This is an optimization exercise on Yosys and OpenROAD, whose aim is small area, not a production implementation. At most, simulation tests tie the RTL to the original design; equivalence was not proved. Some runs may be left out. An edit can pass the tests and still lose a function that they never use. Function not checked in run 6: the RTL went through the layout flow alone.

==> flow/design.v, too long to show whole: its modules and the start of the top module <==
// module mario_rom: 519 lines
// module coin_rom: 1031 lines
// module pipe_head_rom: 1157 lines
// module pipe_body_rom: 57 lines
// module title_rom: 2569 lines
// module mode_rom: 3591 lines
// module keyboard: 60 lines
// module kb_decoder: 32 lines
// module control: 181 lines
// module display: 117 lines
// module flappy_top: 47 lines
module flappy_top (
    input wire clk,
    input wire rst,
    input wire clr,
    input wire kb_clk,
    input wire data,
    output wire [6:0] seg,
    output wire dp,
    output wire [3:0] AN,
    output wire [11:0] rgb,
    output wire hs,
    output wire vs
);
  // ...
==> flow/run.sh <==
#!/bin/bash
# synth_recipe.tcl (not shown) runs the flow's synth.tcl, then flattens the netlist and writes it again
# the make line also repeats each setting of config.mk as NAME=value (left out here)
make -C /OpenROAD-flow-scripts/flow DESIGN_CONFIG=/design/flow/config.mk WORK_HOME=/design/flow/orfs CLKGATE_MAP_FILE= SYNTH_SCRIPT=/design/flow/synth_recipe.tcl finish
==> flow/config.mk <==
export PLATFORM = sky130hd
export DESIGN_NAME = flappy_top
export DESIGN_NICKNAME = flappy_top
export VERILOG_FILES = /design/flow/design.v
export SDC_FILE = /design/flow/constraint.sdc
export NUM_CORES = 4
export LEC_CHECK = 0
export ABC_AREA = 1
export CAP_MARGIN = 20
export CORE_MARGIN = 2
export CORE_UTILIZATION = 40
export SLEW_MARGIN = 20
export SYNTH_MEMORY_MAX_BITS = 131072
==> flow/constraint.sdc <==
create_clock -name core_clock -period 100.0 [get_ports {clk}]
set_input_delay 20.0000 -clock core_clock [delete_from_list [all_inputs] [get_ports {clk}]]
set_output_delay 20.0000 -clock core_clock [all_outputs]
set_load 0.01 [all_outputs]
### Wiring by layer, run 1

(2 px per um)
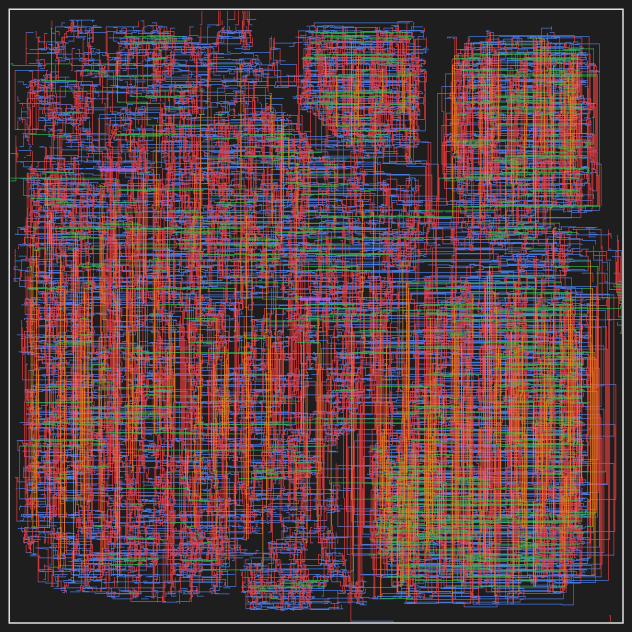
legend:
  met4:
    colour: orange
    wire_length: 15400 um
  met3:
    colour: green
    wire_length: 15700 um
  met1:
    colour: blue
    wire_length: 70.0 mm
  met5:
    colour: purple
    wire_length: 30.4 um
  met2:
    colour: red
    wire_length: 79.1 mm

### I/O nets highlighted, run 1

(2 px per um)
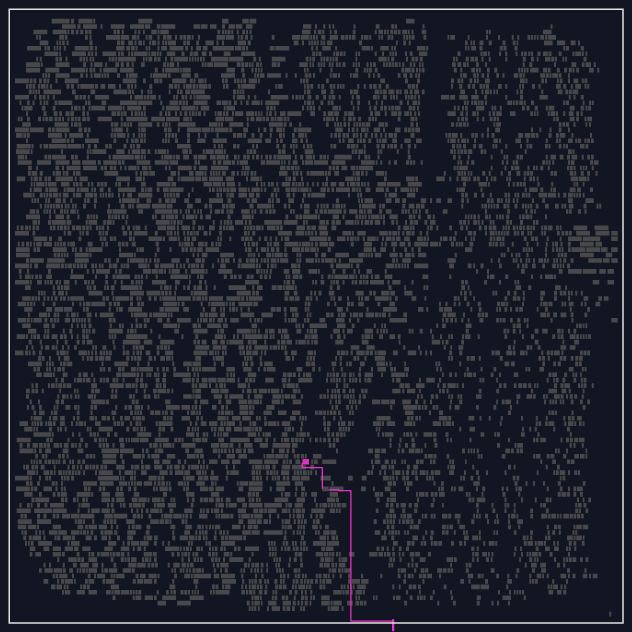
legend:
  `vs`:
    colour: magenta
    bits: 1
    direction: output
    edge: bottom
    end_cells: 1
    buffers: 1
    wire: 121 um

### Logic cells by family, run 1

(2 px per um)
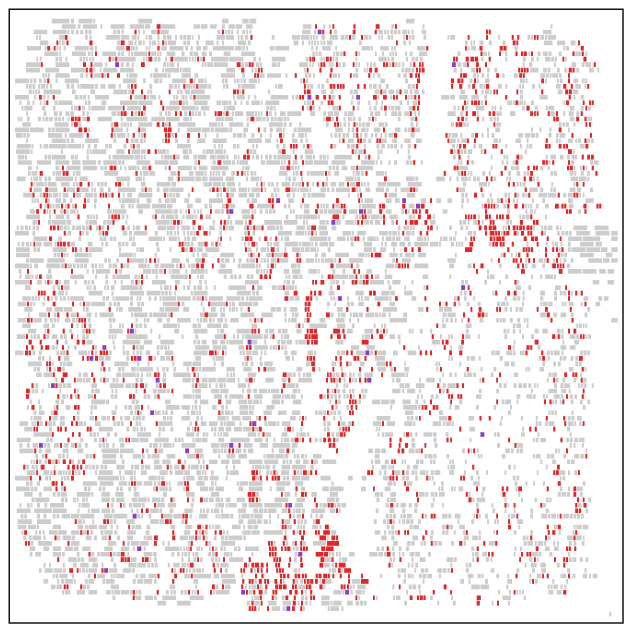
legend:
  NAND gates:
    colour: red
    cells: 1596
    where: widely spread
  AND and OR gates:
    colour: purple
    cells: 36

### Placement by cell class, run 1

(2 px per um)
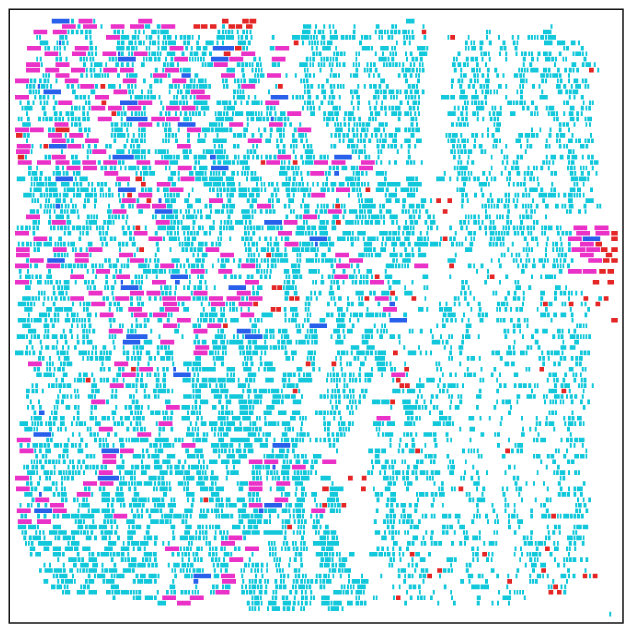
legend:
  flops:
    colour: magenta
    cells: 245
  clock drivers and dummy loads:
    colour: blue
    cells: 56
  other buffers and delay cells:
    colour: red
    cells: 109
  all other logic:
    colour: cyan
    cells: 5604

==> impl_metrics.ini, run 1 <==
[cts]
path_clk_slew_ps = 70
cts_setup_buffers = 0
numCtsBuffers = 31
clk_path_buf_depth = 3

[setup_path]
critical-path-max-stage-delay_ps = 800
critical_path.slowest_cell = dfxtp_1
cp_max_fo = 18
cp_cell_sequence = clkinv_1 > buf_4 > ha_1 > inv_1 > nor4_1 > o2111ai_1 > clkdlybuf4s50_1
crit_family = buffers and inverters

[yosys]
ys.warnings.count = 11
synth_area_um2 = 36500
synth_edf_count = 0
ys_top_cells_by_area = ha_1 (14%), dfxtp_1 (13%), nand2_1 (12%)
async_flop_share = 0
synth_top_family_by_area = compound AO/OA/AOI/OAI gates
synth_top_area_frac = 0.143
synthMuxAreaShare = 0.000274
synth_common_cells = nand2_1 (1158), inv_1 (828), o21ai_0 (636)

[detailed_routing]
vias = 44200
drc = 0
wl_met1_um = 70000
vias_per_cell = 6.14
met3_length_um = 15700

[place]
post-place-ws_ps = 77140
gp_congestion = 1.07

[final_layout]
fin_nets = 6430
final-seq-area_um2 = 4900

[global_route]
grt_use_met3 = 0.0619
grt_use_total = 0.369
grt_pass1_wl_um = 264000
use_met1 = 0.450

[run_status]
status = finished clean

[sta]
hold_viol = 0
rsz0062_at_grt = no
drv_slew = 0
fmax_ghz = 0.0424
slew_headroom = 0.102
setup_viol = 0

[floorplanning]
die-height_um = 306
die_x_um = 306
==> run 1: area by class of cell <==
class                      count  share of cell area
clock inverter                20             0.00676
tap                         1176              0.0377
sequential                   245               0.126
timing repair buffer         109              0.0231
inverter                     870              0.0837
antenna                        1           0.0000641
clock buffer                  36              0.0206
multi-input combinational   4734               0.702
==> run 1: metrics by stage <==
| stage | utilization | hold slack [ps] | cells | instance area [um^2] |
|---|---|---|---|---|
| after floorplan | - | 388 | 6089 | 36500 |
| after global placement | 0.420 | 419 | 7133 | 37900 |
| after detailed placement | 0.420 | 429 | 7133 | 37900 |
| after CTS | 0.432 | 441 | 7189 | 39000 |
| after global routing | 0.432 | 452 | 7190 | 39000 |
| final | 0.432 | 428 | 7191 | 39000 |
==> inputs of run 2 (changes only) <==
--- a/flow/design.v
+++ b/flow/design.v
@@ -8961,3 +8961,3 @@
             if (&cnt) state <= 2'b10;
-            cnt <= cnt + 1'b1;
+            cnt <= {cnt[2] ^ (cnt[1] & cnt[0]), cnt[1] ^ cnt[0], ~cnt[0]};
             if (data) confirm <= ~confirm;
@@ -9037,6 +9037,33 @@
 );
-  reg [7:0] r230;    
-  reg [5:0] r50;     
+  function [19:0] ADD;
+    input [19:0] a, b;
+    input ci;
+    integer i;
+    reg c;
+    begin
+      c = ci;
+      for (i = 0; i < 20; i = i + 1) begin
+        ADD[i] = a[i] ^ b[i] ^ c;
+        c = (a[i] & b[i]) | (c & (a[i] ^ b[i]));
+      end
+    end
+  endfunction
+  function [19:0] SUB;   
+    input [19:0] a, b;
+    SUB = ADD(a, ~b, 1'b1);
+  endfunction
+  function GE;   
+    input [19:0] a, b;
+    integer i;
+    reg c;
+    begin
+      c = 1'b1;
+      for (i = 0; i < 20; i = i + 1) c = (a[i] & ~b[i]) | (c & (a[i] | ~b[i]));
+      GE = c;
+    end
+  endfunction
+  reg [8:0] ry;      
+  reg [7:0] rg;      
   reg [4:0] q20;     
-  reg [8:0] q424;    
+  reg [8:0] qy;      
   reg clr_p, up_p, down_p, fail_p, st3_p;
@@ -9046,13 +9073,9 @@
   reg [2:0] score_hi;       
-  wire [7:0] r230_10 = (r230 >= 8'd220) ? r230 - 8'd220 : r230 + 8'd10;
-  wire [7:0] r230_20 = (r230 >= 8'd210) ? r230 - 8'd210 : r230 + 8'd20;
-  wire [5:0] r50_10 = (r50 >= 6'd40) ? r50 - 6'd40 : r50 + 6'd10;
-  wire [5:0] r50_20 = (r50 >= 6'd30) ? r50 - 6'd30 : r50 + 6'd20;
-  wire [8:0] ry0 = 9'd40 + r230;
-  wire [8:0] ry1 = 9'd40 + r230_10;
-  wire [8:0] ry2 = 9'd40 + r230_20;
-  wire [7:0] rg0 = 8'd100 + r50;
-  wire [7:0] rg1 = 8'd100 + r50_10;
-  wire [7:0] rg2 = 8'd100 + r50_20;
-  wire [7:0] rgs = 8'd120 + r50;
+  wire [8:0] ry0 = ry;
+  wire [8:0] ry1 = GE(ry, 260) ? SUB(ry, 220) : ADD(ry, 10, 1'b0);
+  wire [8:0] ry2 = GE(ry, 250) ? SUB(ry, 210) : ADD(ry, 20, 1'b0);
+  wire [7:0] rg0 = rg;
+  wire [7:0] rg1 = GE(rg, 140) ? SUB(rg, 40) : ADD(rg, 10, 1'b0);
+  wire [7:0] rg2 = GE(rg, 130) ? SUB(rg, 30) : ADD(rg, 20, 1'b0);
+  wire [7:0] rgs = ADD(rg, 20, 1'b0);
   wire mv = !fail_p && st3_p;
@@ -9065,8 +9088,8 @@
       if (!clr_p) rebuild = {menu_x, menu_y, menu_g};
-      else if (lx <= 9'd1) rebuild = {9'd320, ry0, rgs};
+      else if (lx[8:1] == 8'd0) rebuild = {9'd320, ry0, rgs};
       else begin
         y = ly;
-        if (up_p && mv && sel && ly >= 9'd40) y = ly - 1'b1;
-        if (down_p && mv && sel && ly <= 9'd290) y = ly + 1'b1;
-        rebuild = {fail_p ? lx : lx - 1'b1, y, lg};
+        if (up_p && mv && sel && GE(ly, 40)) y = SUB(ly, 1);
+        if (down_p && mv && sel && !GE(ly, 291)) y = ADD(ly, 1, 1'b0);
+        rebuild = {fail_p ? lx : SUB(lx, 1), y, lg};
       end
@@ -9079,26 +9102,27 @@
   assign {g3x, g3y, g3g} = rebuild(p3x, p3y, p3g, 9'd315, ry2, rg2, cnt_p == 2'd3);
-  wire [1:0] cnt = !clr_p ? 2'd3 : (p3x <= 9'd1) ? 2'd3 : (p2x <= 9'd1) ? 2'd2 :
-                   (p1x <= 9'd1) ? 2'd1 : cnt_p;
-  wire [14:0] by16 = bird_y + 15'd16;
+  wire [1:0] cnt = !clr_p ? 2'd3 : (p3x[8:1] == 8'd0) ? 2'd3 : (p2x[8:1] == 8'd0) ? 2'd2 :
+                   (p1x[8:1] == 8'd0) ? 2'd1 : cnt_p;
+  wire [14:0] by16 = ADD(bird_y, 16, 1'b0);
   function hit;
     input [8:0] x; input [8:0] y; input [7:0] g;
-    hit = ((bird_y <= {6'd0, y}) || (by16 >= {5'd0, y} + {7'd0, g})) &&
-          (x >= 9'd10) && (x <= 9'd43);
+    hit = (GE(y, bird_y) || GE(by16, ADD(y, g, 1'b0))) &&
+          GE(x, 10) && !GE(x, 44);
   endfunction
   wire collide = hit(g1x, g1y, g1g) || hit(g2x, g2y, g2g) || hit(g3x, g3y, g3g);
-  wire [9:0] cx16 = coin_x + 10'd16;
-  wire coin_hit = coin_on && (bird_y <= {6'd0, coin_y} + 15'd16) && (by16 >= {6'd0, coin_y}) &&
-                  (cx16 >= 10'd70) && (coin_x <= 10'd86);
+  wire [9:0] cx16 = ADD(coin_x, 16, 1'b0);
+  wire coin_hit = coin_on && GE(ADD(coin_y, 16, 1'b0), bird_y) && GE(by16, coin_y) &&
+                  GE(cx16, 70) && !GE(coin_x, 87);
   wire pass = (g1x == 9'd10) || (g2x == 9'd10) || (g3x == 9'd10);
+  wire [8:0] cpx = (cnt == 2'd1) ? g1x : (cnt == 2'd2) ? g2x : g3x;
   wire inc2 = coin_hit;
   wire [3:0] s0 = score_d[3:0], s1 = score_d[7:4], s2 = score_d[11:8], s3 = score_d[15:12];
-  wire [4:0] a0 = s0 + (inc2 ? 4'd2 : 4'd1);
-  wire c0 = a0 >= 5'd10;
-  wire [3:0] n0 = c0 ? a0 - 5'd10 : a0[3:0];
+  wire [4:0] a0 = ADD(s0, {inc2, !inc2}, 1'b0);
+  wire c0 = GE(a0, 10);
+  wire [3:0] n0 = c0 ? SUB(a0, 10) : a0[3:0];
   wire c1 = c0 && (s1 == 4'd9);
-  wire [3:0] n1 = c0 ? (c1 ? 4'd0 : s1 + 1'b1) : s1;
+  wire [3:0] n1 = c0 ? (c1 ? 4'd0 : ADD(s1, 1, 1'b0)) : s1;
   wire c2 = c1 && (s2 == 4'd9);
-  wire [3:0] n2 = c1 ? (c2 ? 4'd0 : s2 + 1'b1) : s2;
+  wire [3:0] n2 = c1 ? (c2 ? 4'd0 : ADD(s2, 1, 1'b0)) : s2;
   wire c3 = c2 && (s3 == 4'd9);
-  wire [3:0] n3 = c2 ? (c3 ? 4'd0 : s3 + 1'b1) : s3;
+  wire [3:0] n3 = c2 ? (c3 ? 4'd0 : ADD(s3, 1, 1'b0)) : s3;
   wire wrap = (score_hi == 3'd6) && (s3 == 4'd5) && (s2 == 4'd5) && (s1 == 4'd3) &&
@@ -9106,9 +9130,7 @@
   wire [15:0] score_inc = wrap ? {15'd0, (s0 == 4'd5) && inc2} : {n3, n2, n1, n0};
-  wire [2:0] hi_inc = wrap ? 3'd0 : score_hi + c3;
+  wire [2:0] hi_inc = wrap ? 3'd0 : ADD(score_hi, c3, 1'b0);
   always @(posedge clk) begin
     if (sys_rst) begin
-      r230 <= 0;
-      r50 <= 0;
       q20 <= 5'd7;
-      q424 <= 9'd401;
+      qy <= 9'd421;
       clr_p <= 1;
@@ -9135,6 +9157,6 @@
     end else if (tick) begin
-      r230 <= kzero ? 8'd207 : (r230 >= 8'd44) ? r230 - 8'd44 : r230 + 8'd186;
-      r50 <= kzero ? 6'd47 : (r50 >= 6'd4) ? r50 - 6'd4 : r50 + 6'd46;
-      q20 <= klast ? 5'd7 : (q20 >= 5'd4) ? q20 - 5'd4 : q20 + 5'd16;
-      q424 <= klast ? 9'd401 : (q424 >= 9'd144) ? q424 - 9'd144 : q424 + 9'd280;
+      ry <= kzero ? 9'd247 : GE(ry, 84) ? SUB(ry, 44) : ADD(ry, 186, 1'b0);
+      rg <= kzero ? 8'd147 : GE(rg, 104) ? SUB(rg, 4) : ADD(rg, 46, 1'b0);
+      q20 <= klast ? 5'd7 : GE(q20, 4) ? SUB(q20, 4) : ADD(q20, 16, 1'b0);
+      qy <= klast ? 9'd421 : GE(qy, 164) ? SUB(qy, 144) : ADD(qy, 280, 1'b0);
       clr_p <= rst;
@@ -9165,4 +9187,4 @@
         coin_on <= 1;
-        coin_x <= 10'd700 + q20;
-        coin_y <= 9'd20 + q424;
+        coin_x <= ADD(700, q20, 1'b0);
+        coin_y <= qy;
       end else begin
@@ -9171,6 +9193,6 @@
         longpress <= up & (longpress | !fail);
-        if (bird_flying == 0 || fail) bird_y <= bird_y + 15'd4;
-        else bird_y <= bird_y - bird_flying;
+        if (bird_flying == 0 || fail) bird_y <= ADD(bird_y, 4, 1'b0);
+        else bird_y <= SUB(bird_y, bird_flying);
         bird_up <= (bird_flying != 0) && !fail;
-        if (!fail && bird_flying != 0) bird_flying <= bird_flying - 1'b1;
+        if (!fail && bird_flying != 0) bird_flying <= SUB(bird_flying, 1);
         else if (up && !fail && !longpress) bird_flying <= 4'd10;
@@ -9181,12 +9203,7 @@
         end
-        if (!fail) coin_x <= coin_x - 10'd2;
+        if (!fail) coin_x <= SUB(coin_x, 2);
         if (!coin_on || coin_x == 0) begin
           coin_on <= 1;
-          case (cnt)
-            2'd1: coin_x <= {g1x, 1'b0} + 10'd50 + q20;
-            2'd2: coin_x <= {g2x, 1'b0} + 10'd50 + q20;
-            2'd3: coin_x <= {g3x, 1'b0} + 10'd50 + q20;
-            default: ;
-          endcase
-          coin_y <= 9'd20 + q424;
+          if (cnt != 2'd0) coin_x <= ADD({cpx, 1'b0}, ADD(50, q20, 1'b0), 1'b0);
+          coin_y <= qy;
         end
@@ -9218,2 +9235,45 @@
 );
+  function [19:0] ADD;
+    input [19:0] a, b;
+    input ci;
+    integer i;
+    reg c;
+    begin
+      c = ci;
+      for (i = 0; i < 20; i = i + 1) begin
+        ADD[i] = a[i] ^ b[i] ^ c;
+        c = (a[i] & b[i]) | (c & (a[i] ^ b[i]));
+      end
+    end
+  endfunction
+  function [19:0] SUB;   
+    input [19:0] a, b;
+    SUB = ADD(a, ~b, 1'b1);
+  endfunction
+  function GE;   
+    input [19:0] a, b;
+    integer i;
+    reg c;
+    begin
+      c = 1'b1;
+      for (i = 0; i < 20; i = i + 1) c = (a[i] & ~b[i]) | (c & (a[i] | ~b[i]));
+      GE = c;
+    end
+  endfunction
+  function [9:0] DIV3;   
+    input [9:0] a;
+    integer i;
+    reg [2:0] v;
+    reg [1:0] r;
+    reg q;
+    begin
+      r = 2'd0;
+      for (i = 9; i >= 0; i = i - 1) begin
+        v = {r, a[i]};
+        q = v[2] | (v[1] & v[0]);
+        DIV3[i] = q;
+        r = q ? {v[2] & v[0], v[2] & ~v[0]} : v[1:0];
+      end
+    end
+  endfunction
   reg [9:0] x, y;
@@ -9225,26 +9285,26 @@
       x <= 10'd881;
-      y <= (y == 10'd489) ? 10'd989 : y + 1'b1;
+      y <= (y == 10'd489) ? 10'd989 : ADD(y, 1, 1'b0);
     end else begin
-      x <= x + 1'b1;
+      x <= ADD(x, 1, 1'b0);
     end
   end
-  assign hs = !(x >= 10'd880 && x <= 10'd976);
+  assign hs = !(GE(x, 880) && !GE(x, 977));
   assign vs = !(y == 10'd989 || y == 10'd990);
-  wire rd = (x < 10'd640) && (y < 10'd480);
-  wire in_tx = (x >= 10'd45) && (x < 10'd594);
-  wire in_ty = (y >= 10'd80) && (y < 10'd122);
-  wire [9:0] tx = x - 10'd45;
-  wire [5:0] ty = y[5:0] - 6'd16;    
-  wire [7:0] tcol = tx / 2'd3;
-  wire [3:0] trow = ty / 2'd3;
+  wire rd = !GE(x, 640) && !GE(y, 480);
+  wire in_tx = GE(x, 45) && !GE(x, 594);
+  wire in_ty = GE(y, 80) && !GE(y, 122);
+  wire [9:0] tx = SUB(x, 45);
+  wire [5:0] ty = SUB(y[5:0], 16);    
+  wire [7:0] tcol = DIV3(tx);
+  wire [3:0] trow = DIV3(ty);
   wire tbit;
   title_rom d_8 (.a({trow, tcol}), .d(tbit));
-  wire in_mx = (x >= 10'd208) && (x < 10'd432);
-  wire in_my = (y >= 10'd340) && (y < 10'd404);
-  wire [9:0] mx = x - 10'd208;
-  wire [9:0] my = y - 10'd340;
+  wire in_mx = GE(x, 208) && !GE(x, 432);
+  wire in_my = GE(y, 340) && !GE(y, 404);
+  wire [9:0] mx = SUB(x, 208);
+  wire [9:0] my = SUB(y, 340);
   wire mbit;
   mode_rom d_9 (.a({my[5:1], mx[7:1]}), .d(mbit));
-  wire hl = in_mx && ((status == 2'd1 && y >= 10'd340 && y < 10'd368) ||
-                      (status == 2'd2 && y >= 10'd376 && y < 10'd404));
+  wire hl = in_mx && ((status == 2'd1 && GE(y, 340) && !GE(y, 368)) ||
+                      (status == 2'd2 && GE(y, 376) && !GE(y, 404)));
   wire [11:0] color_start = (in_tx && in_ty) ? (tbit ? 12'heee : 12'h000) :
@@ -9253,18 +9313,17 @@
   wire isstart = (status == 2'd1) || (status == 2'd2);
-  wire [9:0] bdy = y - bird_y[9:0];
-  wire [9:0] bdx = x - 10'd70;
+  wire [10:0] bdy = SUB(y, bird_y[9:0]);
+  wire [9:0] bdx = SUB(x, 70);
   wire [11:0] color_mario;
   mario_rom d_3 (.a({bird_up, bdy[3:0], bdx[3:0]}), .d(color_mario));
-  wire ismario = (x >= 10'd70) && (x < 10'd86) && (y >= bird_y[9:0]) &&
-                 ({1'b0, y} < {1'b0, bird_y[9:0]} + 11'd16) && (color_mario != 12'h00f);
-  wire [10:0] cdx = {1'b0, x} - {1'b0, coin_x};
-  wire [9:0] cdy = y - {1'b0, coin_y};
+  wire ismario = GE(x, 70) && !GE(x, 86) && !GE(bdy, 16) && (color_mario != 12'h00f);
+  wire [10:0] cdx = SUB(x, coin_x);
+  wire [10:0] cdy = SUB(y, coin_y);
   wire [11:0] color_coin;
   coin_rom d_7 (.a({cdy[3:0], t[19:18], cdx[3:0]}), .d(color_coin));
-  wire iscoin = coin_on && (cdx < 11'd16) && (y >= {1'b0, coin_y}) && (cdy < 10'd16) &&
+  wire iscoin = coin_on && !GE(cdx, 16) && !GE(cdy, 16) &&
                 (color_coin != 12'h00f);
-  wire [10:0] d1 = {1'b0, x} - {1'b0, p1x, 1'b0};
-  wire [10:0] d2 = {1'b0, x} - {1'b0, p2x, 1'b0};
-  wire [10:0] d3 = {1'b0, x} - {1'b0, p3x, 1'b0};
-  wire i1 = d1 < 11'd50, i2 = d2 < 11'd50, i3 = d3 < 11'd50;
+  wire [10:0] d1 = SUB(x, {p1x, 1'b0});
+  wire [10:0] d2 = SUB(x, {p2x, 1'b0});
+  wire [10:0] d3 = SUB(x, {p3x, 1'b0});
+  wire i1 = !GE(d1, 50), i2 = !GE(d2, 50), i3 = !GE(d3, 50);
   wire ispipe = i1 | i2 | i3;
@@ -9273,6 +9332,6 @@
   wire [7:0] pg = i1 ? p1g : i2 ? p2g : p3g;
-  wire [10:0] e = {1'b0, y} + 11'd23 - {2'b0, py};              
-  wire [10:0] f = {2'b0, py} + {3'b0, pg} + 11'd21 - {1'b0, y};  
-  wire top = e < 11'd23;
-  wire bot = f < 11'd23;
+  wire [10:0] e = SUB(ADD(y, 23, 1'b0), py);    
+  wire [10:0] f = SUB(ADD(py, ADD(pg, 21, 1'b0), 1'b0), y);    
+  wire top = !GE(e, 23);
+  wire bot = !GE(f, 23);
   wire [4:0] hrow = top ? e[4:0] : f[4:0];
@@ -9327,2 +9386,29 @@
 );
+  function [19:0] ADD;
+    input [19:0] a, b;
+    input ci;
+    integer i;
+    reg c;
+    begin
+      c = ci;
+      for (i = 0; i < 20; i = i + 1) begin
+        ADD[i] = a[i] ^ b[i] ^ c;
+        c = (a[i] & b[i]) | (c & (a[i] ^ b[i]));
+      end
+    end
+  endfunction
+  function [19:0] SUB;   
+    input [19:0] a, b;
+    SUB = ADD(a, ~b, 1'b1);
+  endfunction
+  function GE;   
+    input [19:0] a, b;
+    integer i;
+    reg c;
+    begin
+      c = 1'b1;
+      for (i = 0; i < 20; i = i + 1) c = (a[i] & ~b[i]) | (c & (a[i] | ~b[i]));
+      GE = c;
+    end
+  endfunction
   reg [19:0] t;
@@ -9330,3 +9416,3 @@
     if (rst) t <= 20'd0;
-    else t <= t + 1'b1;
+    else t <= ADD(t, 1, 1'b0);
   end
==> flow/flow/run.sh (new file) <==
#!/bin/bash
# Layout flow: the standard synthesis, then the combinational logic between
# the standard synthesis's registers is re-mapped by ABC with an area-oriented
# script (registers, their names and cell types are kept as they are), then
# the standard layout from floorplan to finish.
set -euo pipefail
W=$PWD
F=$W/flow
R=$W/orfs/results/$FLOW_PLATFORM/flappy_top/base
LIB=$FLOW_HOME/platforms/$FLOW_PLATFORM/lib/sky130_fd_sc_hd__tt_025C_1v80.lib
YOSYS=$(command -v yosys || echo /OpenROAD-flow-scripts/tools/install/yosys/bin/yosys)

bash standard.sh synth > $W/std_synth.log 2>&1
cp $R/1_2_yosys.v $W/std_1_2_yosys.v

DU=""
for c in $(cat $F/dontuse.txt); do DU="$DU -dont_use $c"; done
sed -e "s|@LIB@|$LIB|g" -e "s|@DU@|$DU|g" -e "s|@IN@|$W/std_1_2_yosys.v|g" \
    -e "s|@OUT@|$W/reopt.v|g" -e "s|@ABC@|$F/area.abc|g" $F/reopt.ys > $W/reopt.ys
if $YOSYS -q -l $W/reopt.log -s $W/reopt.ys > $W/reopt.out 2>&1 && [[ -s $W/reopt.v ]]; then
  cp $W/reopt.v $R/1_2_yosys.v
  echo "re-mapped netlist used" > $W/reopt.status
else
  echo "re-mapping failed or not proven; standard netlist kept" > $W/reopt.status
fi
rm -f $R/1_synth.odb $R/1_synth.sdc
touch $R/1_2_yosys.v
bash standard.sh > $W/std_layout.log 2>&1
==> flow/flow/area.abc (new file) <==
strash; &get -n; &deepsyn -T 120; &put; &get -n; &dch -f; &nf -a; &put
==> flow/flow/dontuse.txt (new file) <==
sky130_fd_sc_hd__probe_p_8
sky130_fd_sc_hd__probec_p_8
sky130_fd_sc_hd__lpflow_bleeder_1
sky130_fd_sc_hd__lpflow_clkbufkapwr_1
sky130_fd_sc_hd__lpflow_clkbufkapwr_16
sky130_fd_sc_hd__lpflow_clkbufkapwr_2
sky130_fd_sc_hd__lpflow_clkbufkapwr_4
sky130_fd_sc_hd__lpflow_clkbufkapwr_8
sky130_fd_sc_hd__lpflow_clkinvkapwr_1
sky130_fd_sc_hd__lpflow_clkinvkapwr_16
sky130_fd_sc_hd__lpflow_clkinvkapwr_2
sky130_fd_sc_hd__lpflow_clkinvkapwr_4
sky130_fd_sc_hd__lpflow_clkinvkapwr_8
sky130_fd_sc_hd__lpflow_decapkapwr_12
sky130_fd_sc_hd__lpflow_decapkapwr_3
sky130_fd_sc_hd__lpflow_decapkapwr_4
sky130_fd_sc_hd__lpflow_decapkapwr_6
sky130_fd_sc_hd__lpflow_decapkapwr_8
sky130_fd_sc_hd__lpflow_inputiso0n_1
sky130_fd_sc_hd__lpflow_inputiso0p_1
sky130_fd_sc_hd__lpflow_inputiso1n_1
sky130_fd_sc_hd__lpflow_inputiso1p_1
sky130_fd_sc_hd__lpflow_inputisolatch_1
sky130_fd_sc_hd__lpflow_isobufsrc_1
sky130_fd_sc_hd__lpflow_isobufsrc_16
sky130_fd_sc_hd__lpflow_isobufsrc_2
sky130_fd_sc_hd__lpflow_isobufsrc_4
sky130_fd_sc_hd__lpflow_isobufsrc_8
sky130_fd_sc_hd__lpflow_isobufsrckapwr_16
sky130_fd_sc_hd__lpflow_lsbuf_lh_hl_isowell_tap_1
sky130_fd_sc_hd__lpflow_lsbuf_lh_hl_isowell_tap_2
sky130_fd_sc_hd__lpflow_lsbuf_lh_hl_isowell_tap_4
sky130_fd_sc_hd__lpflow_lsbuf_lh_isowell_4
sky130_fd_sc_hd__lpflow_lsbuf_lh_isowell_tap_1
sky130_fd_sc_hd__lpflow_lsbuf_lh_isowell_tap_2
sky130_fd_sc_hd__lpflow_lsbuf_lh_isowell_tap_4
==> flow/flow/reopt.ys (new file) <==
read_liberty -ignore_miss_func @LIB@
setattr -mod -set keep_hierarchy 1 */sky130_fd_sc_hd__*df* */sky130_fd_sc_hd__*dl*
read_verilog @IN@
hierarchy -top flappy_top
flatten
opt -purge
abc -liberty @LIB@ @DU@ -script @ABC@
opt_clean -purge
splitnets
opt_clean -purge
hilomap -singleton -hicell sky130_fd_sc_hd__conb_1 HI -locell sky130_fd_sc_hd__conb_1 LO
insbuf -buf sky130_fd_sc_hd__buf_4 A X
rename -hide w:*$func$*
opt_clean -purge
tee -o @OUT@.stat stat -liberty @LIB@
select flappy_top
write_verilog -noattr -nohex -nodec -selected @OUT@
==> flow/standard.sh (new file) <==
#!/bin/bash
# synth_recipe.tcl (not shown) runs the flow's synth.tcl, then flattens the netlist and writes it again
# the make line also repeats each setting of config.mk as NAME=value (left out here)
make -C /OpenROAD-flow-scripts/flow DESIGN_CONFIG=/design/flow/config.mk WORK_HOME=/design/flow/orfs CLKGATE_MAP_FILE= SYNTH_SCRIPT=/design/flow/synth_recipe.tcl "${@:-finish}"
removed: flow/run.sh
==> run 2 against run 1 <==
  * The flow now stops in netlist read-in after synthesis
==> impl_metrics.ini, run 2 <==
[yosys]
ys.warnings.count = 11

[run_status]
status = aborted with a tool error
haltStage = netlist read-in after synthesis
error_line = [ERROR STA-0171] /design/flow/orfs/results/sky130hd/flappy_top/base/1_2_yosys.v line 3321, syntax error
==> inputs of run 3 (changes only) <==
--- a/flow/design.v
+++ b/flow/design.v
@@ -9030,3 +9030,3 @@
     output reg bird_up,
-    output reg [8:0] p1x, p2x, p3x,    
+    output reg [8:0] p1x,              
     output reg [8:0] p1y, p2y, p3y,
@@ -9081,2 +9081,9 @@
   wire mv = !fail_p && st3_p;
+  wire rs1 = (p1x == 9'd1);
+  wire rs2 = (p1x == 9'd216);
+  wire rs3 = (p1x == 9'd111);
+  wire [8:0] ly_sel = (cnt_p == 2'd1) ? p1y : (cnt_p == 2'd2) ? p2y : p3y;
+  wire do_dn = down_p && !GE(ly_sel, 291);
+  wire do_up = up_p && GE(ly_sel, 40);
+  wire [8:0] ymv = (do_dn || do_up) ? ADD(ly_sel, {{8{~do_dn}}, 1'b1}, 1'b0) : ly_sel;
   function [26:0] rebuild;   
@@ -9085,2 +9092,3 @@
     input sel;
+    input rs;
     reg [8:0] y;
@@ -9088,7 +9096,5 @@
       if (!clr_p) rebuild = {menu_x, menu_y, menu_g};
-      else if (lx[8:1] == 8'd0) rebuild = {9'd320, ry0, rgs};
+      else if (rs) rebuild = {9'd320, ry0, rgs};
       else begin
-        y = ly;
-        if (up_p && mv && sel && GE(ly, 40)) y = SUB(ly, 1);
-        if (down_p && mv && sel && !GE(ly, 291)) y = ADD(ly, 1, 1'b0);
+        y = (mv && sel) ? ymv : ly;
         rebuild = {fail_p ? lx : SUB(lx, 1), y, lg};
@@ -9097,21 +9103,24 @@
   endfunction
-  wire [8:0] g1x, g2x, g3x, g1y, g2y, g3y;
+  wire [8:0] g1x, g2x_u, g3x_u, g1y, g2y, g3y;
   wire [7:0] g1g, g2g, g3g;
-  assign {g1x, g1y, g1g} = rebuild(p1x, p1y, p1g, 9'd105, ry0, rg0, cnt_p == 2'd1);
-  assign {g2x, g2y, g2g} = rebuild(p2x, p2y, p2g, 9'd210, ry1, rg1, cnt_p == 2'd2);
-  assign {g3x, g3y, g3g} = rebuild(p3x, p3y, p3g, 9'd315, ry2, rg2, cnt_p == 2'd3);
-  wire [1:0] cnt = !clr_p ? 2'd3 : (p3x[8:1] == 8'd0) ? 2'd3 : (p2x[8:1] == 8'd0) ? 2'd2 :
+  assign {g1x, g1y, g1g} = rebuild(p1x, p1y, p1g, 9'd105, ry0, rg0, cnt_p == 2'd1, rs1);
+  assign {g2x_u, g2y, g2g} = rebuild(9'd2, p2y, p2g, 9'd210, ry1, rg1, cnt_p == 2'd2, rs2);
+  assign {g3x_u, g3y, g3g} = rebuild(9'd2, p3y, p3g, 9'd315, ry2, rg2, cnt_p == 2'd3, rs3);
+  wire [1:0] cnt = !clr_p ? 2'd3 : rs3 ? 2'd3 : rs2 ? 2'd2 :
                    (p1x[8:1] == 8'd0) ? 2'd1 : cnt_p;
   wire [14:0] by16 = ADD(bird_y, 16, 1'b0);
-  function hit;
-    input [8:0] x; input [8:0] y; input [7:0] g;
-    hit = (GE(y, bird_y) || GE(by16, ADD(y, g, 1'b0))) &&
-          GE(x, 10) && !GE(x, 44);
-  endfunction
-  wire collide = hit(g1x, g1y, g1g) || hit(g2x, g2y, g2g) || hit(g3x, g3y, g3g);
-  wire [9:0] cx16 = ADD(coin_x, 16, 1'b0);
-  wire coin_hit = coin_on && GE(ADD(coin_y, 16, 1'b0), bird_y) && GE(by16, coin_y) &&
-                  GE(cx16, 70) && !GE(coin_x, 87);
-  wire pass = (g1x == 9'd10) || (g2x == 9'd10) || (g3x == 9'd10);
-  wire [8:0] cpx = (cnt == 2'd1) ? g1x : (cnt == 2'd2) ? g2x : g3x;
+  wire fall = (bird_flying == 4'd0) || fail;
+  wire lev1 = GE(g1x, 10) && !GE(g1x, 44);
+  wire lev2 = GE(g1x, 225) && !GE(g1x, 259);
+  wire lev3 = GE(g1x, 120) && !GE(g1x, 154);
+  wire [8:0] ny = lev1 ? g1y : lev2 ? g2y : g3y;
+  wire [7:0] ng = lev1 ? g1g : lev2 ? g2g : g3g;
+  wire collide = (lev1 || lev2 || lev3) && (GE(ny, bird_y) || GE(by16, ADD(ny, ng, 1'b0)));
+  wire [10:0] cdy = SUB(ADD(bird_y[8:0], 16, 1'b0), coin_y);
+  wire coin_hit = coin_on && (bird_y[14:9] == 6'd0) && !cdy[10] && !GE(cdy, 33) &&
+                  GE(coin_x, 54) && !GE(coin_x, 87);
+  wire pass = (g1x == 9'd10) || (g1x == 9'd225) || (g1x == 9'd120);
+  wire [9:0] coff = (cnt == 2'd1) ? 10'd50 :
+                    (cnt == 2'd2) ? (GE(g1x, 216) ? 10'd644 : 10'd260) :
+                                    (GE(g1x, 111) ? 10'd854 : 10'd470);
   wire inc2 = coin_hit;
@@ -9154,4 +9163,4 @@
       p1x <= 9'd105; p1y <= 9'd40; p1g <= 8'd100;
-      p2x <= 9'd210; p2y <= 9'd50; p2g <= 8'd110;
-      p3x <= 9'd315; p3y <= 9'd60; p3g <= 8'd120;
+      p2y <= 9'd50; p2g <= 8'd110;
+      p3y <= 9'd60; p3g <= 8'd120;
     end else if (tick) begin
@@ -9168,4 +9177,4 @@
       {p1x, p1y, p1g} <= {g1x, g1y, g1g};
-      {p2x, p2y, p2g} <= {g2x, g2y, g2g};
-      {p3x, p3y, p3g} <= {g3x, g3y, g3g};
+      {p2y, p2g} <= {g2y, g2g};
+      {p3y, p3g} <= {g3y, g3g};
       if (!rst) begin
@@ -9193,4 +9202,3 @@
         longpress <= up & (longpress | !fail);
-        if (bird_flying == 0 || fail) bird_y <= ADD(bird_y, 4, 1'b0);
-        else bird_y <= SUB(bird_y, bird_flying);
+        bird_y <= ADD(bird_y, fall ? 15'd4 : ~{11'd0, bird_flying}, !fall);
         bird_up <= (bird_flying != 0) && !fail;
@@ -9206,3 +9214,3 @@
           coin_on <= 1;
-          if (cnt != 2'd0) coin_x <= ADD({cpx, 1'b0}, ADD(50, q20, 1'b0), 1'b0);
+          if (cnt != 2'd0) coin_x <= ADD({g1x, 1'b0}, ADD(coff, q20, 1'b0), 1'b0);
           coin_y <= qy;
@@ -9222,3 +9230,3 @@
     input wire bird_up,
-    input wire [8:0] p1x, p2x, p3x,
+    input wire [8:0] p1x,
     input wire [8:0] p1y, p2y, p3y,
@@ -9324,2 +9332,4 @@
                 (color_coin != 12'h00f);
+  wire [8:0] p2x = GE(p1x, 216) ? SUB(p1x, 215) : ADD(p1x, 105, 1'b0);
+  wire [8:0] p3x = GE(p1x, 111) ? SUB(p1x, 110) : ADD(p1x, 210, 1'b0);
   wire [10:0] d1 = SUB(x, {p1x, 1'b0});
@@ -9429,3 +9439,3 @@
   wire bird_up, coin_on;
-  wire [8:0] p1x, p2x, p3x, p1y, p2y, p3y, coin_y;
+  wire [8:0] p1x, p1y, p2y, p3y, coin_y;
   wire [7:0] p1g, p2g, p3g;
@@ -9436,3 +9446,3 @@
       .status(status), .score_d(score_d), .bird_y(bird_y), .bird_up(bird_up),
-      .p1x(p1x), .p2x(p2x), .p3x(p3x), .p1y(p1y), .p2y(p2y), .p3y(p3y),
+      .p1x(p1x), .p1y(p1y), .p2y(p2y), .p3y(p3y),
       .p1g(p1g), .p2g(p2g), .p3g(p3g),
@@ -9442,3 +9452,3 @@
       .bird_y(bird_y), .bird_up(bird_up),
-      .p1x(p1x), .p2x(p2x), .p3x(p3x), .p1y(p1y), .p2y(p2y), .p3y(p3y),
+      .p1x(p1x), .p1y(p1y), .p2y(p2y), .p3y(p3y),
       .p1g(p1g), .p2g(p2g), .p3g(p3g),
==> flow/run.sh (new file) <==
#!/bin/bash
# synth_recipe.tcl (not shown) runs the flow's synth.tcl, then flattens the netlist and writes it again
# the make line also repeats each setting of config.mk as NAME=value (left out here)
make -C /OpenROAD-flow-scripts/flow DESIGN_CONFIG=/design/flow/config.mk WORK_HOME=/design/flow/orfs CLKGATE_MAP_FILE= SYNTH_SCRIPT=/design/flow/synth_recipe.tcl finish
removed: flow/flow/run.sh
removed: flow/flow/area.abc
removed: flow/flow/dontuse.txt
removed: flow/flow/reopt.ys
removed: flow/standard.sh
### Placement by cell class, run 3

(2 px per um)
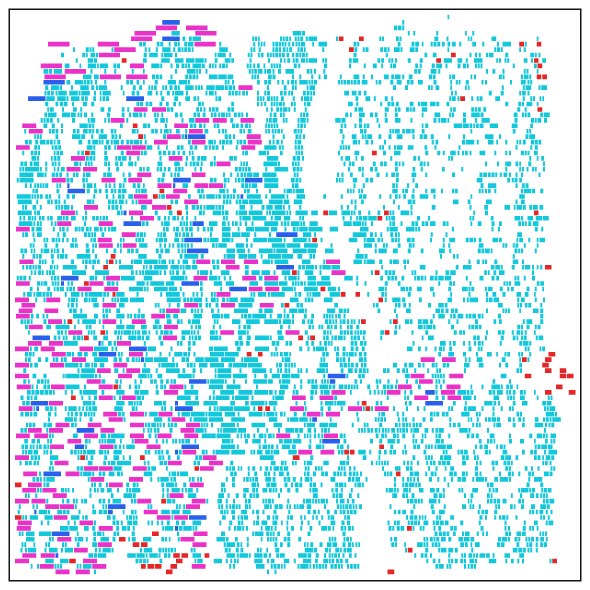
legend:
  other buffers and delay cells:
    colour: red
    cells: 97
  clock drivers and dummy loads:
    colour: blue
    cells: 52
  flops:
    colour: magenta
    cells: 230
  all other logic:
    colour: cyan
    cells: 4626

### Wiring by layer, run 3

(3 px per um)
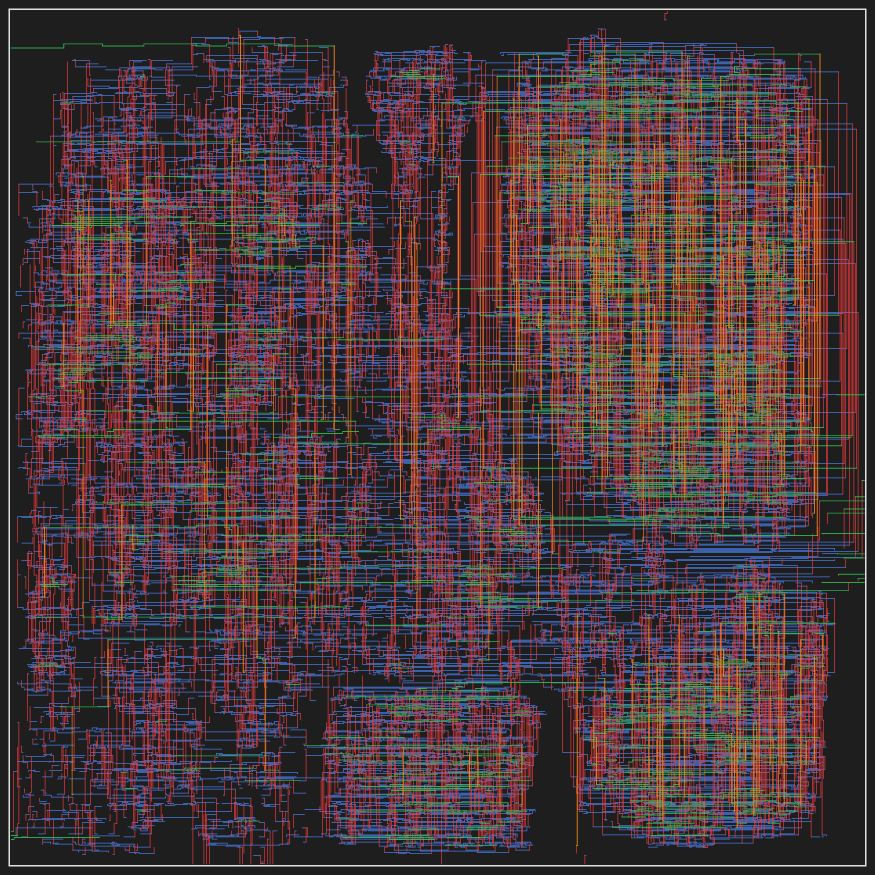
legend:
  met1:
    colour: blue
    wire_length: 59.0 mm
  met4:
    colour: orange
    wire_length: 9890 um
  met2:
    colour: red
    wire_length: 66.9 mm
  met3:
    colour: green
    wire_length: 13900 um

==> run 3 against run 2 <==
  * The run now finishes clean
==> impl_metrics.ini, run 3 <==
[run_status]
status = finished clean

[sta]
hold_viol = 0
setup_viol = 0
worst_pin_slew_ps = 1230
fmax_ghz = 0.0422
drv_slew = 0
rsz0062_at_grt = no
slew_headroom = 0.177

[setup_path]
cp_max_fo = 19
critical_path.slowest_cell = dfxtp_1
cp_cell_sequence = inv_1 > ha_1 > ha_1 > a21oi_1 > o211ai_1 > nand3_1 > clkdlybuf4s50_1
crit_family = buffers and inverters
critical-path-max-stage-delay_ps = 800
endpoint_kind = primary output

[yosys]
synth_top_family_by_area = compound AO/OA/AOI/OAI gates
synth_common_cells = nand2_1 (1020), inv_1 (740), o21ai_0 (528)
ys_ff_latch = 230
synth_top_area_cell = dfxtp_1
synth_edf_count = 15
synthMuxAreaShare = 0.000317
synth_top_area_frac = 0.136
ys_top_cells_by_area = dfxtp_1 (14%), nand2_1 (12%), ha_1 (11%)
ys.warnings.count = 11
async_flop_share = 0
synth_area_um2 = 31600

[cts]
cts_setup_buffers = 0
clk_path_buf_depth = 3
path_clk_slew_ps = 70
clock_latency_ps = 590
numCtsBuffers = 28

[floorplanning]
die-height_um = 285
die_x_um = 285

[place]
place_area_um2 = 32800
dpl.cell_count = 6002
post-place-ws_ps = 77000
gp_congestion = 1.08

[detailed_routing]
drc = 0
vias_per_cell = 6.09
vias = 36900
drt_iter0_drc = 4908
wl_met1_um = 59000
met3_length_um = 13900

[final_layout]
final_cells = 6056
fin_nets = 5394

[global_route]
grt_use_total = 0.356
grt_pass1_wl_um = 222000
### Logic cells by family, run 3

(2 px per um)
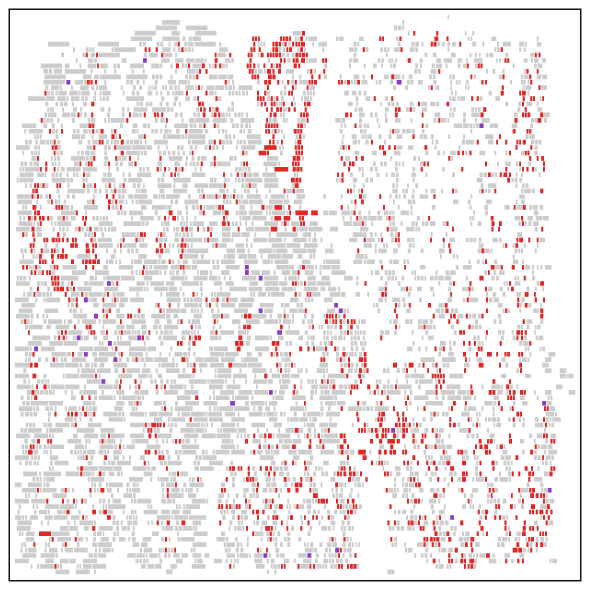
legend:
  AND and OR gates:
    colour: purple
    cells: 30
    where: widely spread
  NAND gates:
    colour: red
    cells: 1363
    where: widely spread

run 3: per-stage QoR:
stage	hold WS (ps)	utilization
6_report	403	0.429
5_1_grt	448	0.429
4_1_cts	406	0.429
3_5_place_dp	397	0.417
3_3_place_gp	393	0.417
2_1_floorplan	388	-
run 3: routing by layer:
metal | global-route usage | vias up
met5 | 0 | -
met4 | 0.195 | 0
met3 | 0.0620 | 502
met2 | 0.574 | 2145
met1 | 0.451 | 17300
li1 | - | 16900
run 3: cell type report:
class | count | area [um^2]
Antenna cell | 1 | 2.50
Clock buffer | 33 | 761
Clock inverter | 19 | 186
Fill cell | 8603 | 44900
Inverter | 782 | 2940
Multi-Input combinational cell | 3844 | 23000
Sequential cell | 230 | 4750
Tap cell | 1050 | 1310
Timing Repair Buffer | 97 | 796
run 3: tightest hold or removal path, delay by kind of cell (launching register included):
family	cells	cell delay, ps
flip-flops	1	300
buffers and inverters	1	40
AND/OR/NAND/NOR	1	30
### I/O nets highlighted, run 3

(2 px per um)
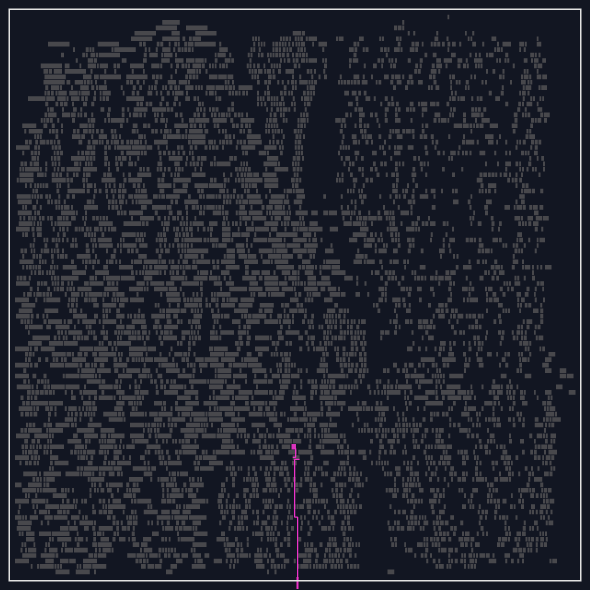

--- run 4: outline of the changes from run 3 ---
flow/design.v: 9457 -> 11014 lines; modules unchanged: 9
  mario_t: new, 519 lines
  coin_t: new, 1031 lines
  control: edited, 206 -> 209 lines
  display: edited, 161 -> 165 lines
==> module control as of run 4 <==
module control (
    input wire clk,
    input wire sys_rst,
    input wire rst,             
    input wire up,              
    input wire pipe_up,
    input wire pipe_down,
    input wire tick,
    input wire kzero,           
    input wire klast,           
    output reg [1:0] status,
    output reg [15:0] score_d,  
    output reg [14:0] bird_y,
    output reg bird_up,
    output reg [8:0] p1x,              
    output reg [8:0] p1y, p2y, p3y,
    output reg [7:0] p1g, p2g, p3g,
    output reg coin_on,
    output reg [8:0] coin_y,
    output reg [9:0] coin_x
);
  function [19:0] ADD;
    input [19:0] a, b;
    input ci;
    integer i;
    reg c;
    begin
      c = ci;
      for (i = 0; i < 20; i = i + 1) begin
        ADD[i] = a[i] ^ b[i] ^ c;
        c = (a[i] & b[i]) | (c & (a[i] ^ b[i]));
      end
    end
  endfunction
  function [19:0] SUB;   
    input [19:0] a, b;
    SUB = ADD(a, ~b, 1'b1);
  endfunction
  function GE;   
    input [19:0] a, b;
    integer i;
    reg c;
    begin
      c = 1'b1;
      for (i = 0; i < 20; i = i + 1) c = (a[i] & ~b[i]) | (c & (a[i] | ~b[i]));
      GE = c;
    end
  endfunction
  reg [8:0] ry;      
  reg [7:0] rg;      
  reg [4:0] q20;     
  reg [8:0] qy;      
  reg clr_p, up_p, down_p, fail_p, st3_p;
  reg [1:0] cnt_p;
  reg old, longpress, fail;
  reg [3:0] bird_flying;
  reg [2:0] score_hi;       
  wire [8:0] ry0 = ry;
  wire [8:0] ry1 = GE(ry, 260) ? SUB(ry, 220) : ADD(ry, 10, 1'b0);
  wire [8:0] ry2 = GE(ry, 250) ? SUB(ry, 210) : ADD(ry, 20, 1'b0);
  wire [7:0] rg0 = rg;
  wire [7:0] rg1 = GE(rg, 140) ? SUB(rg, 40) : ADD(rg, 10, 1'b0);
  wire [7:0] rg2 = GE(rg, 130) ? SUB(rg, 30) : ADD(rg, 20, 1'b0);
  wire [7:0] rgs = ADD(rg, 20, 1'b0);
  wire mv = !fail_p && st3_p;
  wire rs1 = (p1x == 9'd1);
  wire rs2 = (p1x == 9'd216);
  wire rs3 = (p1x == 9'd111);
  wire [8:0] ly_sel = (cnt_p == 2'd1) ? p1y : (cnt_p == 2'd2) ? p2y : p3y;
  wire do_dn = down_p && !GE(ly_sel, 291);
  wire do_up = up_p && GE(ly_sel, 40);
  wire [8:0] ymv = (do_dn || do_up) ? ADD(ly_sel, {{8{~do_dn}}, 1'b1}, 1'b0) : ly_sel;
  function [26:0] rebuild;   
    input [8:0] lx; input [8:0] ly; input [7:0] lg;
    input [8:0] menu_x; input [8:0] menu_y; input [7:0] menu_g;
    input sel;
    input rs;
    reg [8:0] y;
    begin
      if (!clr_p) rebuild = {menu_x, menu_y, menu_g};
      else if (rs) rebuild = {9'd320, ry0, rgs};
      else begin
        y = (mv && sel) ? ymv : ly;
        rebuild = {fail_p ? lx : SUB(lx, 1), y, lg};
      end
    end
  endfunction
  wire [8:0] g1x, g2x_u, g3x_u, g1y, g2y, g3y;
  wire [7:0] g1g, g2g, g3g;
  assign {g1x, g1y, g1g} = rebuild(p1x, p1y, p1g, 9'd105, ry0, rg0, cnt_p == 2'd1, rs1);
  assign {g2x_u, g2y, g2g} = rebuild(9'd2, p2y, p2g, 9'd210, ry1, rg1, cnt_p == 2'd2, rs2);
  assign {g3x_u, g3y, g3g} = rebuild(9'd2, p3y, p3g, 9'd315, ry2, rg2, cnt_p == 2'd3, rs3);
  wire [1:0] cnt = !clr_p ? 2'd3 : rs3 ? 2'd3 : rs2 ? 2'd2 :
                   (p1x[8:1] == 8'd0) ? 2'd1 : cnt_p;
  wire [14:0] by16 = ADD(bird_y, 16, 1'b0);
  wire fall = (bird_flying == 4'd0) || fail;
  wire lev1 = GE(g1x, 10) && !GE(g1x, 44);
  wire lev2 = GE(g1x, 225) && !GE(g1x, 259);
  wire lev3 = GE(g1x, 120) && !GE(g1x, 154);
  wire [8:0] ny = lev1 ? g1y : lev2 ? g2y : g3y;
  wire [7:0] ng = lev1 ? g1g : lev2 ? g2g : g3g;
  wire [9:0] q = ADD(bird_y[8:0], ~{1'b0, ny}, 1'b0);    
  wire clear = (bird_y[14:9] == 6'd0) && !GE(q, SUB(ng, 17));
  wire wrapzone = (bird_y[14:4] == 11'h7ff);
  wire collide = (lev1 || lev2 || lev3) && !clear && !wrapzone;
  wire [10:0] cdy = SUB(ADD(bird_y[8:0], 16, 1'b0), coin_y);
  wire coin_hit = coin_on && (bird_y[14:9] == 6'd0) && !cdy[10] && !GE(cdy, 33) &&
                  GE(coin_x, 54) && !GE(coin_x, 87);
  wire pass = (g1x == 9'd10) || (g1x == 9'd225) || (g1x == 9'd120);
  wire [9:0] coff = (cnt == 2'd1) ? 10'd50 :
                    (cnt == 2'd2) ? (GE(g1x, 216) ? 10'd644 : 10'd260) :
                                    (GE(g1x, 111) ? 10'd854 : 10'd470);
  wire inc2 = coin_hit;
  wire [3:0] s0 = score_d[3:0], s1 = score_d[7:4], s2 = score_d[11:8], s3 = score_d[15:12];
  wire [4:0] a0 = ADD(s0, {inc2, !inc2}, 1'b0);
  wire c0 = GE(a0, 10);
  wire [3:0] n0 = c0 ? SUB(a0, 10) : a0[3:0];
  wire c1 = c0 && (s1 == 4'd9);
  wire [3:0] n1 = c0 ? (c1 ? 4'd0 : ADD(s1, 1, 1'b0)) : s1;
  wire c2 = c1 && (s2 == 4'd9);
  wire [3:0] n2 = c1 ? (c2 ? 4'd0 : ADD(s2, 1, 1'b0)) : s2;
  wire c3 = c2 && (s3 == 4'd9);
  wire [3:0] n3 = c2 ? (c3 ? 4'd0 : ADD(s3, 1, 1'b0)) : s3;
  wire wrap = (score_hi == 3'd6) && (s3 == 4'd5) && (s2 == 4'd5) && (s1 == 4'd3) &&
              ((s0 == 4'd5) || (s0 == 4'd4 && inc2));
  wire [15:0] score_inc = wrap ? {15'd0, (s0 == 4'd5) && inc2} : {n3, n2, n1, n0};
  wire [2:0] hi_inc = wrap ? 3'd0 : ADD(score_hi, c3, 1'b0);
  always @(posedge clk) begin
    if (sys_rst) begin
      q20 <= 5'd7;
      qy <= 9'd421;
      clr_p <= 1;
      up_p <= 0;
      down_p <= 0;
      fail_p <= 1;
      st3_p <= 0;
      cnt_p <= 2'd3;
      status <= 2'b01;
      old <= 0;
      bird_y <= 15'd240;
      bird_up <= 0;
      longpress <= 0;
      fail <= 0;
      bird_flying <= 0;
      score_d <= 0;
      score_hi <= 0;
      coin_on <= 1;
      coin_y <= 9'd70;
      coin_x <= 10'd700;
      p1x <= 9'd105; p1y <= 9'd40; p1g <= 8'd100;
      p2y <= 9'd50; p2g <= 8'd110;
      p3y <= 9'd60; p3g <= 8'd120;
    end else if (tick) begin
      ry <= kzero ? 9'd247 : GE(ry, 84) ? SUB(ry, 44) : ADD(ry, 186, 1'b0);
      rg <= kzero ? 8'd147 : GE(rg, 104) ? SUB(rg, 4) : ADD(rg, 46, 1'b0);
      q20 <= klast ? 5'd7 : GE(q20, 4) ? SUB(q20, 4) : ADD(q20, 16, 1'b0);
      qy <= klast ? 9'd421 : GE(qy, 164) ? SUB(qy, 144) : ADD(qy, 280, 1'b0);
      clr_p <= rst;
      up_p <= pipe_up;
      down_p <= pipe_down;
      fail_p <= fail;
      st3_p <= (status == 2'd3);
      cnt_p <= cnt;
      {p1x, p1y, p1g} <= {g1x, g1y, g1g};
      {p2y, p2g} <= {g2y, g2g};
      {p3y, p3g} <= {g3y, g3g};
      if (!rst) begin
        if (pipe_up || pipe_down) begin
          old <= 1;
          if (!old) status <= (status == 2'd1) ? 2'd2 : 2'd1;
          else if (status == 2'd0 || status == 2'd3) status <= 2'd1;
        end else begin
          old <= 0;
          if (status == 2'd0 || status == 2'd3) status <= 2'd1;
        end
        bird_y <= 15'd240;
        bird_up <= 0;
        longpress <= 0;
        fail <= 0;
        bird_flying <= 0;
        score_d <= 0;
        score_hi <= 0;
        coin_on <= 1;
        coin_x <= ADD(700, q20, 1'b0);
        coin_y <= qy;
      end else begin
        if (status == 2'd1) status <= 2'd0;
        if (status == 2'd2) status <= 2'd3;
        longpress <= up & (longpress | !fail);
        bird_y <= ADD(bird_y, fall ? 15'd4 : ~{11'd0, bird_flying}, !fall);
        bird_up <= (bird_flying != 0) && !fail;
        if (!fail && bird_flying != 0) bird_flying <= SUB(bird_flying, 1);
        else if (up && !fail && !longpress) bird_flying <= 4'd10;
        if (collide) fail <= 1;
        if (coin_hit || (!fail && pass)) begin
          score_d <= score_inc;
          score_hi <= hi_inc;
        end
        if (!fail) coin_x <= SUB(coin_x, 2);
        if (!coin_on || coin_x == 0) begin
          coin_on <= 1;
          if (cnt != 2'd0) coin_x <= ADD({g1x, 1'b0}, ADD(coff, q20, 1'b0), 1'b0);
          coin_y <= qy;
        end
        if (coin_hit) coin_on <= 0;
      end
    end
  end
endmodule
==> module display as of run 4 <==
module display (
    input wire clk,
    input wire rst,
    input wire [19:0] t,           
    input wire [1:0] status,
    input wire [15:0] score_d,
    input wire [14:0] bird_y,
    input wire bird_up,
    input wire [8:0] p1x,
    input wire [8:0] p1y, p2y, p3y,
    input wire [7:0] p1g, p2g, p3g,
    input wire coin_on,
    input wire [8:0] coin_y,
    input wire [9:0] coin_x,
    output wire [6:0] seg,
    output wire dp,
    output wire [3:0] AN,
    output reg [11:0] rgb,
    output wire hs,
    output wire vs
);
  function [19:0] ADD;
    input [19:0] a, b;
    input ci;
    integer i;
    reg c;
    begin
      c = ci;
      for (i = 0; i < 20; i = i + 1) begin
        ADD[i] = a[i] ^ b[i] ^ c;
        c = (a[i] & b[i]) | (c & (a[i] ^ b[i]));
      end
    end
  endfunction
  function [19:0] SUB;   
    input [19:0] a, b;
    SUB = ADD(a, ~b, 1'b1);
  endfunction
  function GE;   
    input [19:0] a, b;
    integer i;
    reg c;
    begin
      c = 1'b1;
      for (i = 0; i < 20; i = i + 1) c = (a[i] & ~b[i]) | (c & (a[i] | ~b[i]));
      GE = c;
    end
  endfunction
  function [9:0] DIV3;   
    input [9:0] a;
    integer i;
    reg [2:0] v;
    reg [1:0] r;
    reg q;
    begin
      r = 2'd0;
      for (i = 9; i >= 0; i = i - 1) begin
        v = {r, a[i]};
        q = v[2] | (v[1] & v[0]);
        DIV3[i] = q;
        r = q ? {v[2] & v[0], v[2] & ~v[0]} : v[1:0];
      end
    end
  endfunction
  reg [9:0] x, y;
  always @(posedge clk) begin
    if (rst) begin
      x <= 10'd880;
      y <= 10'd989;
    end else if (x == 10'd656) begin
      x <= 10'd881;
      y <= (y == 10'd489) ? 10'd989 : ADD(y, 1, 1'b0);
    end else begin
      x <= ADD(x, 1, 1'b0);
    end
  end
  assign hs = !(GE(x, 880) && !GE(x, 977));
  assign vs = !(y == 10'd989 || y == 10'd990);
  wire rd = !GE(x, 640) && !GE(y, 480);
  wire in_tx = GE(x, 45) && !GE(x, 594);
  wire in_ty = GE(y, 80) && !GE(y, 122);
  wire [9:0] tx = SUB(x, 45);
  wire [5:0] ty = SUB(y[5:0], 16);    
  wire [7:0] tcol = DIV3(tx);
  wire [3:0] trow = DIV3(ty);
  wire tbit;
  title_rom d_8 (.a({trow, tcol}), .d(tbit));
  wire in_mx = GE(x, 208) && !GE(x, 432);
  wire in_my = GE(y, 340) && !GE(y, 404);
  wire [9:0] mx = SUB(x, 208);
  wire [9:0] my = SUB(y, 340);
  wire mbit;
  mode_rom d_9 (.a({my[5:1], mx[7:1]}), .d(mbit));
  wire hl = in_mx && ((status == 2'd1 && GE(y, 340) && !GE(y, 368)) ||
                      (status == 2'd2 && GE(y, 376) && !GE(y, 404)));
  wire [11:0] color_start = (in_tx && in_ty) ? (tbit ? 12'heee : 12'h000) :
                            (in_mx && in_my && mbit) ? 12'heee :
                            hl ? 12'h888 : 12'h000;
  wire isstart = (status == 2'd1) || (status == 2'd2);
  wire [10:0] bdy = SUB(y, bird_y[9:0]);
  wire [9:0] bdx = SUB(x, 70);
  wire [11:0] color_mario;
  wire mario_tr, coin_tr;
  mario_rom d_3 (.a({bird_up, bdy[3:0], bdx[3:0]}), .d(color_mario));
  mario_t d_3t (.a({bird_up, bdy[3:0], bdx[3:0]}), .d(mario_tr));
  wire ismario = GE(x, 70) && !GE(x, 86) && !GE(bdy, 16) && !mario_tr;
  wire [10:0] cdx = SUB(x, coin_x);
  wire [10:0] cdy = SUB(y, coin_y);
  wire [11:0] color_coin;
  coin_rom d_7 (.a({cdy[3:0], t[19:18], cdx[3:0]}), .d(color_coin));
  coin_t d_7t (.a({cdy[3:0], t[19:18], cdx[3:0]}), .d(coin_tr));
  wire iscoin = coin_on && !GE(cdx, 16) && !GE(cdy, 16) &&
                !coin_tr;
  wire [10:0] d1 = SUB(x, {p1x, 1'b0});
  wire [9:0] m = d1[10] ? ADD(d1[9:0], 640, 1'b0) : d1[9:0];
  wire k1 = !GE(m, 50);
  wire k2 = GE(m, 210) && !GE(m, 260);
  wire k3 = GE(m, 420) && !GE(m, 470);
  wire [5:0] pdx = SUB(m[5:0], k2 ? 6'd18 : k3 ? 6'd36 : 6'd0);
  wire ispipe = (k1 | k2 | k3) && GE(x, ADD(pdx, 1, 1'b0));
  wire [8:0] py = k2 ? p2y : k3 ? p3y : p1y;
  wire [7:0] pg = k2 ? p2g : k3 ? p3g : p1g;
  wire [10:0] e = SUB(ADD(y, 23, 1'b0), py);      
  wire [10:0] f = SUB(ADD(pg, 44, 1'b0), e);       
  wire top = !GE(e, 23);
  wire bot = !GE(f, 23);
  wire [4:0] hrow = top ? e[4:0] : f[4:0];
  wire [11:0] color_head, color_body;
  pipe_head_rom d_4 (.a({hrow, pdx}), .d(color_head));
  pipe_body_rom d_5 (.a(pdx), .d(color_body));
  wire head_t = (f[4:0] == 5'd0 && pdx == 6'd0) || (f[4:0] == 5'd22 && pdx == 6'd49);
  wire body_t = (pdx == 6'd0) || (pdx == 6'd49);
  wire ishead = top || (bot && !head_t);
  wire isbody = e[10] || (f[10] && !body_t);
  wire [11:0] c = isstart ? color_start :
                  ismario ? color_mario :
                  iscoin ? color_coin :
                  (ispipe && ishead) ? color_head :
                  (ispipe && isbody) ? color_body : 12'h08c;
  always @(posedge clk) begin
    if (rst || !rd) rgb <= 12'h000;
    else rgb <= {c[3:0], c[7:4], c[11:8]};
  end
  wire [1:0] scan = t[17:16];
  wire [3:0] D = scan == 2'd0 ? score_d[3:0] : scan == 2'd1 ? score_d[7:4] :
                 scan == 2'd2 ? score_d[11:8] : score_d[15:12];
  assign AN = ~(4'b0001 << scan);
  assign dp = 1'b1;
  reg [6:0] sg;   
  always @* begin
    case (D)
      4'd0: sg = 7'b1000000;
      4'd1: sg = 7'b1111001;
      4'd2: sg = 7'b0100100;
      4'd3: sg = 7'b0110000;
      4'd4: sg = 7'b0011001;
      4'd5: sg = 7'b0010010;
      4'd6: sg = 7'b0000010;
      4'd7: sg = 7'b1111000;
      4'd8: sg = 7'b0000000;
      default: sg = 7'b0010000;
    endcase
  end
  assign seg = sg;
endmodule
==> flow/flow/run.sh (new file) <==
#!/bin/bash
# Layout flow: the standard synthesis, then the combinational logic between
# the standard synthesis's registers is re-mapped by ABC with an area-oriented
# script (registers, their names and cell types are kept as they are), then
# the standard layout from floorplan to finish.
set -euo pipefail
W=$PWD
F=$W/flow
R=$W/orfs/results/$FLOW_PLATFORM/flappy_top/base
LIB=$FLOW_HOME/platforms/$FLOW_PLATFORM/lib/sky130_fd_sc_hd__tt_025C_1v80.lib
YOSYS=$(command -v yosys || echo /OpenROAD-flow-scripts/tools/install/yosys/bin/yosys)

bash standard.sh synth > $W/std_synth.log 2>&1
cp $R/1_2_yosys.v $W/std_1_2_yosys.v

DU=""
for c in $(cat $F/dontuse.txt); do DU="$DU -dont_use $c"; done
sed -e "s|@LIB@|$LIB|g" -e "s|@DU@|$DU|g" -e "s|@IN@|$W/std_1_2_yosys.v|g" \
    -e "s|@OUT@|$W/reopt.v|g" -e "s|@ABC@|$F/area.abc|g" $F/reopt.ys > $W/reopt.ys
nff() { grep -cE '^ *sky130_fd_sc_hd__[a-z]*df[a-z0-9_]* ' "$1" || true; }
if $YOSYS -q -l $W/reopt.log -s $W/reopt.ys > $W/reopt.out 2>&1 && [[ -s $W/reopt.v ]] && \
   ! grep -qE '^ *reg |always *@' $W/reopt.v && \
   [[ $(nff $W/reopt.v) -eq $(nff $W/std_1_2_yosys.v) && $(nff $W/reopt.v) -gt 0 ]]; then
  cp $W/reopt.v $R/1_2_yosys.v
  echo "re-mapped netlist used" > $W/reopt.status
else
  echo "re-mapping failed or not proven; standard netlist kept" > $W/reopt.status
fi
rm -f $R/1_synth.odb $R/1_synth.sdc
touch $R/1_2_yosys.v
bash standard.sh > $W/std_layout.log 2>&1
==> flow/flow/area.abc (new file) <==
strash; &get -n; &deepsyn -T 120; &put; &get -n; &dch -f; &nf -a; &put
==> flow/flow/dontuse.txt (new file) <==
sky130_fd_sc_hd__probe_p_8
sky130_fd_sc_hd__probec_p_8
sky130_fd_sc_hd__lpflow_bleeder_1
sky130_fd_sc_hd__lpflow_clkbufkapwr_1
sky130_fd_sc_hd__lpflow_clkbufkapwr_16
sky130_fd_sc_hd__lpflow_clkbufkapwr_2
sky130_fd_sc_hd__lpflow_clkbufkapwr_4
sky130_fd_sc_hd__lpflow_clkbufkapwr_8
sky130_fd_sc_hd__lpflow_clkinvkapwr_1
sky130_fd_sc_hd__lpflow_clkinvkapwr_16
sky130_fd_sc_hd__lpflow_clkinvkapwr_2
sky130_fd_sc_hd__lpflow_clkinvkapwr_4
sky130_fd_sc_hd__lpflow_clkinvkapwr_8
sky130_fd_sc_hd__lpflow_decapkapwr_12
sky130_fd_sc_hd__lpflow_decapkapwr_3
sky130_fd_sc_hd__lpflow_decapkapwr_4
sky130_fd_sc_hd__lpflow_decapkapwr_6
sky130_fd_sc_hd__lpflow_decapkapwr_8
sky130_fd_sc_hd__lpflow_inputiso0n_1
sky130_fd_sc_hd__lpflow_inputiso0p_1
sky130_fd_sc_hd__lpflow_inputiso1n_1
sky130_fd_sc_hd__lpflow_inputiso1p_1
sky130_fd_sc_hd__lpflow_inputisolatch_1
sky130_fd_sc_hd__lpflow_isobufsrc_1
sky130_fd_sc_hd__lpflow_isobufsrc_16
sky130_fd_sc_hd__lpflow_isobufsrc_2
sky130_fd_sc_hd__lpflow_isobufsrc_4
sky130_fd_sc_hd__lpflow_isobufsrc_8
sky130_fd_sc_hd__lpflow_isobufsrckapwr_16
sky130_fd_sc_hd__lpflow_lsbuf_lh_hl_isowell_tap_1
sky130_fd_sc_hd__lpflow_lsbuf_lh_hl_isowell_tap_2
sky130_fd_sc_hd__lpflow_lsbuf_lh_hl_isowell_tap_4
sky130_fd_sc_hd__lpflow_lsbuf_lh_isowell_4
sky130_fd_sc_hd__lpflow_lsbuf_lh_isowell_tap_1
sky130_fd_sc_hd__lpflow_lsbuf_lh_isowell_tap_2
sky130_fd_sc_hd__lpflow_lsbuf_lh_isowell_tap_4
==> flow/flow/reopt.ys (new file) <==
read_liberty -ignore_miss_func @LIB@
setattr -mod -set keep_hierarchy 1 sky130_fd_sc_hd__*df* sky130_fd_sc_hd__*dl*
read_verilog @IN@
hierarchy -top flappy_top
flatten
opt -purge
abc -liberty @LIB@ @DU@ -script @ABC@
opt_clean -purge
splitnets
opt_clean -purge
hilomap -singleton -hicell sky130_fd_sc_hd__conb_1 HI -locell sky130_fd_sc_hd__conb_1 LO
insbuf -buf sky130_fd_sc_hd__buf_4 A X
rename -hide w:*$func$*
opt_clean -purge
tee -o @OUT@.stat stat -liberty @LIB@
select flappy_top
write_verilog -noattr -nohex -nodec -selected @OUT@
==> flow/standard.sh (new file) <==
#!/bin/bash
# synth_recipe.tcl (not shown) runs the flow's synth.tcl, then flattens the netlist and writes it again
# the make line also repeats each setting of config.mk as NAME=value (left out here)
make -C /OpenROAD-flow-scripts/flow DESIGN_CONFIG=/design/flow/config.mk WORK_HOME=/design/flow/orfs CLKGATE_MAP_FILE= SYNTH_SCRIPT=/design/flow/synth_recipe.tcl "${@:-finish}"
--- a/flow/config.mk
+++ b/flow/config.mk
@@ -10,4 +10,6 @@
 export CORE_MARGIN = 2
 export CORE_UTILIZATION = 40
+export CTS_BUF_LIST = sky130_fd_sc_hd__clkbuf_4
+export GPL_TIMING_DRIVEN = 0
 export SLEW_MARGIN = 20
 export SYNTH_MEMORY_MAX_BITS = 131072
removed: flow/run.sh
### I/O nets highlighted, run 4

(2 px per um)
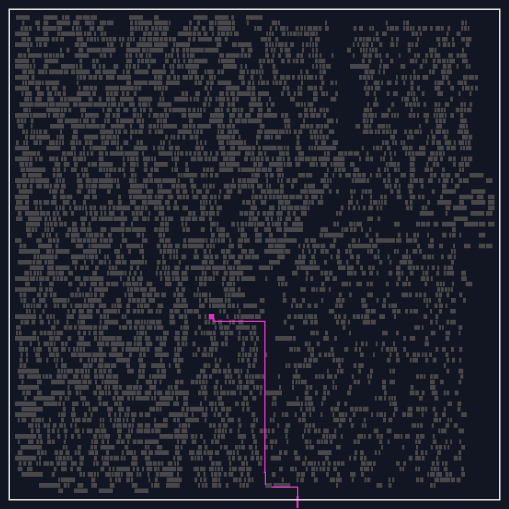
legend:
  `vs`:
    colour: magenta
    bits: 1
    direction: output
    edge: bottom
    end_cells: 1
    buffers: 1
    wire: 128 um

### Placement by cell class, run 4

(3 px per um)
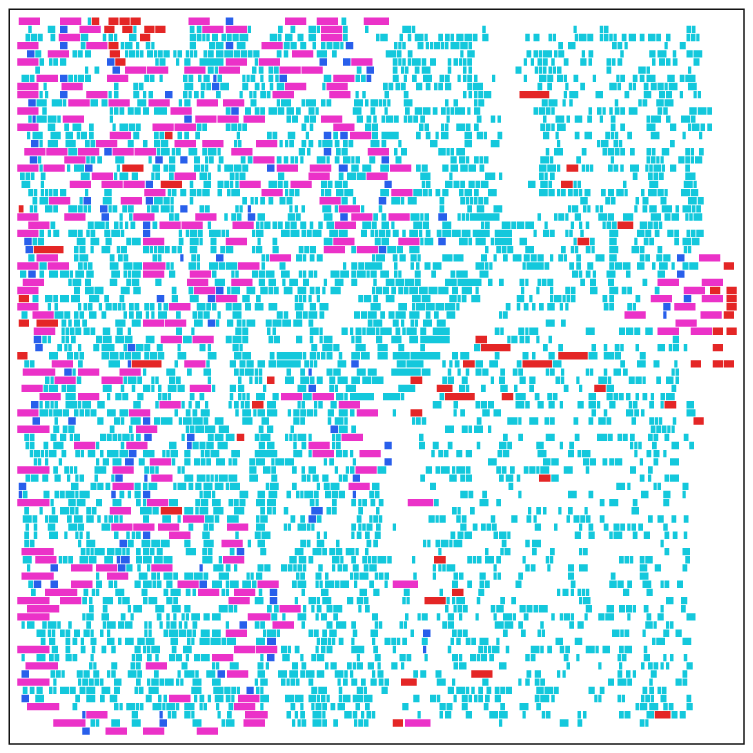
legend:
  clock drivers and dummy loads:
    colour: blue
    cells: 120
  all other logic:
    colour: cyan
    cells: 3240
  flops:
    colour: magenta
    cells: 230
  other buffers and delay cells:
    colour: red
    cells: 64

### Logic cells by family, run 4

(2 px per um)
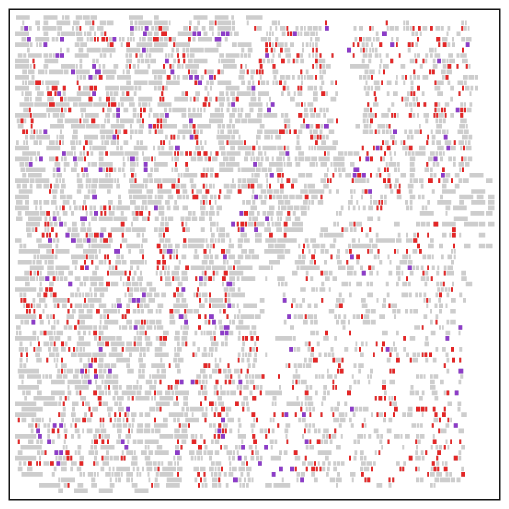
legend:
  NAND gates:
    colour: red
    cells: 744
    where: widely spread
  AND and OR gates:
    colour: purple
    cells: 165
    where: widely spread

==> run 4 against run 3 <==
  * Still clean
  * Register-to-register slack gained 1500 ps
  * Sequential share of layout area up 4.2 points
  * Clock skew increased by 28 ps
  * Synthesized area fell by 27%
  * Final area down 23%
  * Critical path depth down 2
  * Critical path type unchanged
  * Largest cell class unchanged
==> impl_metrics.ini, run 4 <==
[sta]
hold_viol = 0
worst_pin_slew_ps = 1240
holdWs_ps = 454
fmax_ghz = 0.0415
slew_headroom = 0.168

[place]
post-place-ws_ps = 76770
gp_congestion = 1.13
dpl.cell_count = 4299

[setup_path]
cp_max_fo = 26
endpoint_kind = primary output

[final_layout]
final-seq-area_um2 = 4770
finish.utilization = 0.453
fin_area_um2 = 26100
fillers = 6216
multi_input_area_um2 = 18400

[run_status]
status = finished clean

[cts]
path_clk_slew_ps = 60
clk_path_buf_depth = 3
clock_latency_ps = 830

[yosys]
synth_area_um2 = 23100
ys.warnings.count = 13

[detailed_routing]
vias = 30800
drt_iter0_drc = 4381
vias_per_cell = 6.96
-- run 4: per-layer routing --
| layer | vias up | GRT usage | wire, um |
|---|---|---|---|
| li1 | 13600 | - | - |
| met1 | 14400 | 0.516 | 49300 |
| met2 | 2170 | 0.622 | 53700 |
| met3 | 537 | 0.0936 | 13500 |
| met4 | 6 | 0.235 | 8610 |
| met5 | - | 0 | 40 |
-- run 4: worst max-delay path, stage by stage (launching register included) --
cell and delay (ps):
dfxtp_1 1050, nand2_1 390, o21ai_0 580, nor3_1 110, a21oi_1 540, clkdlybuf4s50_1 670
-- run 4: cell type report --
| class | count | area share |
|---|---|---|
| well taps | 765 | 0.0367 |
| flip-flops and latches | 230 | 0.183 |
| clock buffers | 95 | 0.0274 |
| diodes | 2 | 0.000192 |
| multi-input cells | 3171 | 0.705 |
| inverters | 69 | 0.0100 |
| clock inverters | 25 | 0.00514 |
| plain buffers | 1 | 0.000288 |
| repair buffers | 63 | 0.0322 |
### Wiring by layer, run 4

(3 px per um)
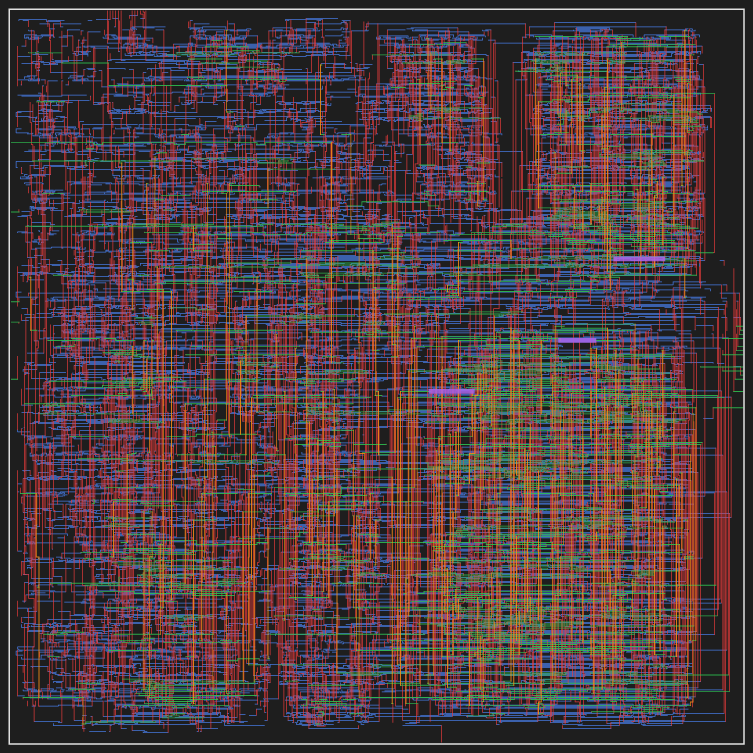

==> inputs of run 5 (changes only) <==
--- a/flow/config.mk
+++ b/flow/config.mk
@@ -11,4 +11,2 @@
 export CORE_UTILIZATION = 40
-export CTS_BUF_LIST = sky130_fd_sc_hd__clkbuf_4
-export GPL_TIMING_DRIVEN = 0
 export SLEW_MARGIN = 20
### Wiring by layer, run 5

(3 px per um)
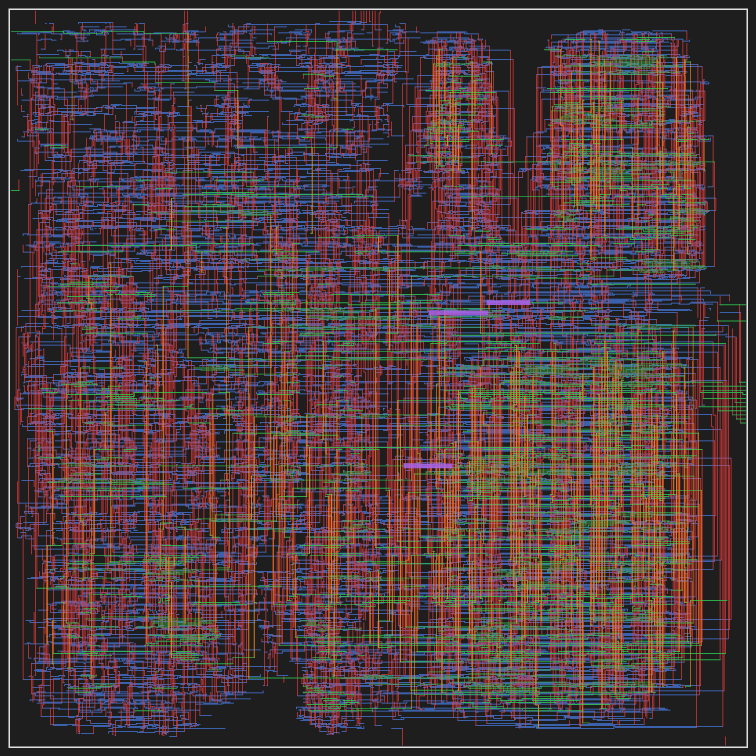
legend:
  met2:
    colour: red
    wire_length: 53.4 mm
  met4:
    colour: orange
    wire_length: 9060 um
  met3:
    colour: green
    wire_length: 13400 um
  met1:
    colour: blue
    wire_length: 49.2 mm
  met5:
    colour: purple
    wire_length: 46.0 um

### Placement by cell class, run 5

(3 px per um)
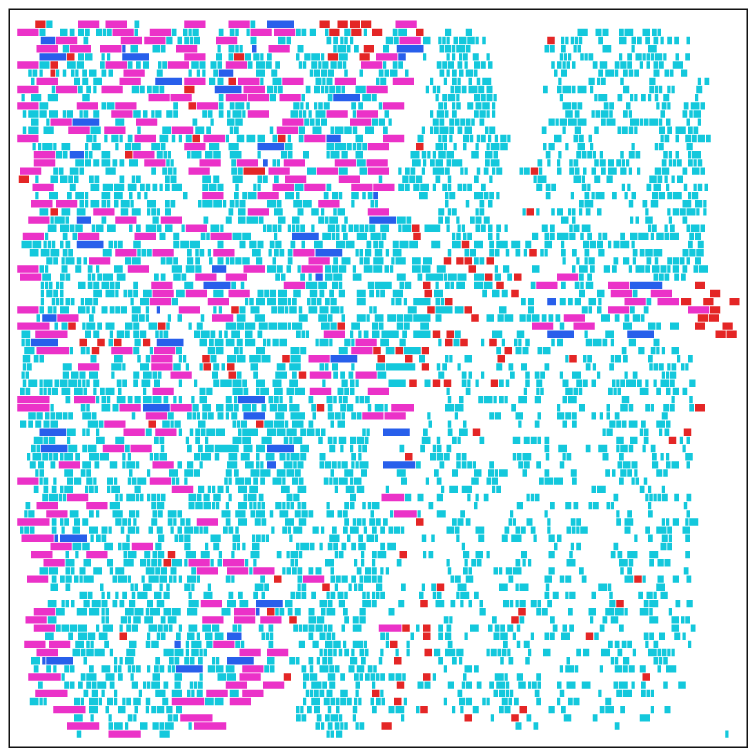
legend:
  flops:
    colour: magenta
    cells: 230
  all other logic:
    colour: cyan
    cells: 3296
  other buffers and delay cells:
    colour: red
    cells: 134
  clock drivers and dummy loads:
    colour: blue
    cells: 54

### Logic cells by family, run 5

(2 px per um)
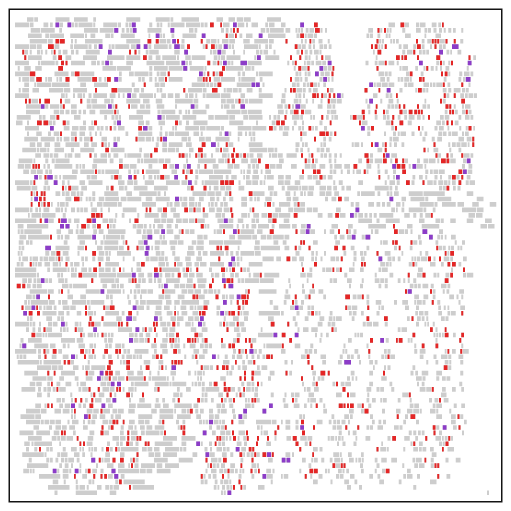
legend:
  NAND gates:
    colour: red
    cells: 711
    where: widely spread
  AND and OR gates:
    colour: purple
    cells: 163
    where: widely spread

==> run 5 against run 4 <==
  * Worst setup slack better by 1100 ps
  * Cell count is 1.4% higher
  * First-iteration DRC count grew 4.9%
  * Synthesized area rose by 0.84%
  * Core utilization rose by 0.61 points
  * Fmax grew 4.6%
  * Largest cell class unchanged
==> impl_metrics.ini, run 5 <==
[run_status]
status = finished clean

[detailed_routing]
drc = 0
drt_iter0_drc = 4594
vias_per_cell = 6.90

[sta]
holdWs_ps = 440
rsz0062_at_grt = no
hold_viol = 0
worst_pin_slew_ps = 1230
drv_slew = 0

[setup_path]
critical-path-max-stage-delay_ps = 560
cp_max_fo = 9
crit_family = simple AND/OR/NAND/NOR gates
cp.depth = 8
endpoint_kind = primary output

[final_layout]
finish.utilization = 0.459
fillers = 6151

[floorplanning]
die_x_um = 245
die-height_um = 245

[global_route]
grt_use_total = 0.401

[place]
gp_congestion = 1.08

[cts]
numCtsBuffers = 29
-- run 5: layer usage --
metal,vias up,global-route usage,share of wire
li1,13700,-,-
met1,14300,0.515,0.39
met2,2223,0.617,0.43
met3,606,0.0837,0.11
met4,6,0.239,0.072
met5,-,0.00327,0.00037
-- run 5: area by class of cell --
cell class	count	area, um^2	share of cell area
Antenna cell	2	5.00	0.000189
Clock buffer	43	880	0.0332
Sequential cell	230	4760	0.180
Clock inverter	11	134	0.00505
Timing Repair Buffer	134	1090	0.0410
Inverter	83	312	0.0118
Tap cell	765	957	0.0361
Multi-Input combinational cell	3213	18400	0.693
-- run 5: per-stage QoR --
stage	cells	worst slack, ps
floorplan	3527	76720
global placement	4424	77230
detailed placement	4424	77070
CTS	4478	76900
global route	4479	76630
finish	4481	76950
### I/O nets highlighted, run 5

(2 px per um)
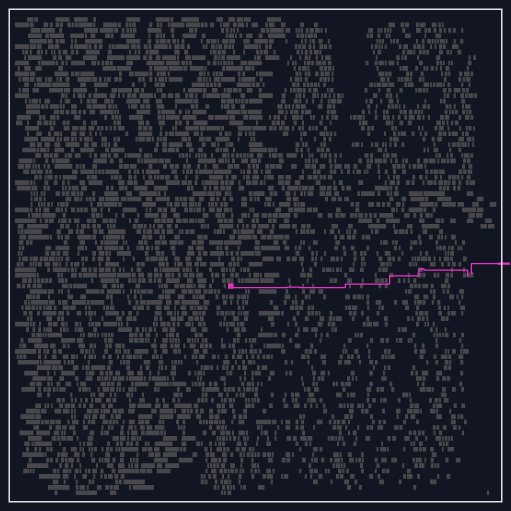

## Run 6: large edit since run 5, in outline
flow/design.v: 11014 -> 812 lines; modules unchanged: 0
  coin_rom: edited, 1031 -> 8 lines
  mario_rom: edited, 519 -> 8 lines
  mario_up_rom: new, 8 lines
  mode_rom: edited, 3591 -> 8 lines
  pipe_body_rom: edited, 57 -> 8 lines
  pipe_head_rom: edited, 1157 -> 8 lines
  title_rom: edited, 2569 -> 8 lines
  clk_div: new, 12 lines
  clkdiv: new, 10 lines
  clk_100ms: new, 20 lines
  vga_sync: new, 61 lines
  dispsync: new, 39 lines
  MyMC14495: new, 32 lines
  DispNum: new, 21 lines
  keyboard: edited, 60 -> 74 lines
  kb_decoder: edited, 32 -> 48 lines
  control: edited, 209 -> 198 lines
  display: edited, 165 -> 172 lines
  flappy_top: edited, 74 -> 63 lines
  removed: mario_t, coin_t
==> module DispNum as of run 6 <==
module DispNum(
clk,
HEXS,
LES,
points,
RST,
AN,
Segment
    );
    input wire clk,RST;
    input wire[3:0]LES,points;
    output wire[3:0]AN;
    input wire[15:0] HEXS;
    output wire[7:0] Segment;
    wire[31:0]clkd;
    wire [3:0]HEX;
    wire point,LE;
    clkdiv d0(clk,RST,clkd);
    dispsync d1(HEXS,clkd[17:16],points,LES,HEX,point,LE,AN);
    MyMC14495 d2(HEX[0],HEX[1],HEX[2],HEX[3],point,LE,Segment[0],Segment[1],Segment[2],Segment[3],Segment[4],Segment[5],Segment[6],Segment[7]);
endmodule
==> module clkdiv as of run 6 <==
module clkdiv (
    input clk,
    input rst,
    output reg [31:0] clkdiv
);
  always @(posedge clk) begin
    if (rst) clkdiv <= 0;
    else clkdiv <= clkdiv + 1'b1;
  end
endmodule
==> module display as of run 6 <==
module display (
    input wire clk,   
    input wire rst,   
    input wire [1:0] status,   
    input wire [15:0] score,   
    input wire [15:0] mario,   
    input wire [31:0] pipe_1,   
    input wire [31:0] pipe_2,   
    input wire [31:0] pipe_3,   
    input wire [31:0] coin,   
    output wire [6:0] seg,   
    output wire dp,   
    output wire [3:0] AN,   
    output wire [11:0] rgb,   
    output wire hs,   
    output wire vs   
);
  wire [31:0] clk_extend;   
  wire [11:0] color_mario, color_pipe_head, color_pipe_body, color_mario_down, color_mario_up,color_coin,color_start,color_title,color_mode;   
  wire [11:0] color_back;   
  localparam [11:0] ignore = 12'h00f;
  wire [ 9:0] x;   
  wire [ 9:0] y;   
  wire video_on, rdn, f_tick;   
  wire [9:0] pipe_height, pipe_address, pipe_gap;   
  wire ishead, ispipe, isbody;   
  wire ismario, iscoin;   
  wire isstart, istitle, ishighlight, ismode;   
  wire [11:0] rgb_temp;   
  wire [16:0] score_d;   
  localparam integer
      back_width = 256,
      back_height = 192,
      display_width = 640,
      display_height = 480;   
  localparam integer
      character_width = 16,
      character_height = 16,
      character_address = 70;   
  localparam integer pipes_width = 50, pipes_head_height = 23;
  localparam integer
      coin_width = 16,
      coin_height = 16;
  reg [1:0] coin_status;
  localparam integer
      title_width = 183,   
      title_height = 14,   
      title_width_start = 45,   
      title_height_start = 80,   
      title_multi = 3;   
  localparam integer
      mode_width = 112,   
      mode_height = 32,   
      mode_width_start = 208,   
      mode_height_start = 340,   
      mode_line_height = 14,   
      mode_multi = 2;   
  assign y[9] = 1'b0;   
  assign pipe_gap[9:8] = 0;   
  DispNum d_0 (
      .clk(clk),
      .RST(rst),
      .LES(4'b0000),
      .points(4'b0000),
      .AN(AN),
      .Segment({dp, seg}),
      .HEXS(score_d)
  );
  clkdiv d_1 (
      .clk(clk),
      .rst(rst),
      .clkdiv(clk_extend)
  );
  assign color_back = 12'h08c;
  mario_rom d_3 (
      .a  (((y - mario[9:0]) * character_width + (x - character_address))),
      .spo(color_mario_down)
  );
  mario_up_rom d_6 (
      .a  (((y - mario[9:0]) * character_width + (x - character_address))),
      .spo(color_mario_up)
  );
  pipe_head_rom d_4 (
      .a((((y>=pipe_height-pipes_head_height&&y<pipe_height)?
    y-pipe_height+pipes_head_height:pipe_height+pipe_gap+pipes_head_height-2-y)*pipes_width
    +(x - pipe_address))),
      .spo(color_pipe_head)
  );
  pipe_body_rom d_5 (
      .spo(color_pipe_body),
      .a  (x - pipe_address)
  );
  coin_rom d_7 (
      .spo(color_coin),
      .a  ((y - coin[19:10]) * coin_width * 4 + coin_width * coin_status + x - coin[9:0])
  );
  title_rom d_8 (
      .spo(color_title),
      .a  ((y - title_height_start)/title_multi * title_width + (x-title_width_start)/title_multi)
  );
  mode_rom d_9 (
      .spo(color_mode),
      .a  ((y - mode_height_start) / mode_multi * mode_width + (x - mode_width_start) / mode_multi)
  );
  vga_sync vga_sync (
      .vga_clk(clk),
      .rst(rst),
      .d_in(rgb_temp),
      .hs(hs),
      .vs(vs),
      .r(rgb[11:8]),
      .g(rgb[7:4]),
      .b(rgb[3:0]),
      .rdn(rdn),
      .col_addr(x),
      .row_addr(y[8:0])
  );
  always @(posedge clk) begin
    if (rst) begin
      coin_status <= 0;
    end else if (clk_extend[17:0] != 18'h3ffff) begin
    end else if (coin_status[0] && coin_status[1]) begin
      coin_status <= 0;
    end else begin
      coin_status <= coin_status + 1;
    end
  end
  assign score_d[3:0] = score % 10;
  assign score_d[7:4] = score / 10 % 10;
  assign score_d[11:8] = score / 100 % 10;
  assign score_d[15:12] = score / 1000 % 10;
  assign isstart = (status[0] && ~status[1]) || (~status && status[1]);
  assign istitle = (x >= title_width_start && x < title_width_start + title_multi * title_width) 
                 && (y >= title_height_start && y < title_height_start + title_multi * title_height)&&(|(color_title^ignore));
  assign ismode = (x >= mode_width_start && x < mode_width_start + mode_multi * mode_width) 
                && (y >= mode_height_start && y < mode_height_start + mode_multi * mode_height)&&(|(color_mode^ignore));
  assign ishighlight = (status[0] && ~status[1] && ((x >= mode_width_start && x < mode_width_start + mode_multi * mode_width) 
                                                  && (y >= mode_height_start && y < mode_height_start + mode_line_height * mode_multi)))
                     || (~status[0] && status[1] && ((x >= mode_width_start && x < mode_width_start + mode_multi * mode_width) 
                                                      && (y >= mode_height_start + mode_multi * (mode_height - mode_line_height) 
                                                          && y < mode_height_start + mode_multi * mode_height)));
  assign {ispipe, pipe_gap[7:0], pipe_address, pipe_height} = 
    ((0 <= x - pipe_1[19:10]) && (x - pipe_1[19:10] < pipes_width)) ? {1'b1, pipe_1[27:20], pipe_1[19:10], pipe_1[9:0]} :
    ((0 <= x - pipe_2[19:10]) && (x - pipe_2[19:10] < pipes_width)) ? {1'b1, pipe_2[27:20], pipe_2[19:10], pipe_2[9:0]} :
    ((0 <= x - pipe_3[19:10]) && (x - pipe_3[19:10] < pipes_width)) ? {1'b1, pipe_3[27:20], pipe_3[19:10], pipe_3[9:0]} :
    {1'b0, 28'b0};
  assign color_mario = mario[15] ? color_mario_up : color_mario_down;
  assign ishead = (((y >= pipe_height - pipes_head_height) && (y < pipe_height)) 
                 || ((-y + pipe_height + pipe_gap + pipes_head_height - 2 >= 10'd0) 
                     && (-y + pipe_height + pipe_gap - 2 + pipes_head_height < pipes_head_height)) 
                 && (|(color_pipe_head ^ ignore))) ? 1'b1 : 1'b0;
  assign isbody = (y < pipe_height - pipes_head_height) 
                || (pipe_height + pipe_gap + pipes_head_height - 2 < y) 
                && (|(color_pipe_body ^ ignore)) ? 1'b1 : 1'b0;
  assign ismario = ((character_address <= x) && (x < character_address + character_width) 
                  && (y >= mario[9:0]) && (y < mario[9:0] + character_height) 
                  && (|(color_mario ^ ignore))) ? 1'b1 : 1'b0;
  assign iscoin = coin[31] && ((|(color_coin ^ ignore)) 
                             && (x - coin[9:0] < coin_width) 
                             && (y - coin[19:10] < coin_height) 
                             && (x - coin[9:0] >= 0) 
                             && (y - coin[19:0] >= 0));
  assign color_start = istitle ? color_title : ismode ? color_mode : ishighlight ? 12'h888 : 12'h000;
  assign rgb_temp = 
    rdn ? 12'h000 :
    isstart ? color_start :
    ismario ? color_mario :
    iscoin ? color_coin :
    ispipe && ishead ? color_pipe_head :
    ispipe && isbody ? color_pipe_body :
    color_back;
endmodule
==> module keyboard as of run 6 <==
module keyboard (
    input wire clk,   
    input wire rst,   
    input wire kb_clk,   
    input wire data,   
    output reg [7:0] keycode,   
    output reg sign   
);
  reg [1:0] state;
  reg [7:0] code_temp;
  reg [2:0] cnt;
  reg confirm;
  reg [2:0] kb_clk_old;
  always @(posedge clk) begin   
   if (rst) begin
    state <= 0;
    code_temp <= 0;
    cnt <= 0;
    confirm <= 0;
    kb_clk_old <= 0;
    keycode <= 8'h00;
    sign <= 0;
   end else begin
    kb_clk_old <= {kb_clk_old[1:0], kb_clk};   
    case (state)   
      2'b00: begin   
        if (kb_clk_old[2] & ~kb_clk_old[1]) begin
          if (!data) begin
            if ((&code_temp[7:4]) && ~(|code_temp[3:0])) begin
              sign <= 0;
            end else begin
              sign <= 1;
            end
            state   <= 2'b01;   
            confirm <= 0;
          end
        end
        keycode <= 8'h00;   
      end
      2'b01: begin   
        if (kb_clk_old[2] & ~kb_clk_old[1]) begin
          if (&cnt) begin
            state <= 2'b10;   
            cnt   <= 0;
          end else begin
            cnt <= cnt + 1;   
          end
          if (data) begin
            confirm <= ~confirm;   
          end
          code_temp <= {code_temp[6:0], data};   
        end
        keycode <= 8'h00;   
      end
      2'b10: begin   
        if (kb_clk_old[2] & ~kb_clk_old[1]) begin
          if ((confirm ^ data)) begin
            state <= 2'b11;   
          end else begin
            state <= 2'b00;   
            code_temp <= 8'h00;   
          end
        end
        keycode <= 8'h00;   
      end
      2'b11: begin   
        state <= 2'b00;   
        {keycode[0],keycode[1],keycode[2],keycode[3],keycode[4],keycode[5],keycode[6],keycode[7]} <= code_temp;  
        {code_temp[0],code_temp[1],code_temp[2],code_temp[3],code_temp[4],code_temp[5],code_temp[6],code_temp[7]} <= code_temp;  
      end
    endcase
   end
  end
endmodule
==> module clk_div as of run 6 <==
module clk_div(
    input clk,
    input rst,
    output reg[31:0]clk_div
);
    always @(posedge clk) begin
        if(rst)
            clk_div<=32'd0;
        else
            clk_div[19:0]<=clk_div[19:0]+1;
    end
endmodule
==> module pipe_head_rom as of run 6 <==
module pipe_head_rom (
    input wire [10:0] a,
    output wire [11:0] spo
);
  reg [11:0] mem [0:2047];
  initial $readmemh("pipe_head_rom.hex", mem);
  assign spo = mem[a];
endmodule
==> module mario_up_rom as of run 6 <==
module mario_up_rom (
    input wire [7:0] a,
    output wire [11:0] spo
);
  reg [11:0] mem [0:255];
  initial $readmemh("mario_up_rom.hex", mem);
  assign spo = mem[a];
endmodule
new, not shown: flow/coin_rom.hex
new, not shown: flow/mario_rom.hex
new, not shown: flow/mario_up_rom.hex
new, not shown: flow/mode_rom.hex
new, not shown: flow/pipe_body_rom.hex
new, not shown: flow/pipe_head_rom.hex
new, not shown: flow/title_rom.hex
new, not shown: flow/run.sh
removed: flow/flow/run.sh
removed: flow/flow/area.abc
removed: flow/flow/dontuse.txt
removed: flow/flow/reopt.ys
removed: flow/standard.sh
--- a/flow/config.mk
+++ b/flow/config.mk
@@ -6,5 +6,4 @@
 export NUM_CORES = 4
 export LEC_CHECK = 0
-export ABC_AREA = 1
 export CAP_MARGIN = 20
 export CORE_MARGIN = 2
### I/O nets highlighted, run 6

(1 px per um)
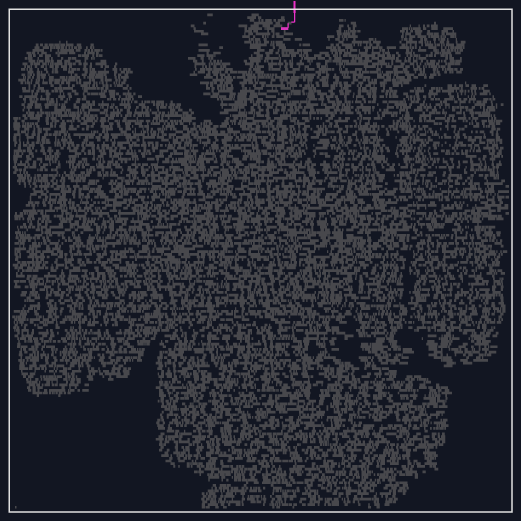
legend:
  `vs`:
    colour: magenta
    bits: 1
    direction: output
    edge: top
    end_cells: 1
    buffers: 1
    wire: 19.6 um

### Wiring by layer, run 6

(1.5 px per um)
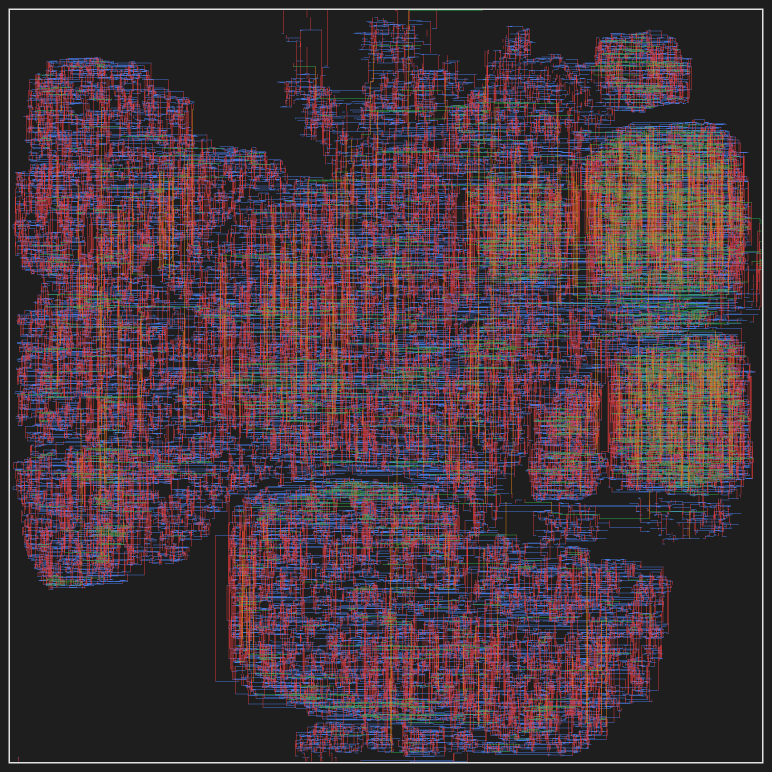
legend:
  met4:
    colour: orange
    wire_length: 16200 um
  met5:
    colour: purple
    wire_length: 13.8 um
  met1:
    colour: blue
    wire_length: 159 mm
  met2:
    colour: red
    wire_length: 154 mm
  met3:
    colour: green
    wire_length: 28.4 mm

### Placement by cell class, run 6

(1.5 px per um)
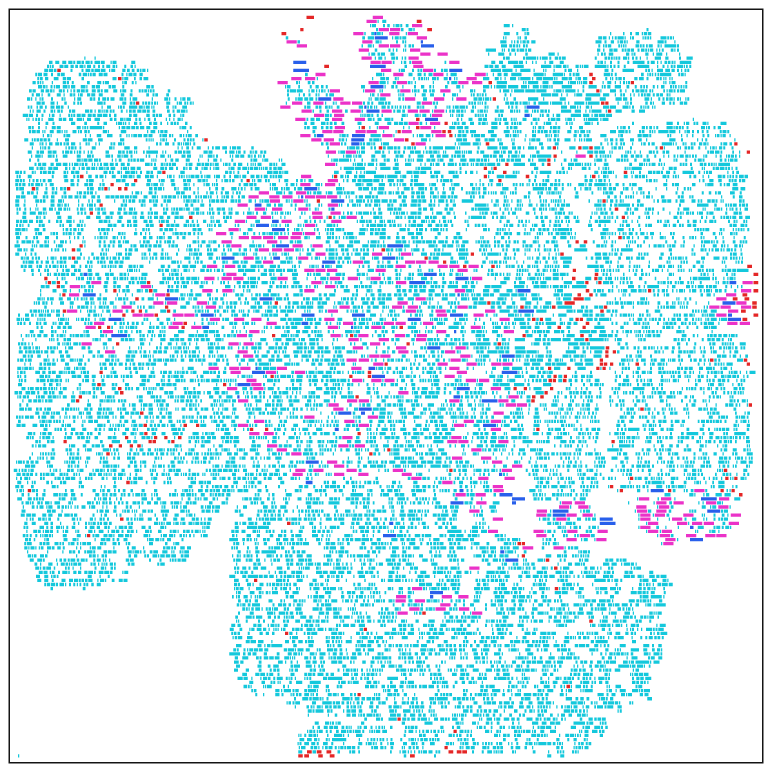
legend:
  other buffers and delay cells:
    colour: red
    cells: 262
  all other logic:
    colour: cyan
    cells: 13676
  flops:
    colour: magenta
    cells: 412
  clock drivers and dummy loads:
    colour: blue
    cells: 101

==> run 6 against run 5 <==
  * Wire length rose to 2.9 times the previous value
  * Fmax decreased by 75%
  * Clock skew increased by 26 ps
  * Core utilization is 3.5 points lower
  * Critical path type unchanged
  * Synthesized cell count grew to 4.2 times the previous value
  * First-iteration DRC count rose to 2.5 times the previous value
  * Critical path depth increased by 282
==> impl_metrics.ini, run 6 <==
[cts]
path_clk_slew_ps = 70
cts_setup_buffers = 0
clk_path_buf_depth = 3

[yosys]
async_flop_share = 0
synth_top_area_cell = ha_1
ys_top_cells_by_area = ha_1 (10%), dfxtp_1 (8.3%), xnor2_1 (8.0%)
synth_area_um2 = 98900
ys_ff_latch = 412
synth_top_area_frac = 0.100

[final_layout]
finish.utilization = 0.424
flops_and_latches = 412
clk_share = 0.0192
final-seq-area_um2 = 8250
fillers = 26100
multi_input_area_um2 = 85700
multi_input_area_share = 0.821

[sta]
setup_viol = 0
worst_pin_slew_ps = 1270

[detailed_routing]
drc = 0
drt_iter0_drc = 11600
vias_per_cell = 6.18

[setup_path]
crit_family = simple AND/OR/NAND/NOR gates
critical_path.slowest_cell = a311oi_1

[run_status]
status = finished clean

[floorplanning]
die_x_um = 501

[place]
dpl.cell_count = 17600
gp_congestion = 1.02
[run 6: cell count changes in the layout (fill, tap and decap cells not counted), moves of 293 or more]
| cell | delta |
|---|---|
| a21oi_1 | +962 |
| inv_1 | +609 |
| o21ai_0 | +830 |
| nor2_1 | +1103 |
| xor2_1 | +294 |
| xnor2_1 | +763 |
| nand3_1 | +318 |
| nor3_1 | +293 |
| nand2_1 | +1181 |
| ha_1 | +788 |
[run 6: metal layers]
layer	routed length, um	global-route usage	vias up
li1	-	-	53200
met1	159000	0.370	50500
met2	154000	0.422	4667
met3	28400	0.0341	893
met4	16200	0.107	2
met5	13	0	-
[run 6: kinds of logic after synthesis]
family / after synthesis / share of synthesized area
other: 2 / 0.0000759
adder cells (fa/ha/maj): 917 / 0.122
AO/OA/AOI/OAI: 4812 / 0.313
AND/OR/NAND/NOR: 5665 / 0.273
XOR/XNOR: 1276 / 0.114
buffers and inverters: 1463 / 0.0570
multiplexers: 326 / 0.0388
flip-flops: 412 / 0.0834

-- static timing again, ports no longer ideal --
How much do the figures lean on ideal ports? The routed layouts below were timed once more, with nothing changed but the port constraints.
Step 1 (the two cells are an assumption about what drives the block):
set clk [get_ports {clk}]
set_driving_cell -lib_cell sky130_fd_sc_hd__clkbuf_16 $clk
set_driving_cell -lib_cell sky130_fd_sc_hd__buf_2 [delete_from_list [all_inputs] $clk]
Step 2, shift: input delay + t, output delay - t, t = (earliest + latest rising clock arrival at the registers) / 2. This alone moves slack from input paths to output paths.
Three values: ideal ports, drivers, drivers and shift; two values: the first two.
| run | shift t [ns] | setup slack, ns | worst slew at a driven data input, ns |
|---|---|---|---|
| run 1 | 0.691 | 76.430 / 76.356 / 77.047 | 0.18 |
| run 3 | 0.642 | 76.294 / 76.233 / 76.875 | 0.05 |
| run 4 | 0.853 | 75.884 / 75.829 / 76.682 | 0.03 |
| run 5 | 0.638 | 76.947 / 76.886 / 76.903 | 0.04 |
| run 6 | 0.724 | 6.461 / 6.396 / 7.121 | 0.08 |
After both steps setup and hold are still met in every run listed. The setup slack of run 5, which loses most, moves by -0.061 ns with the drivers and by -0.044 ns with both steps.
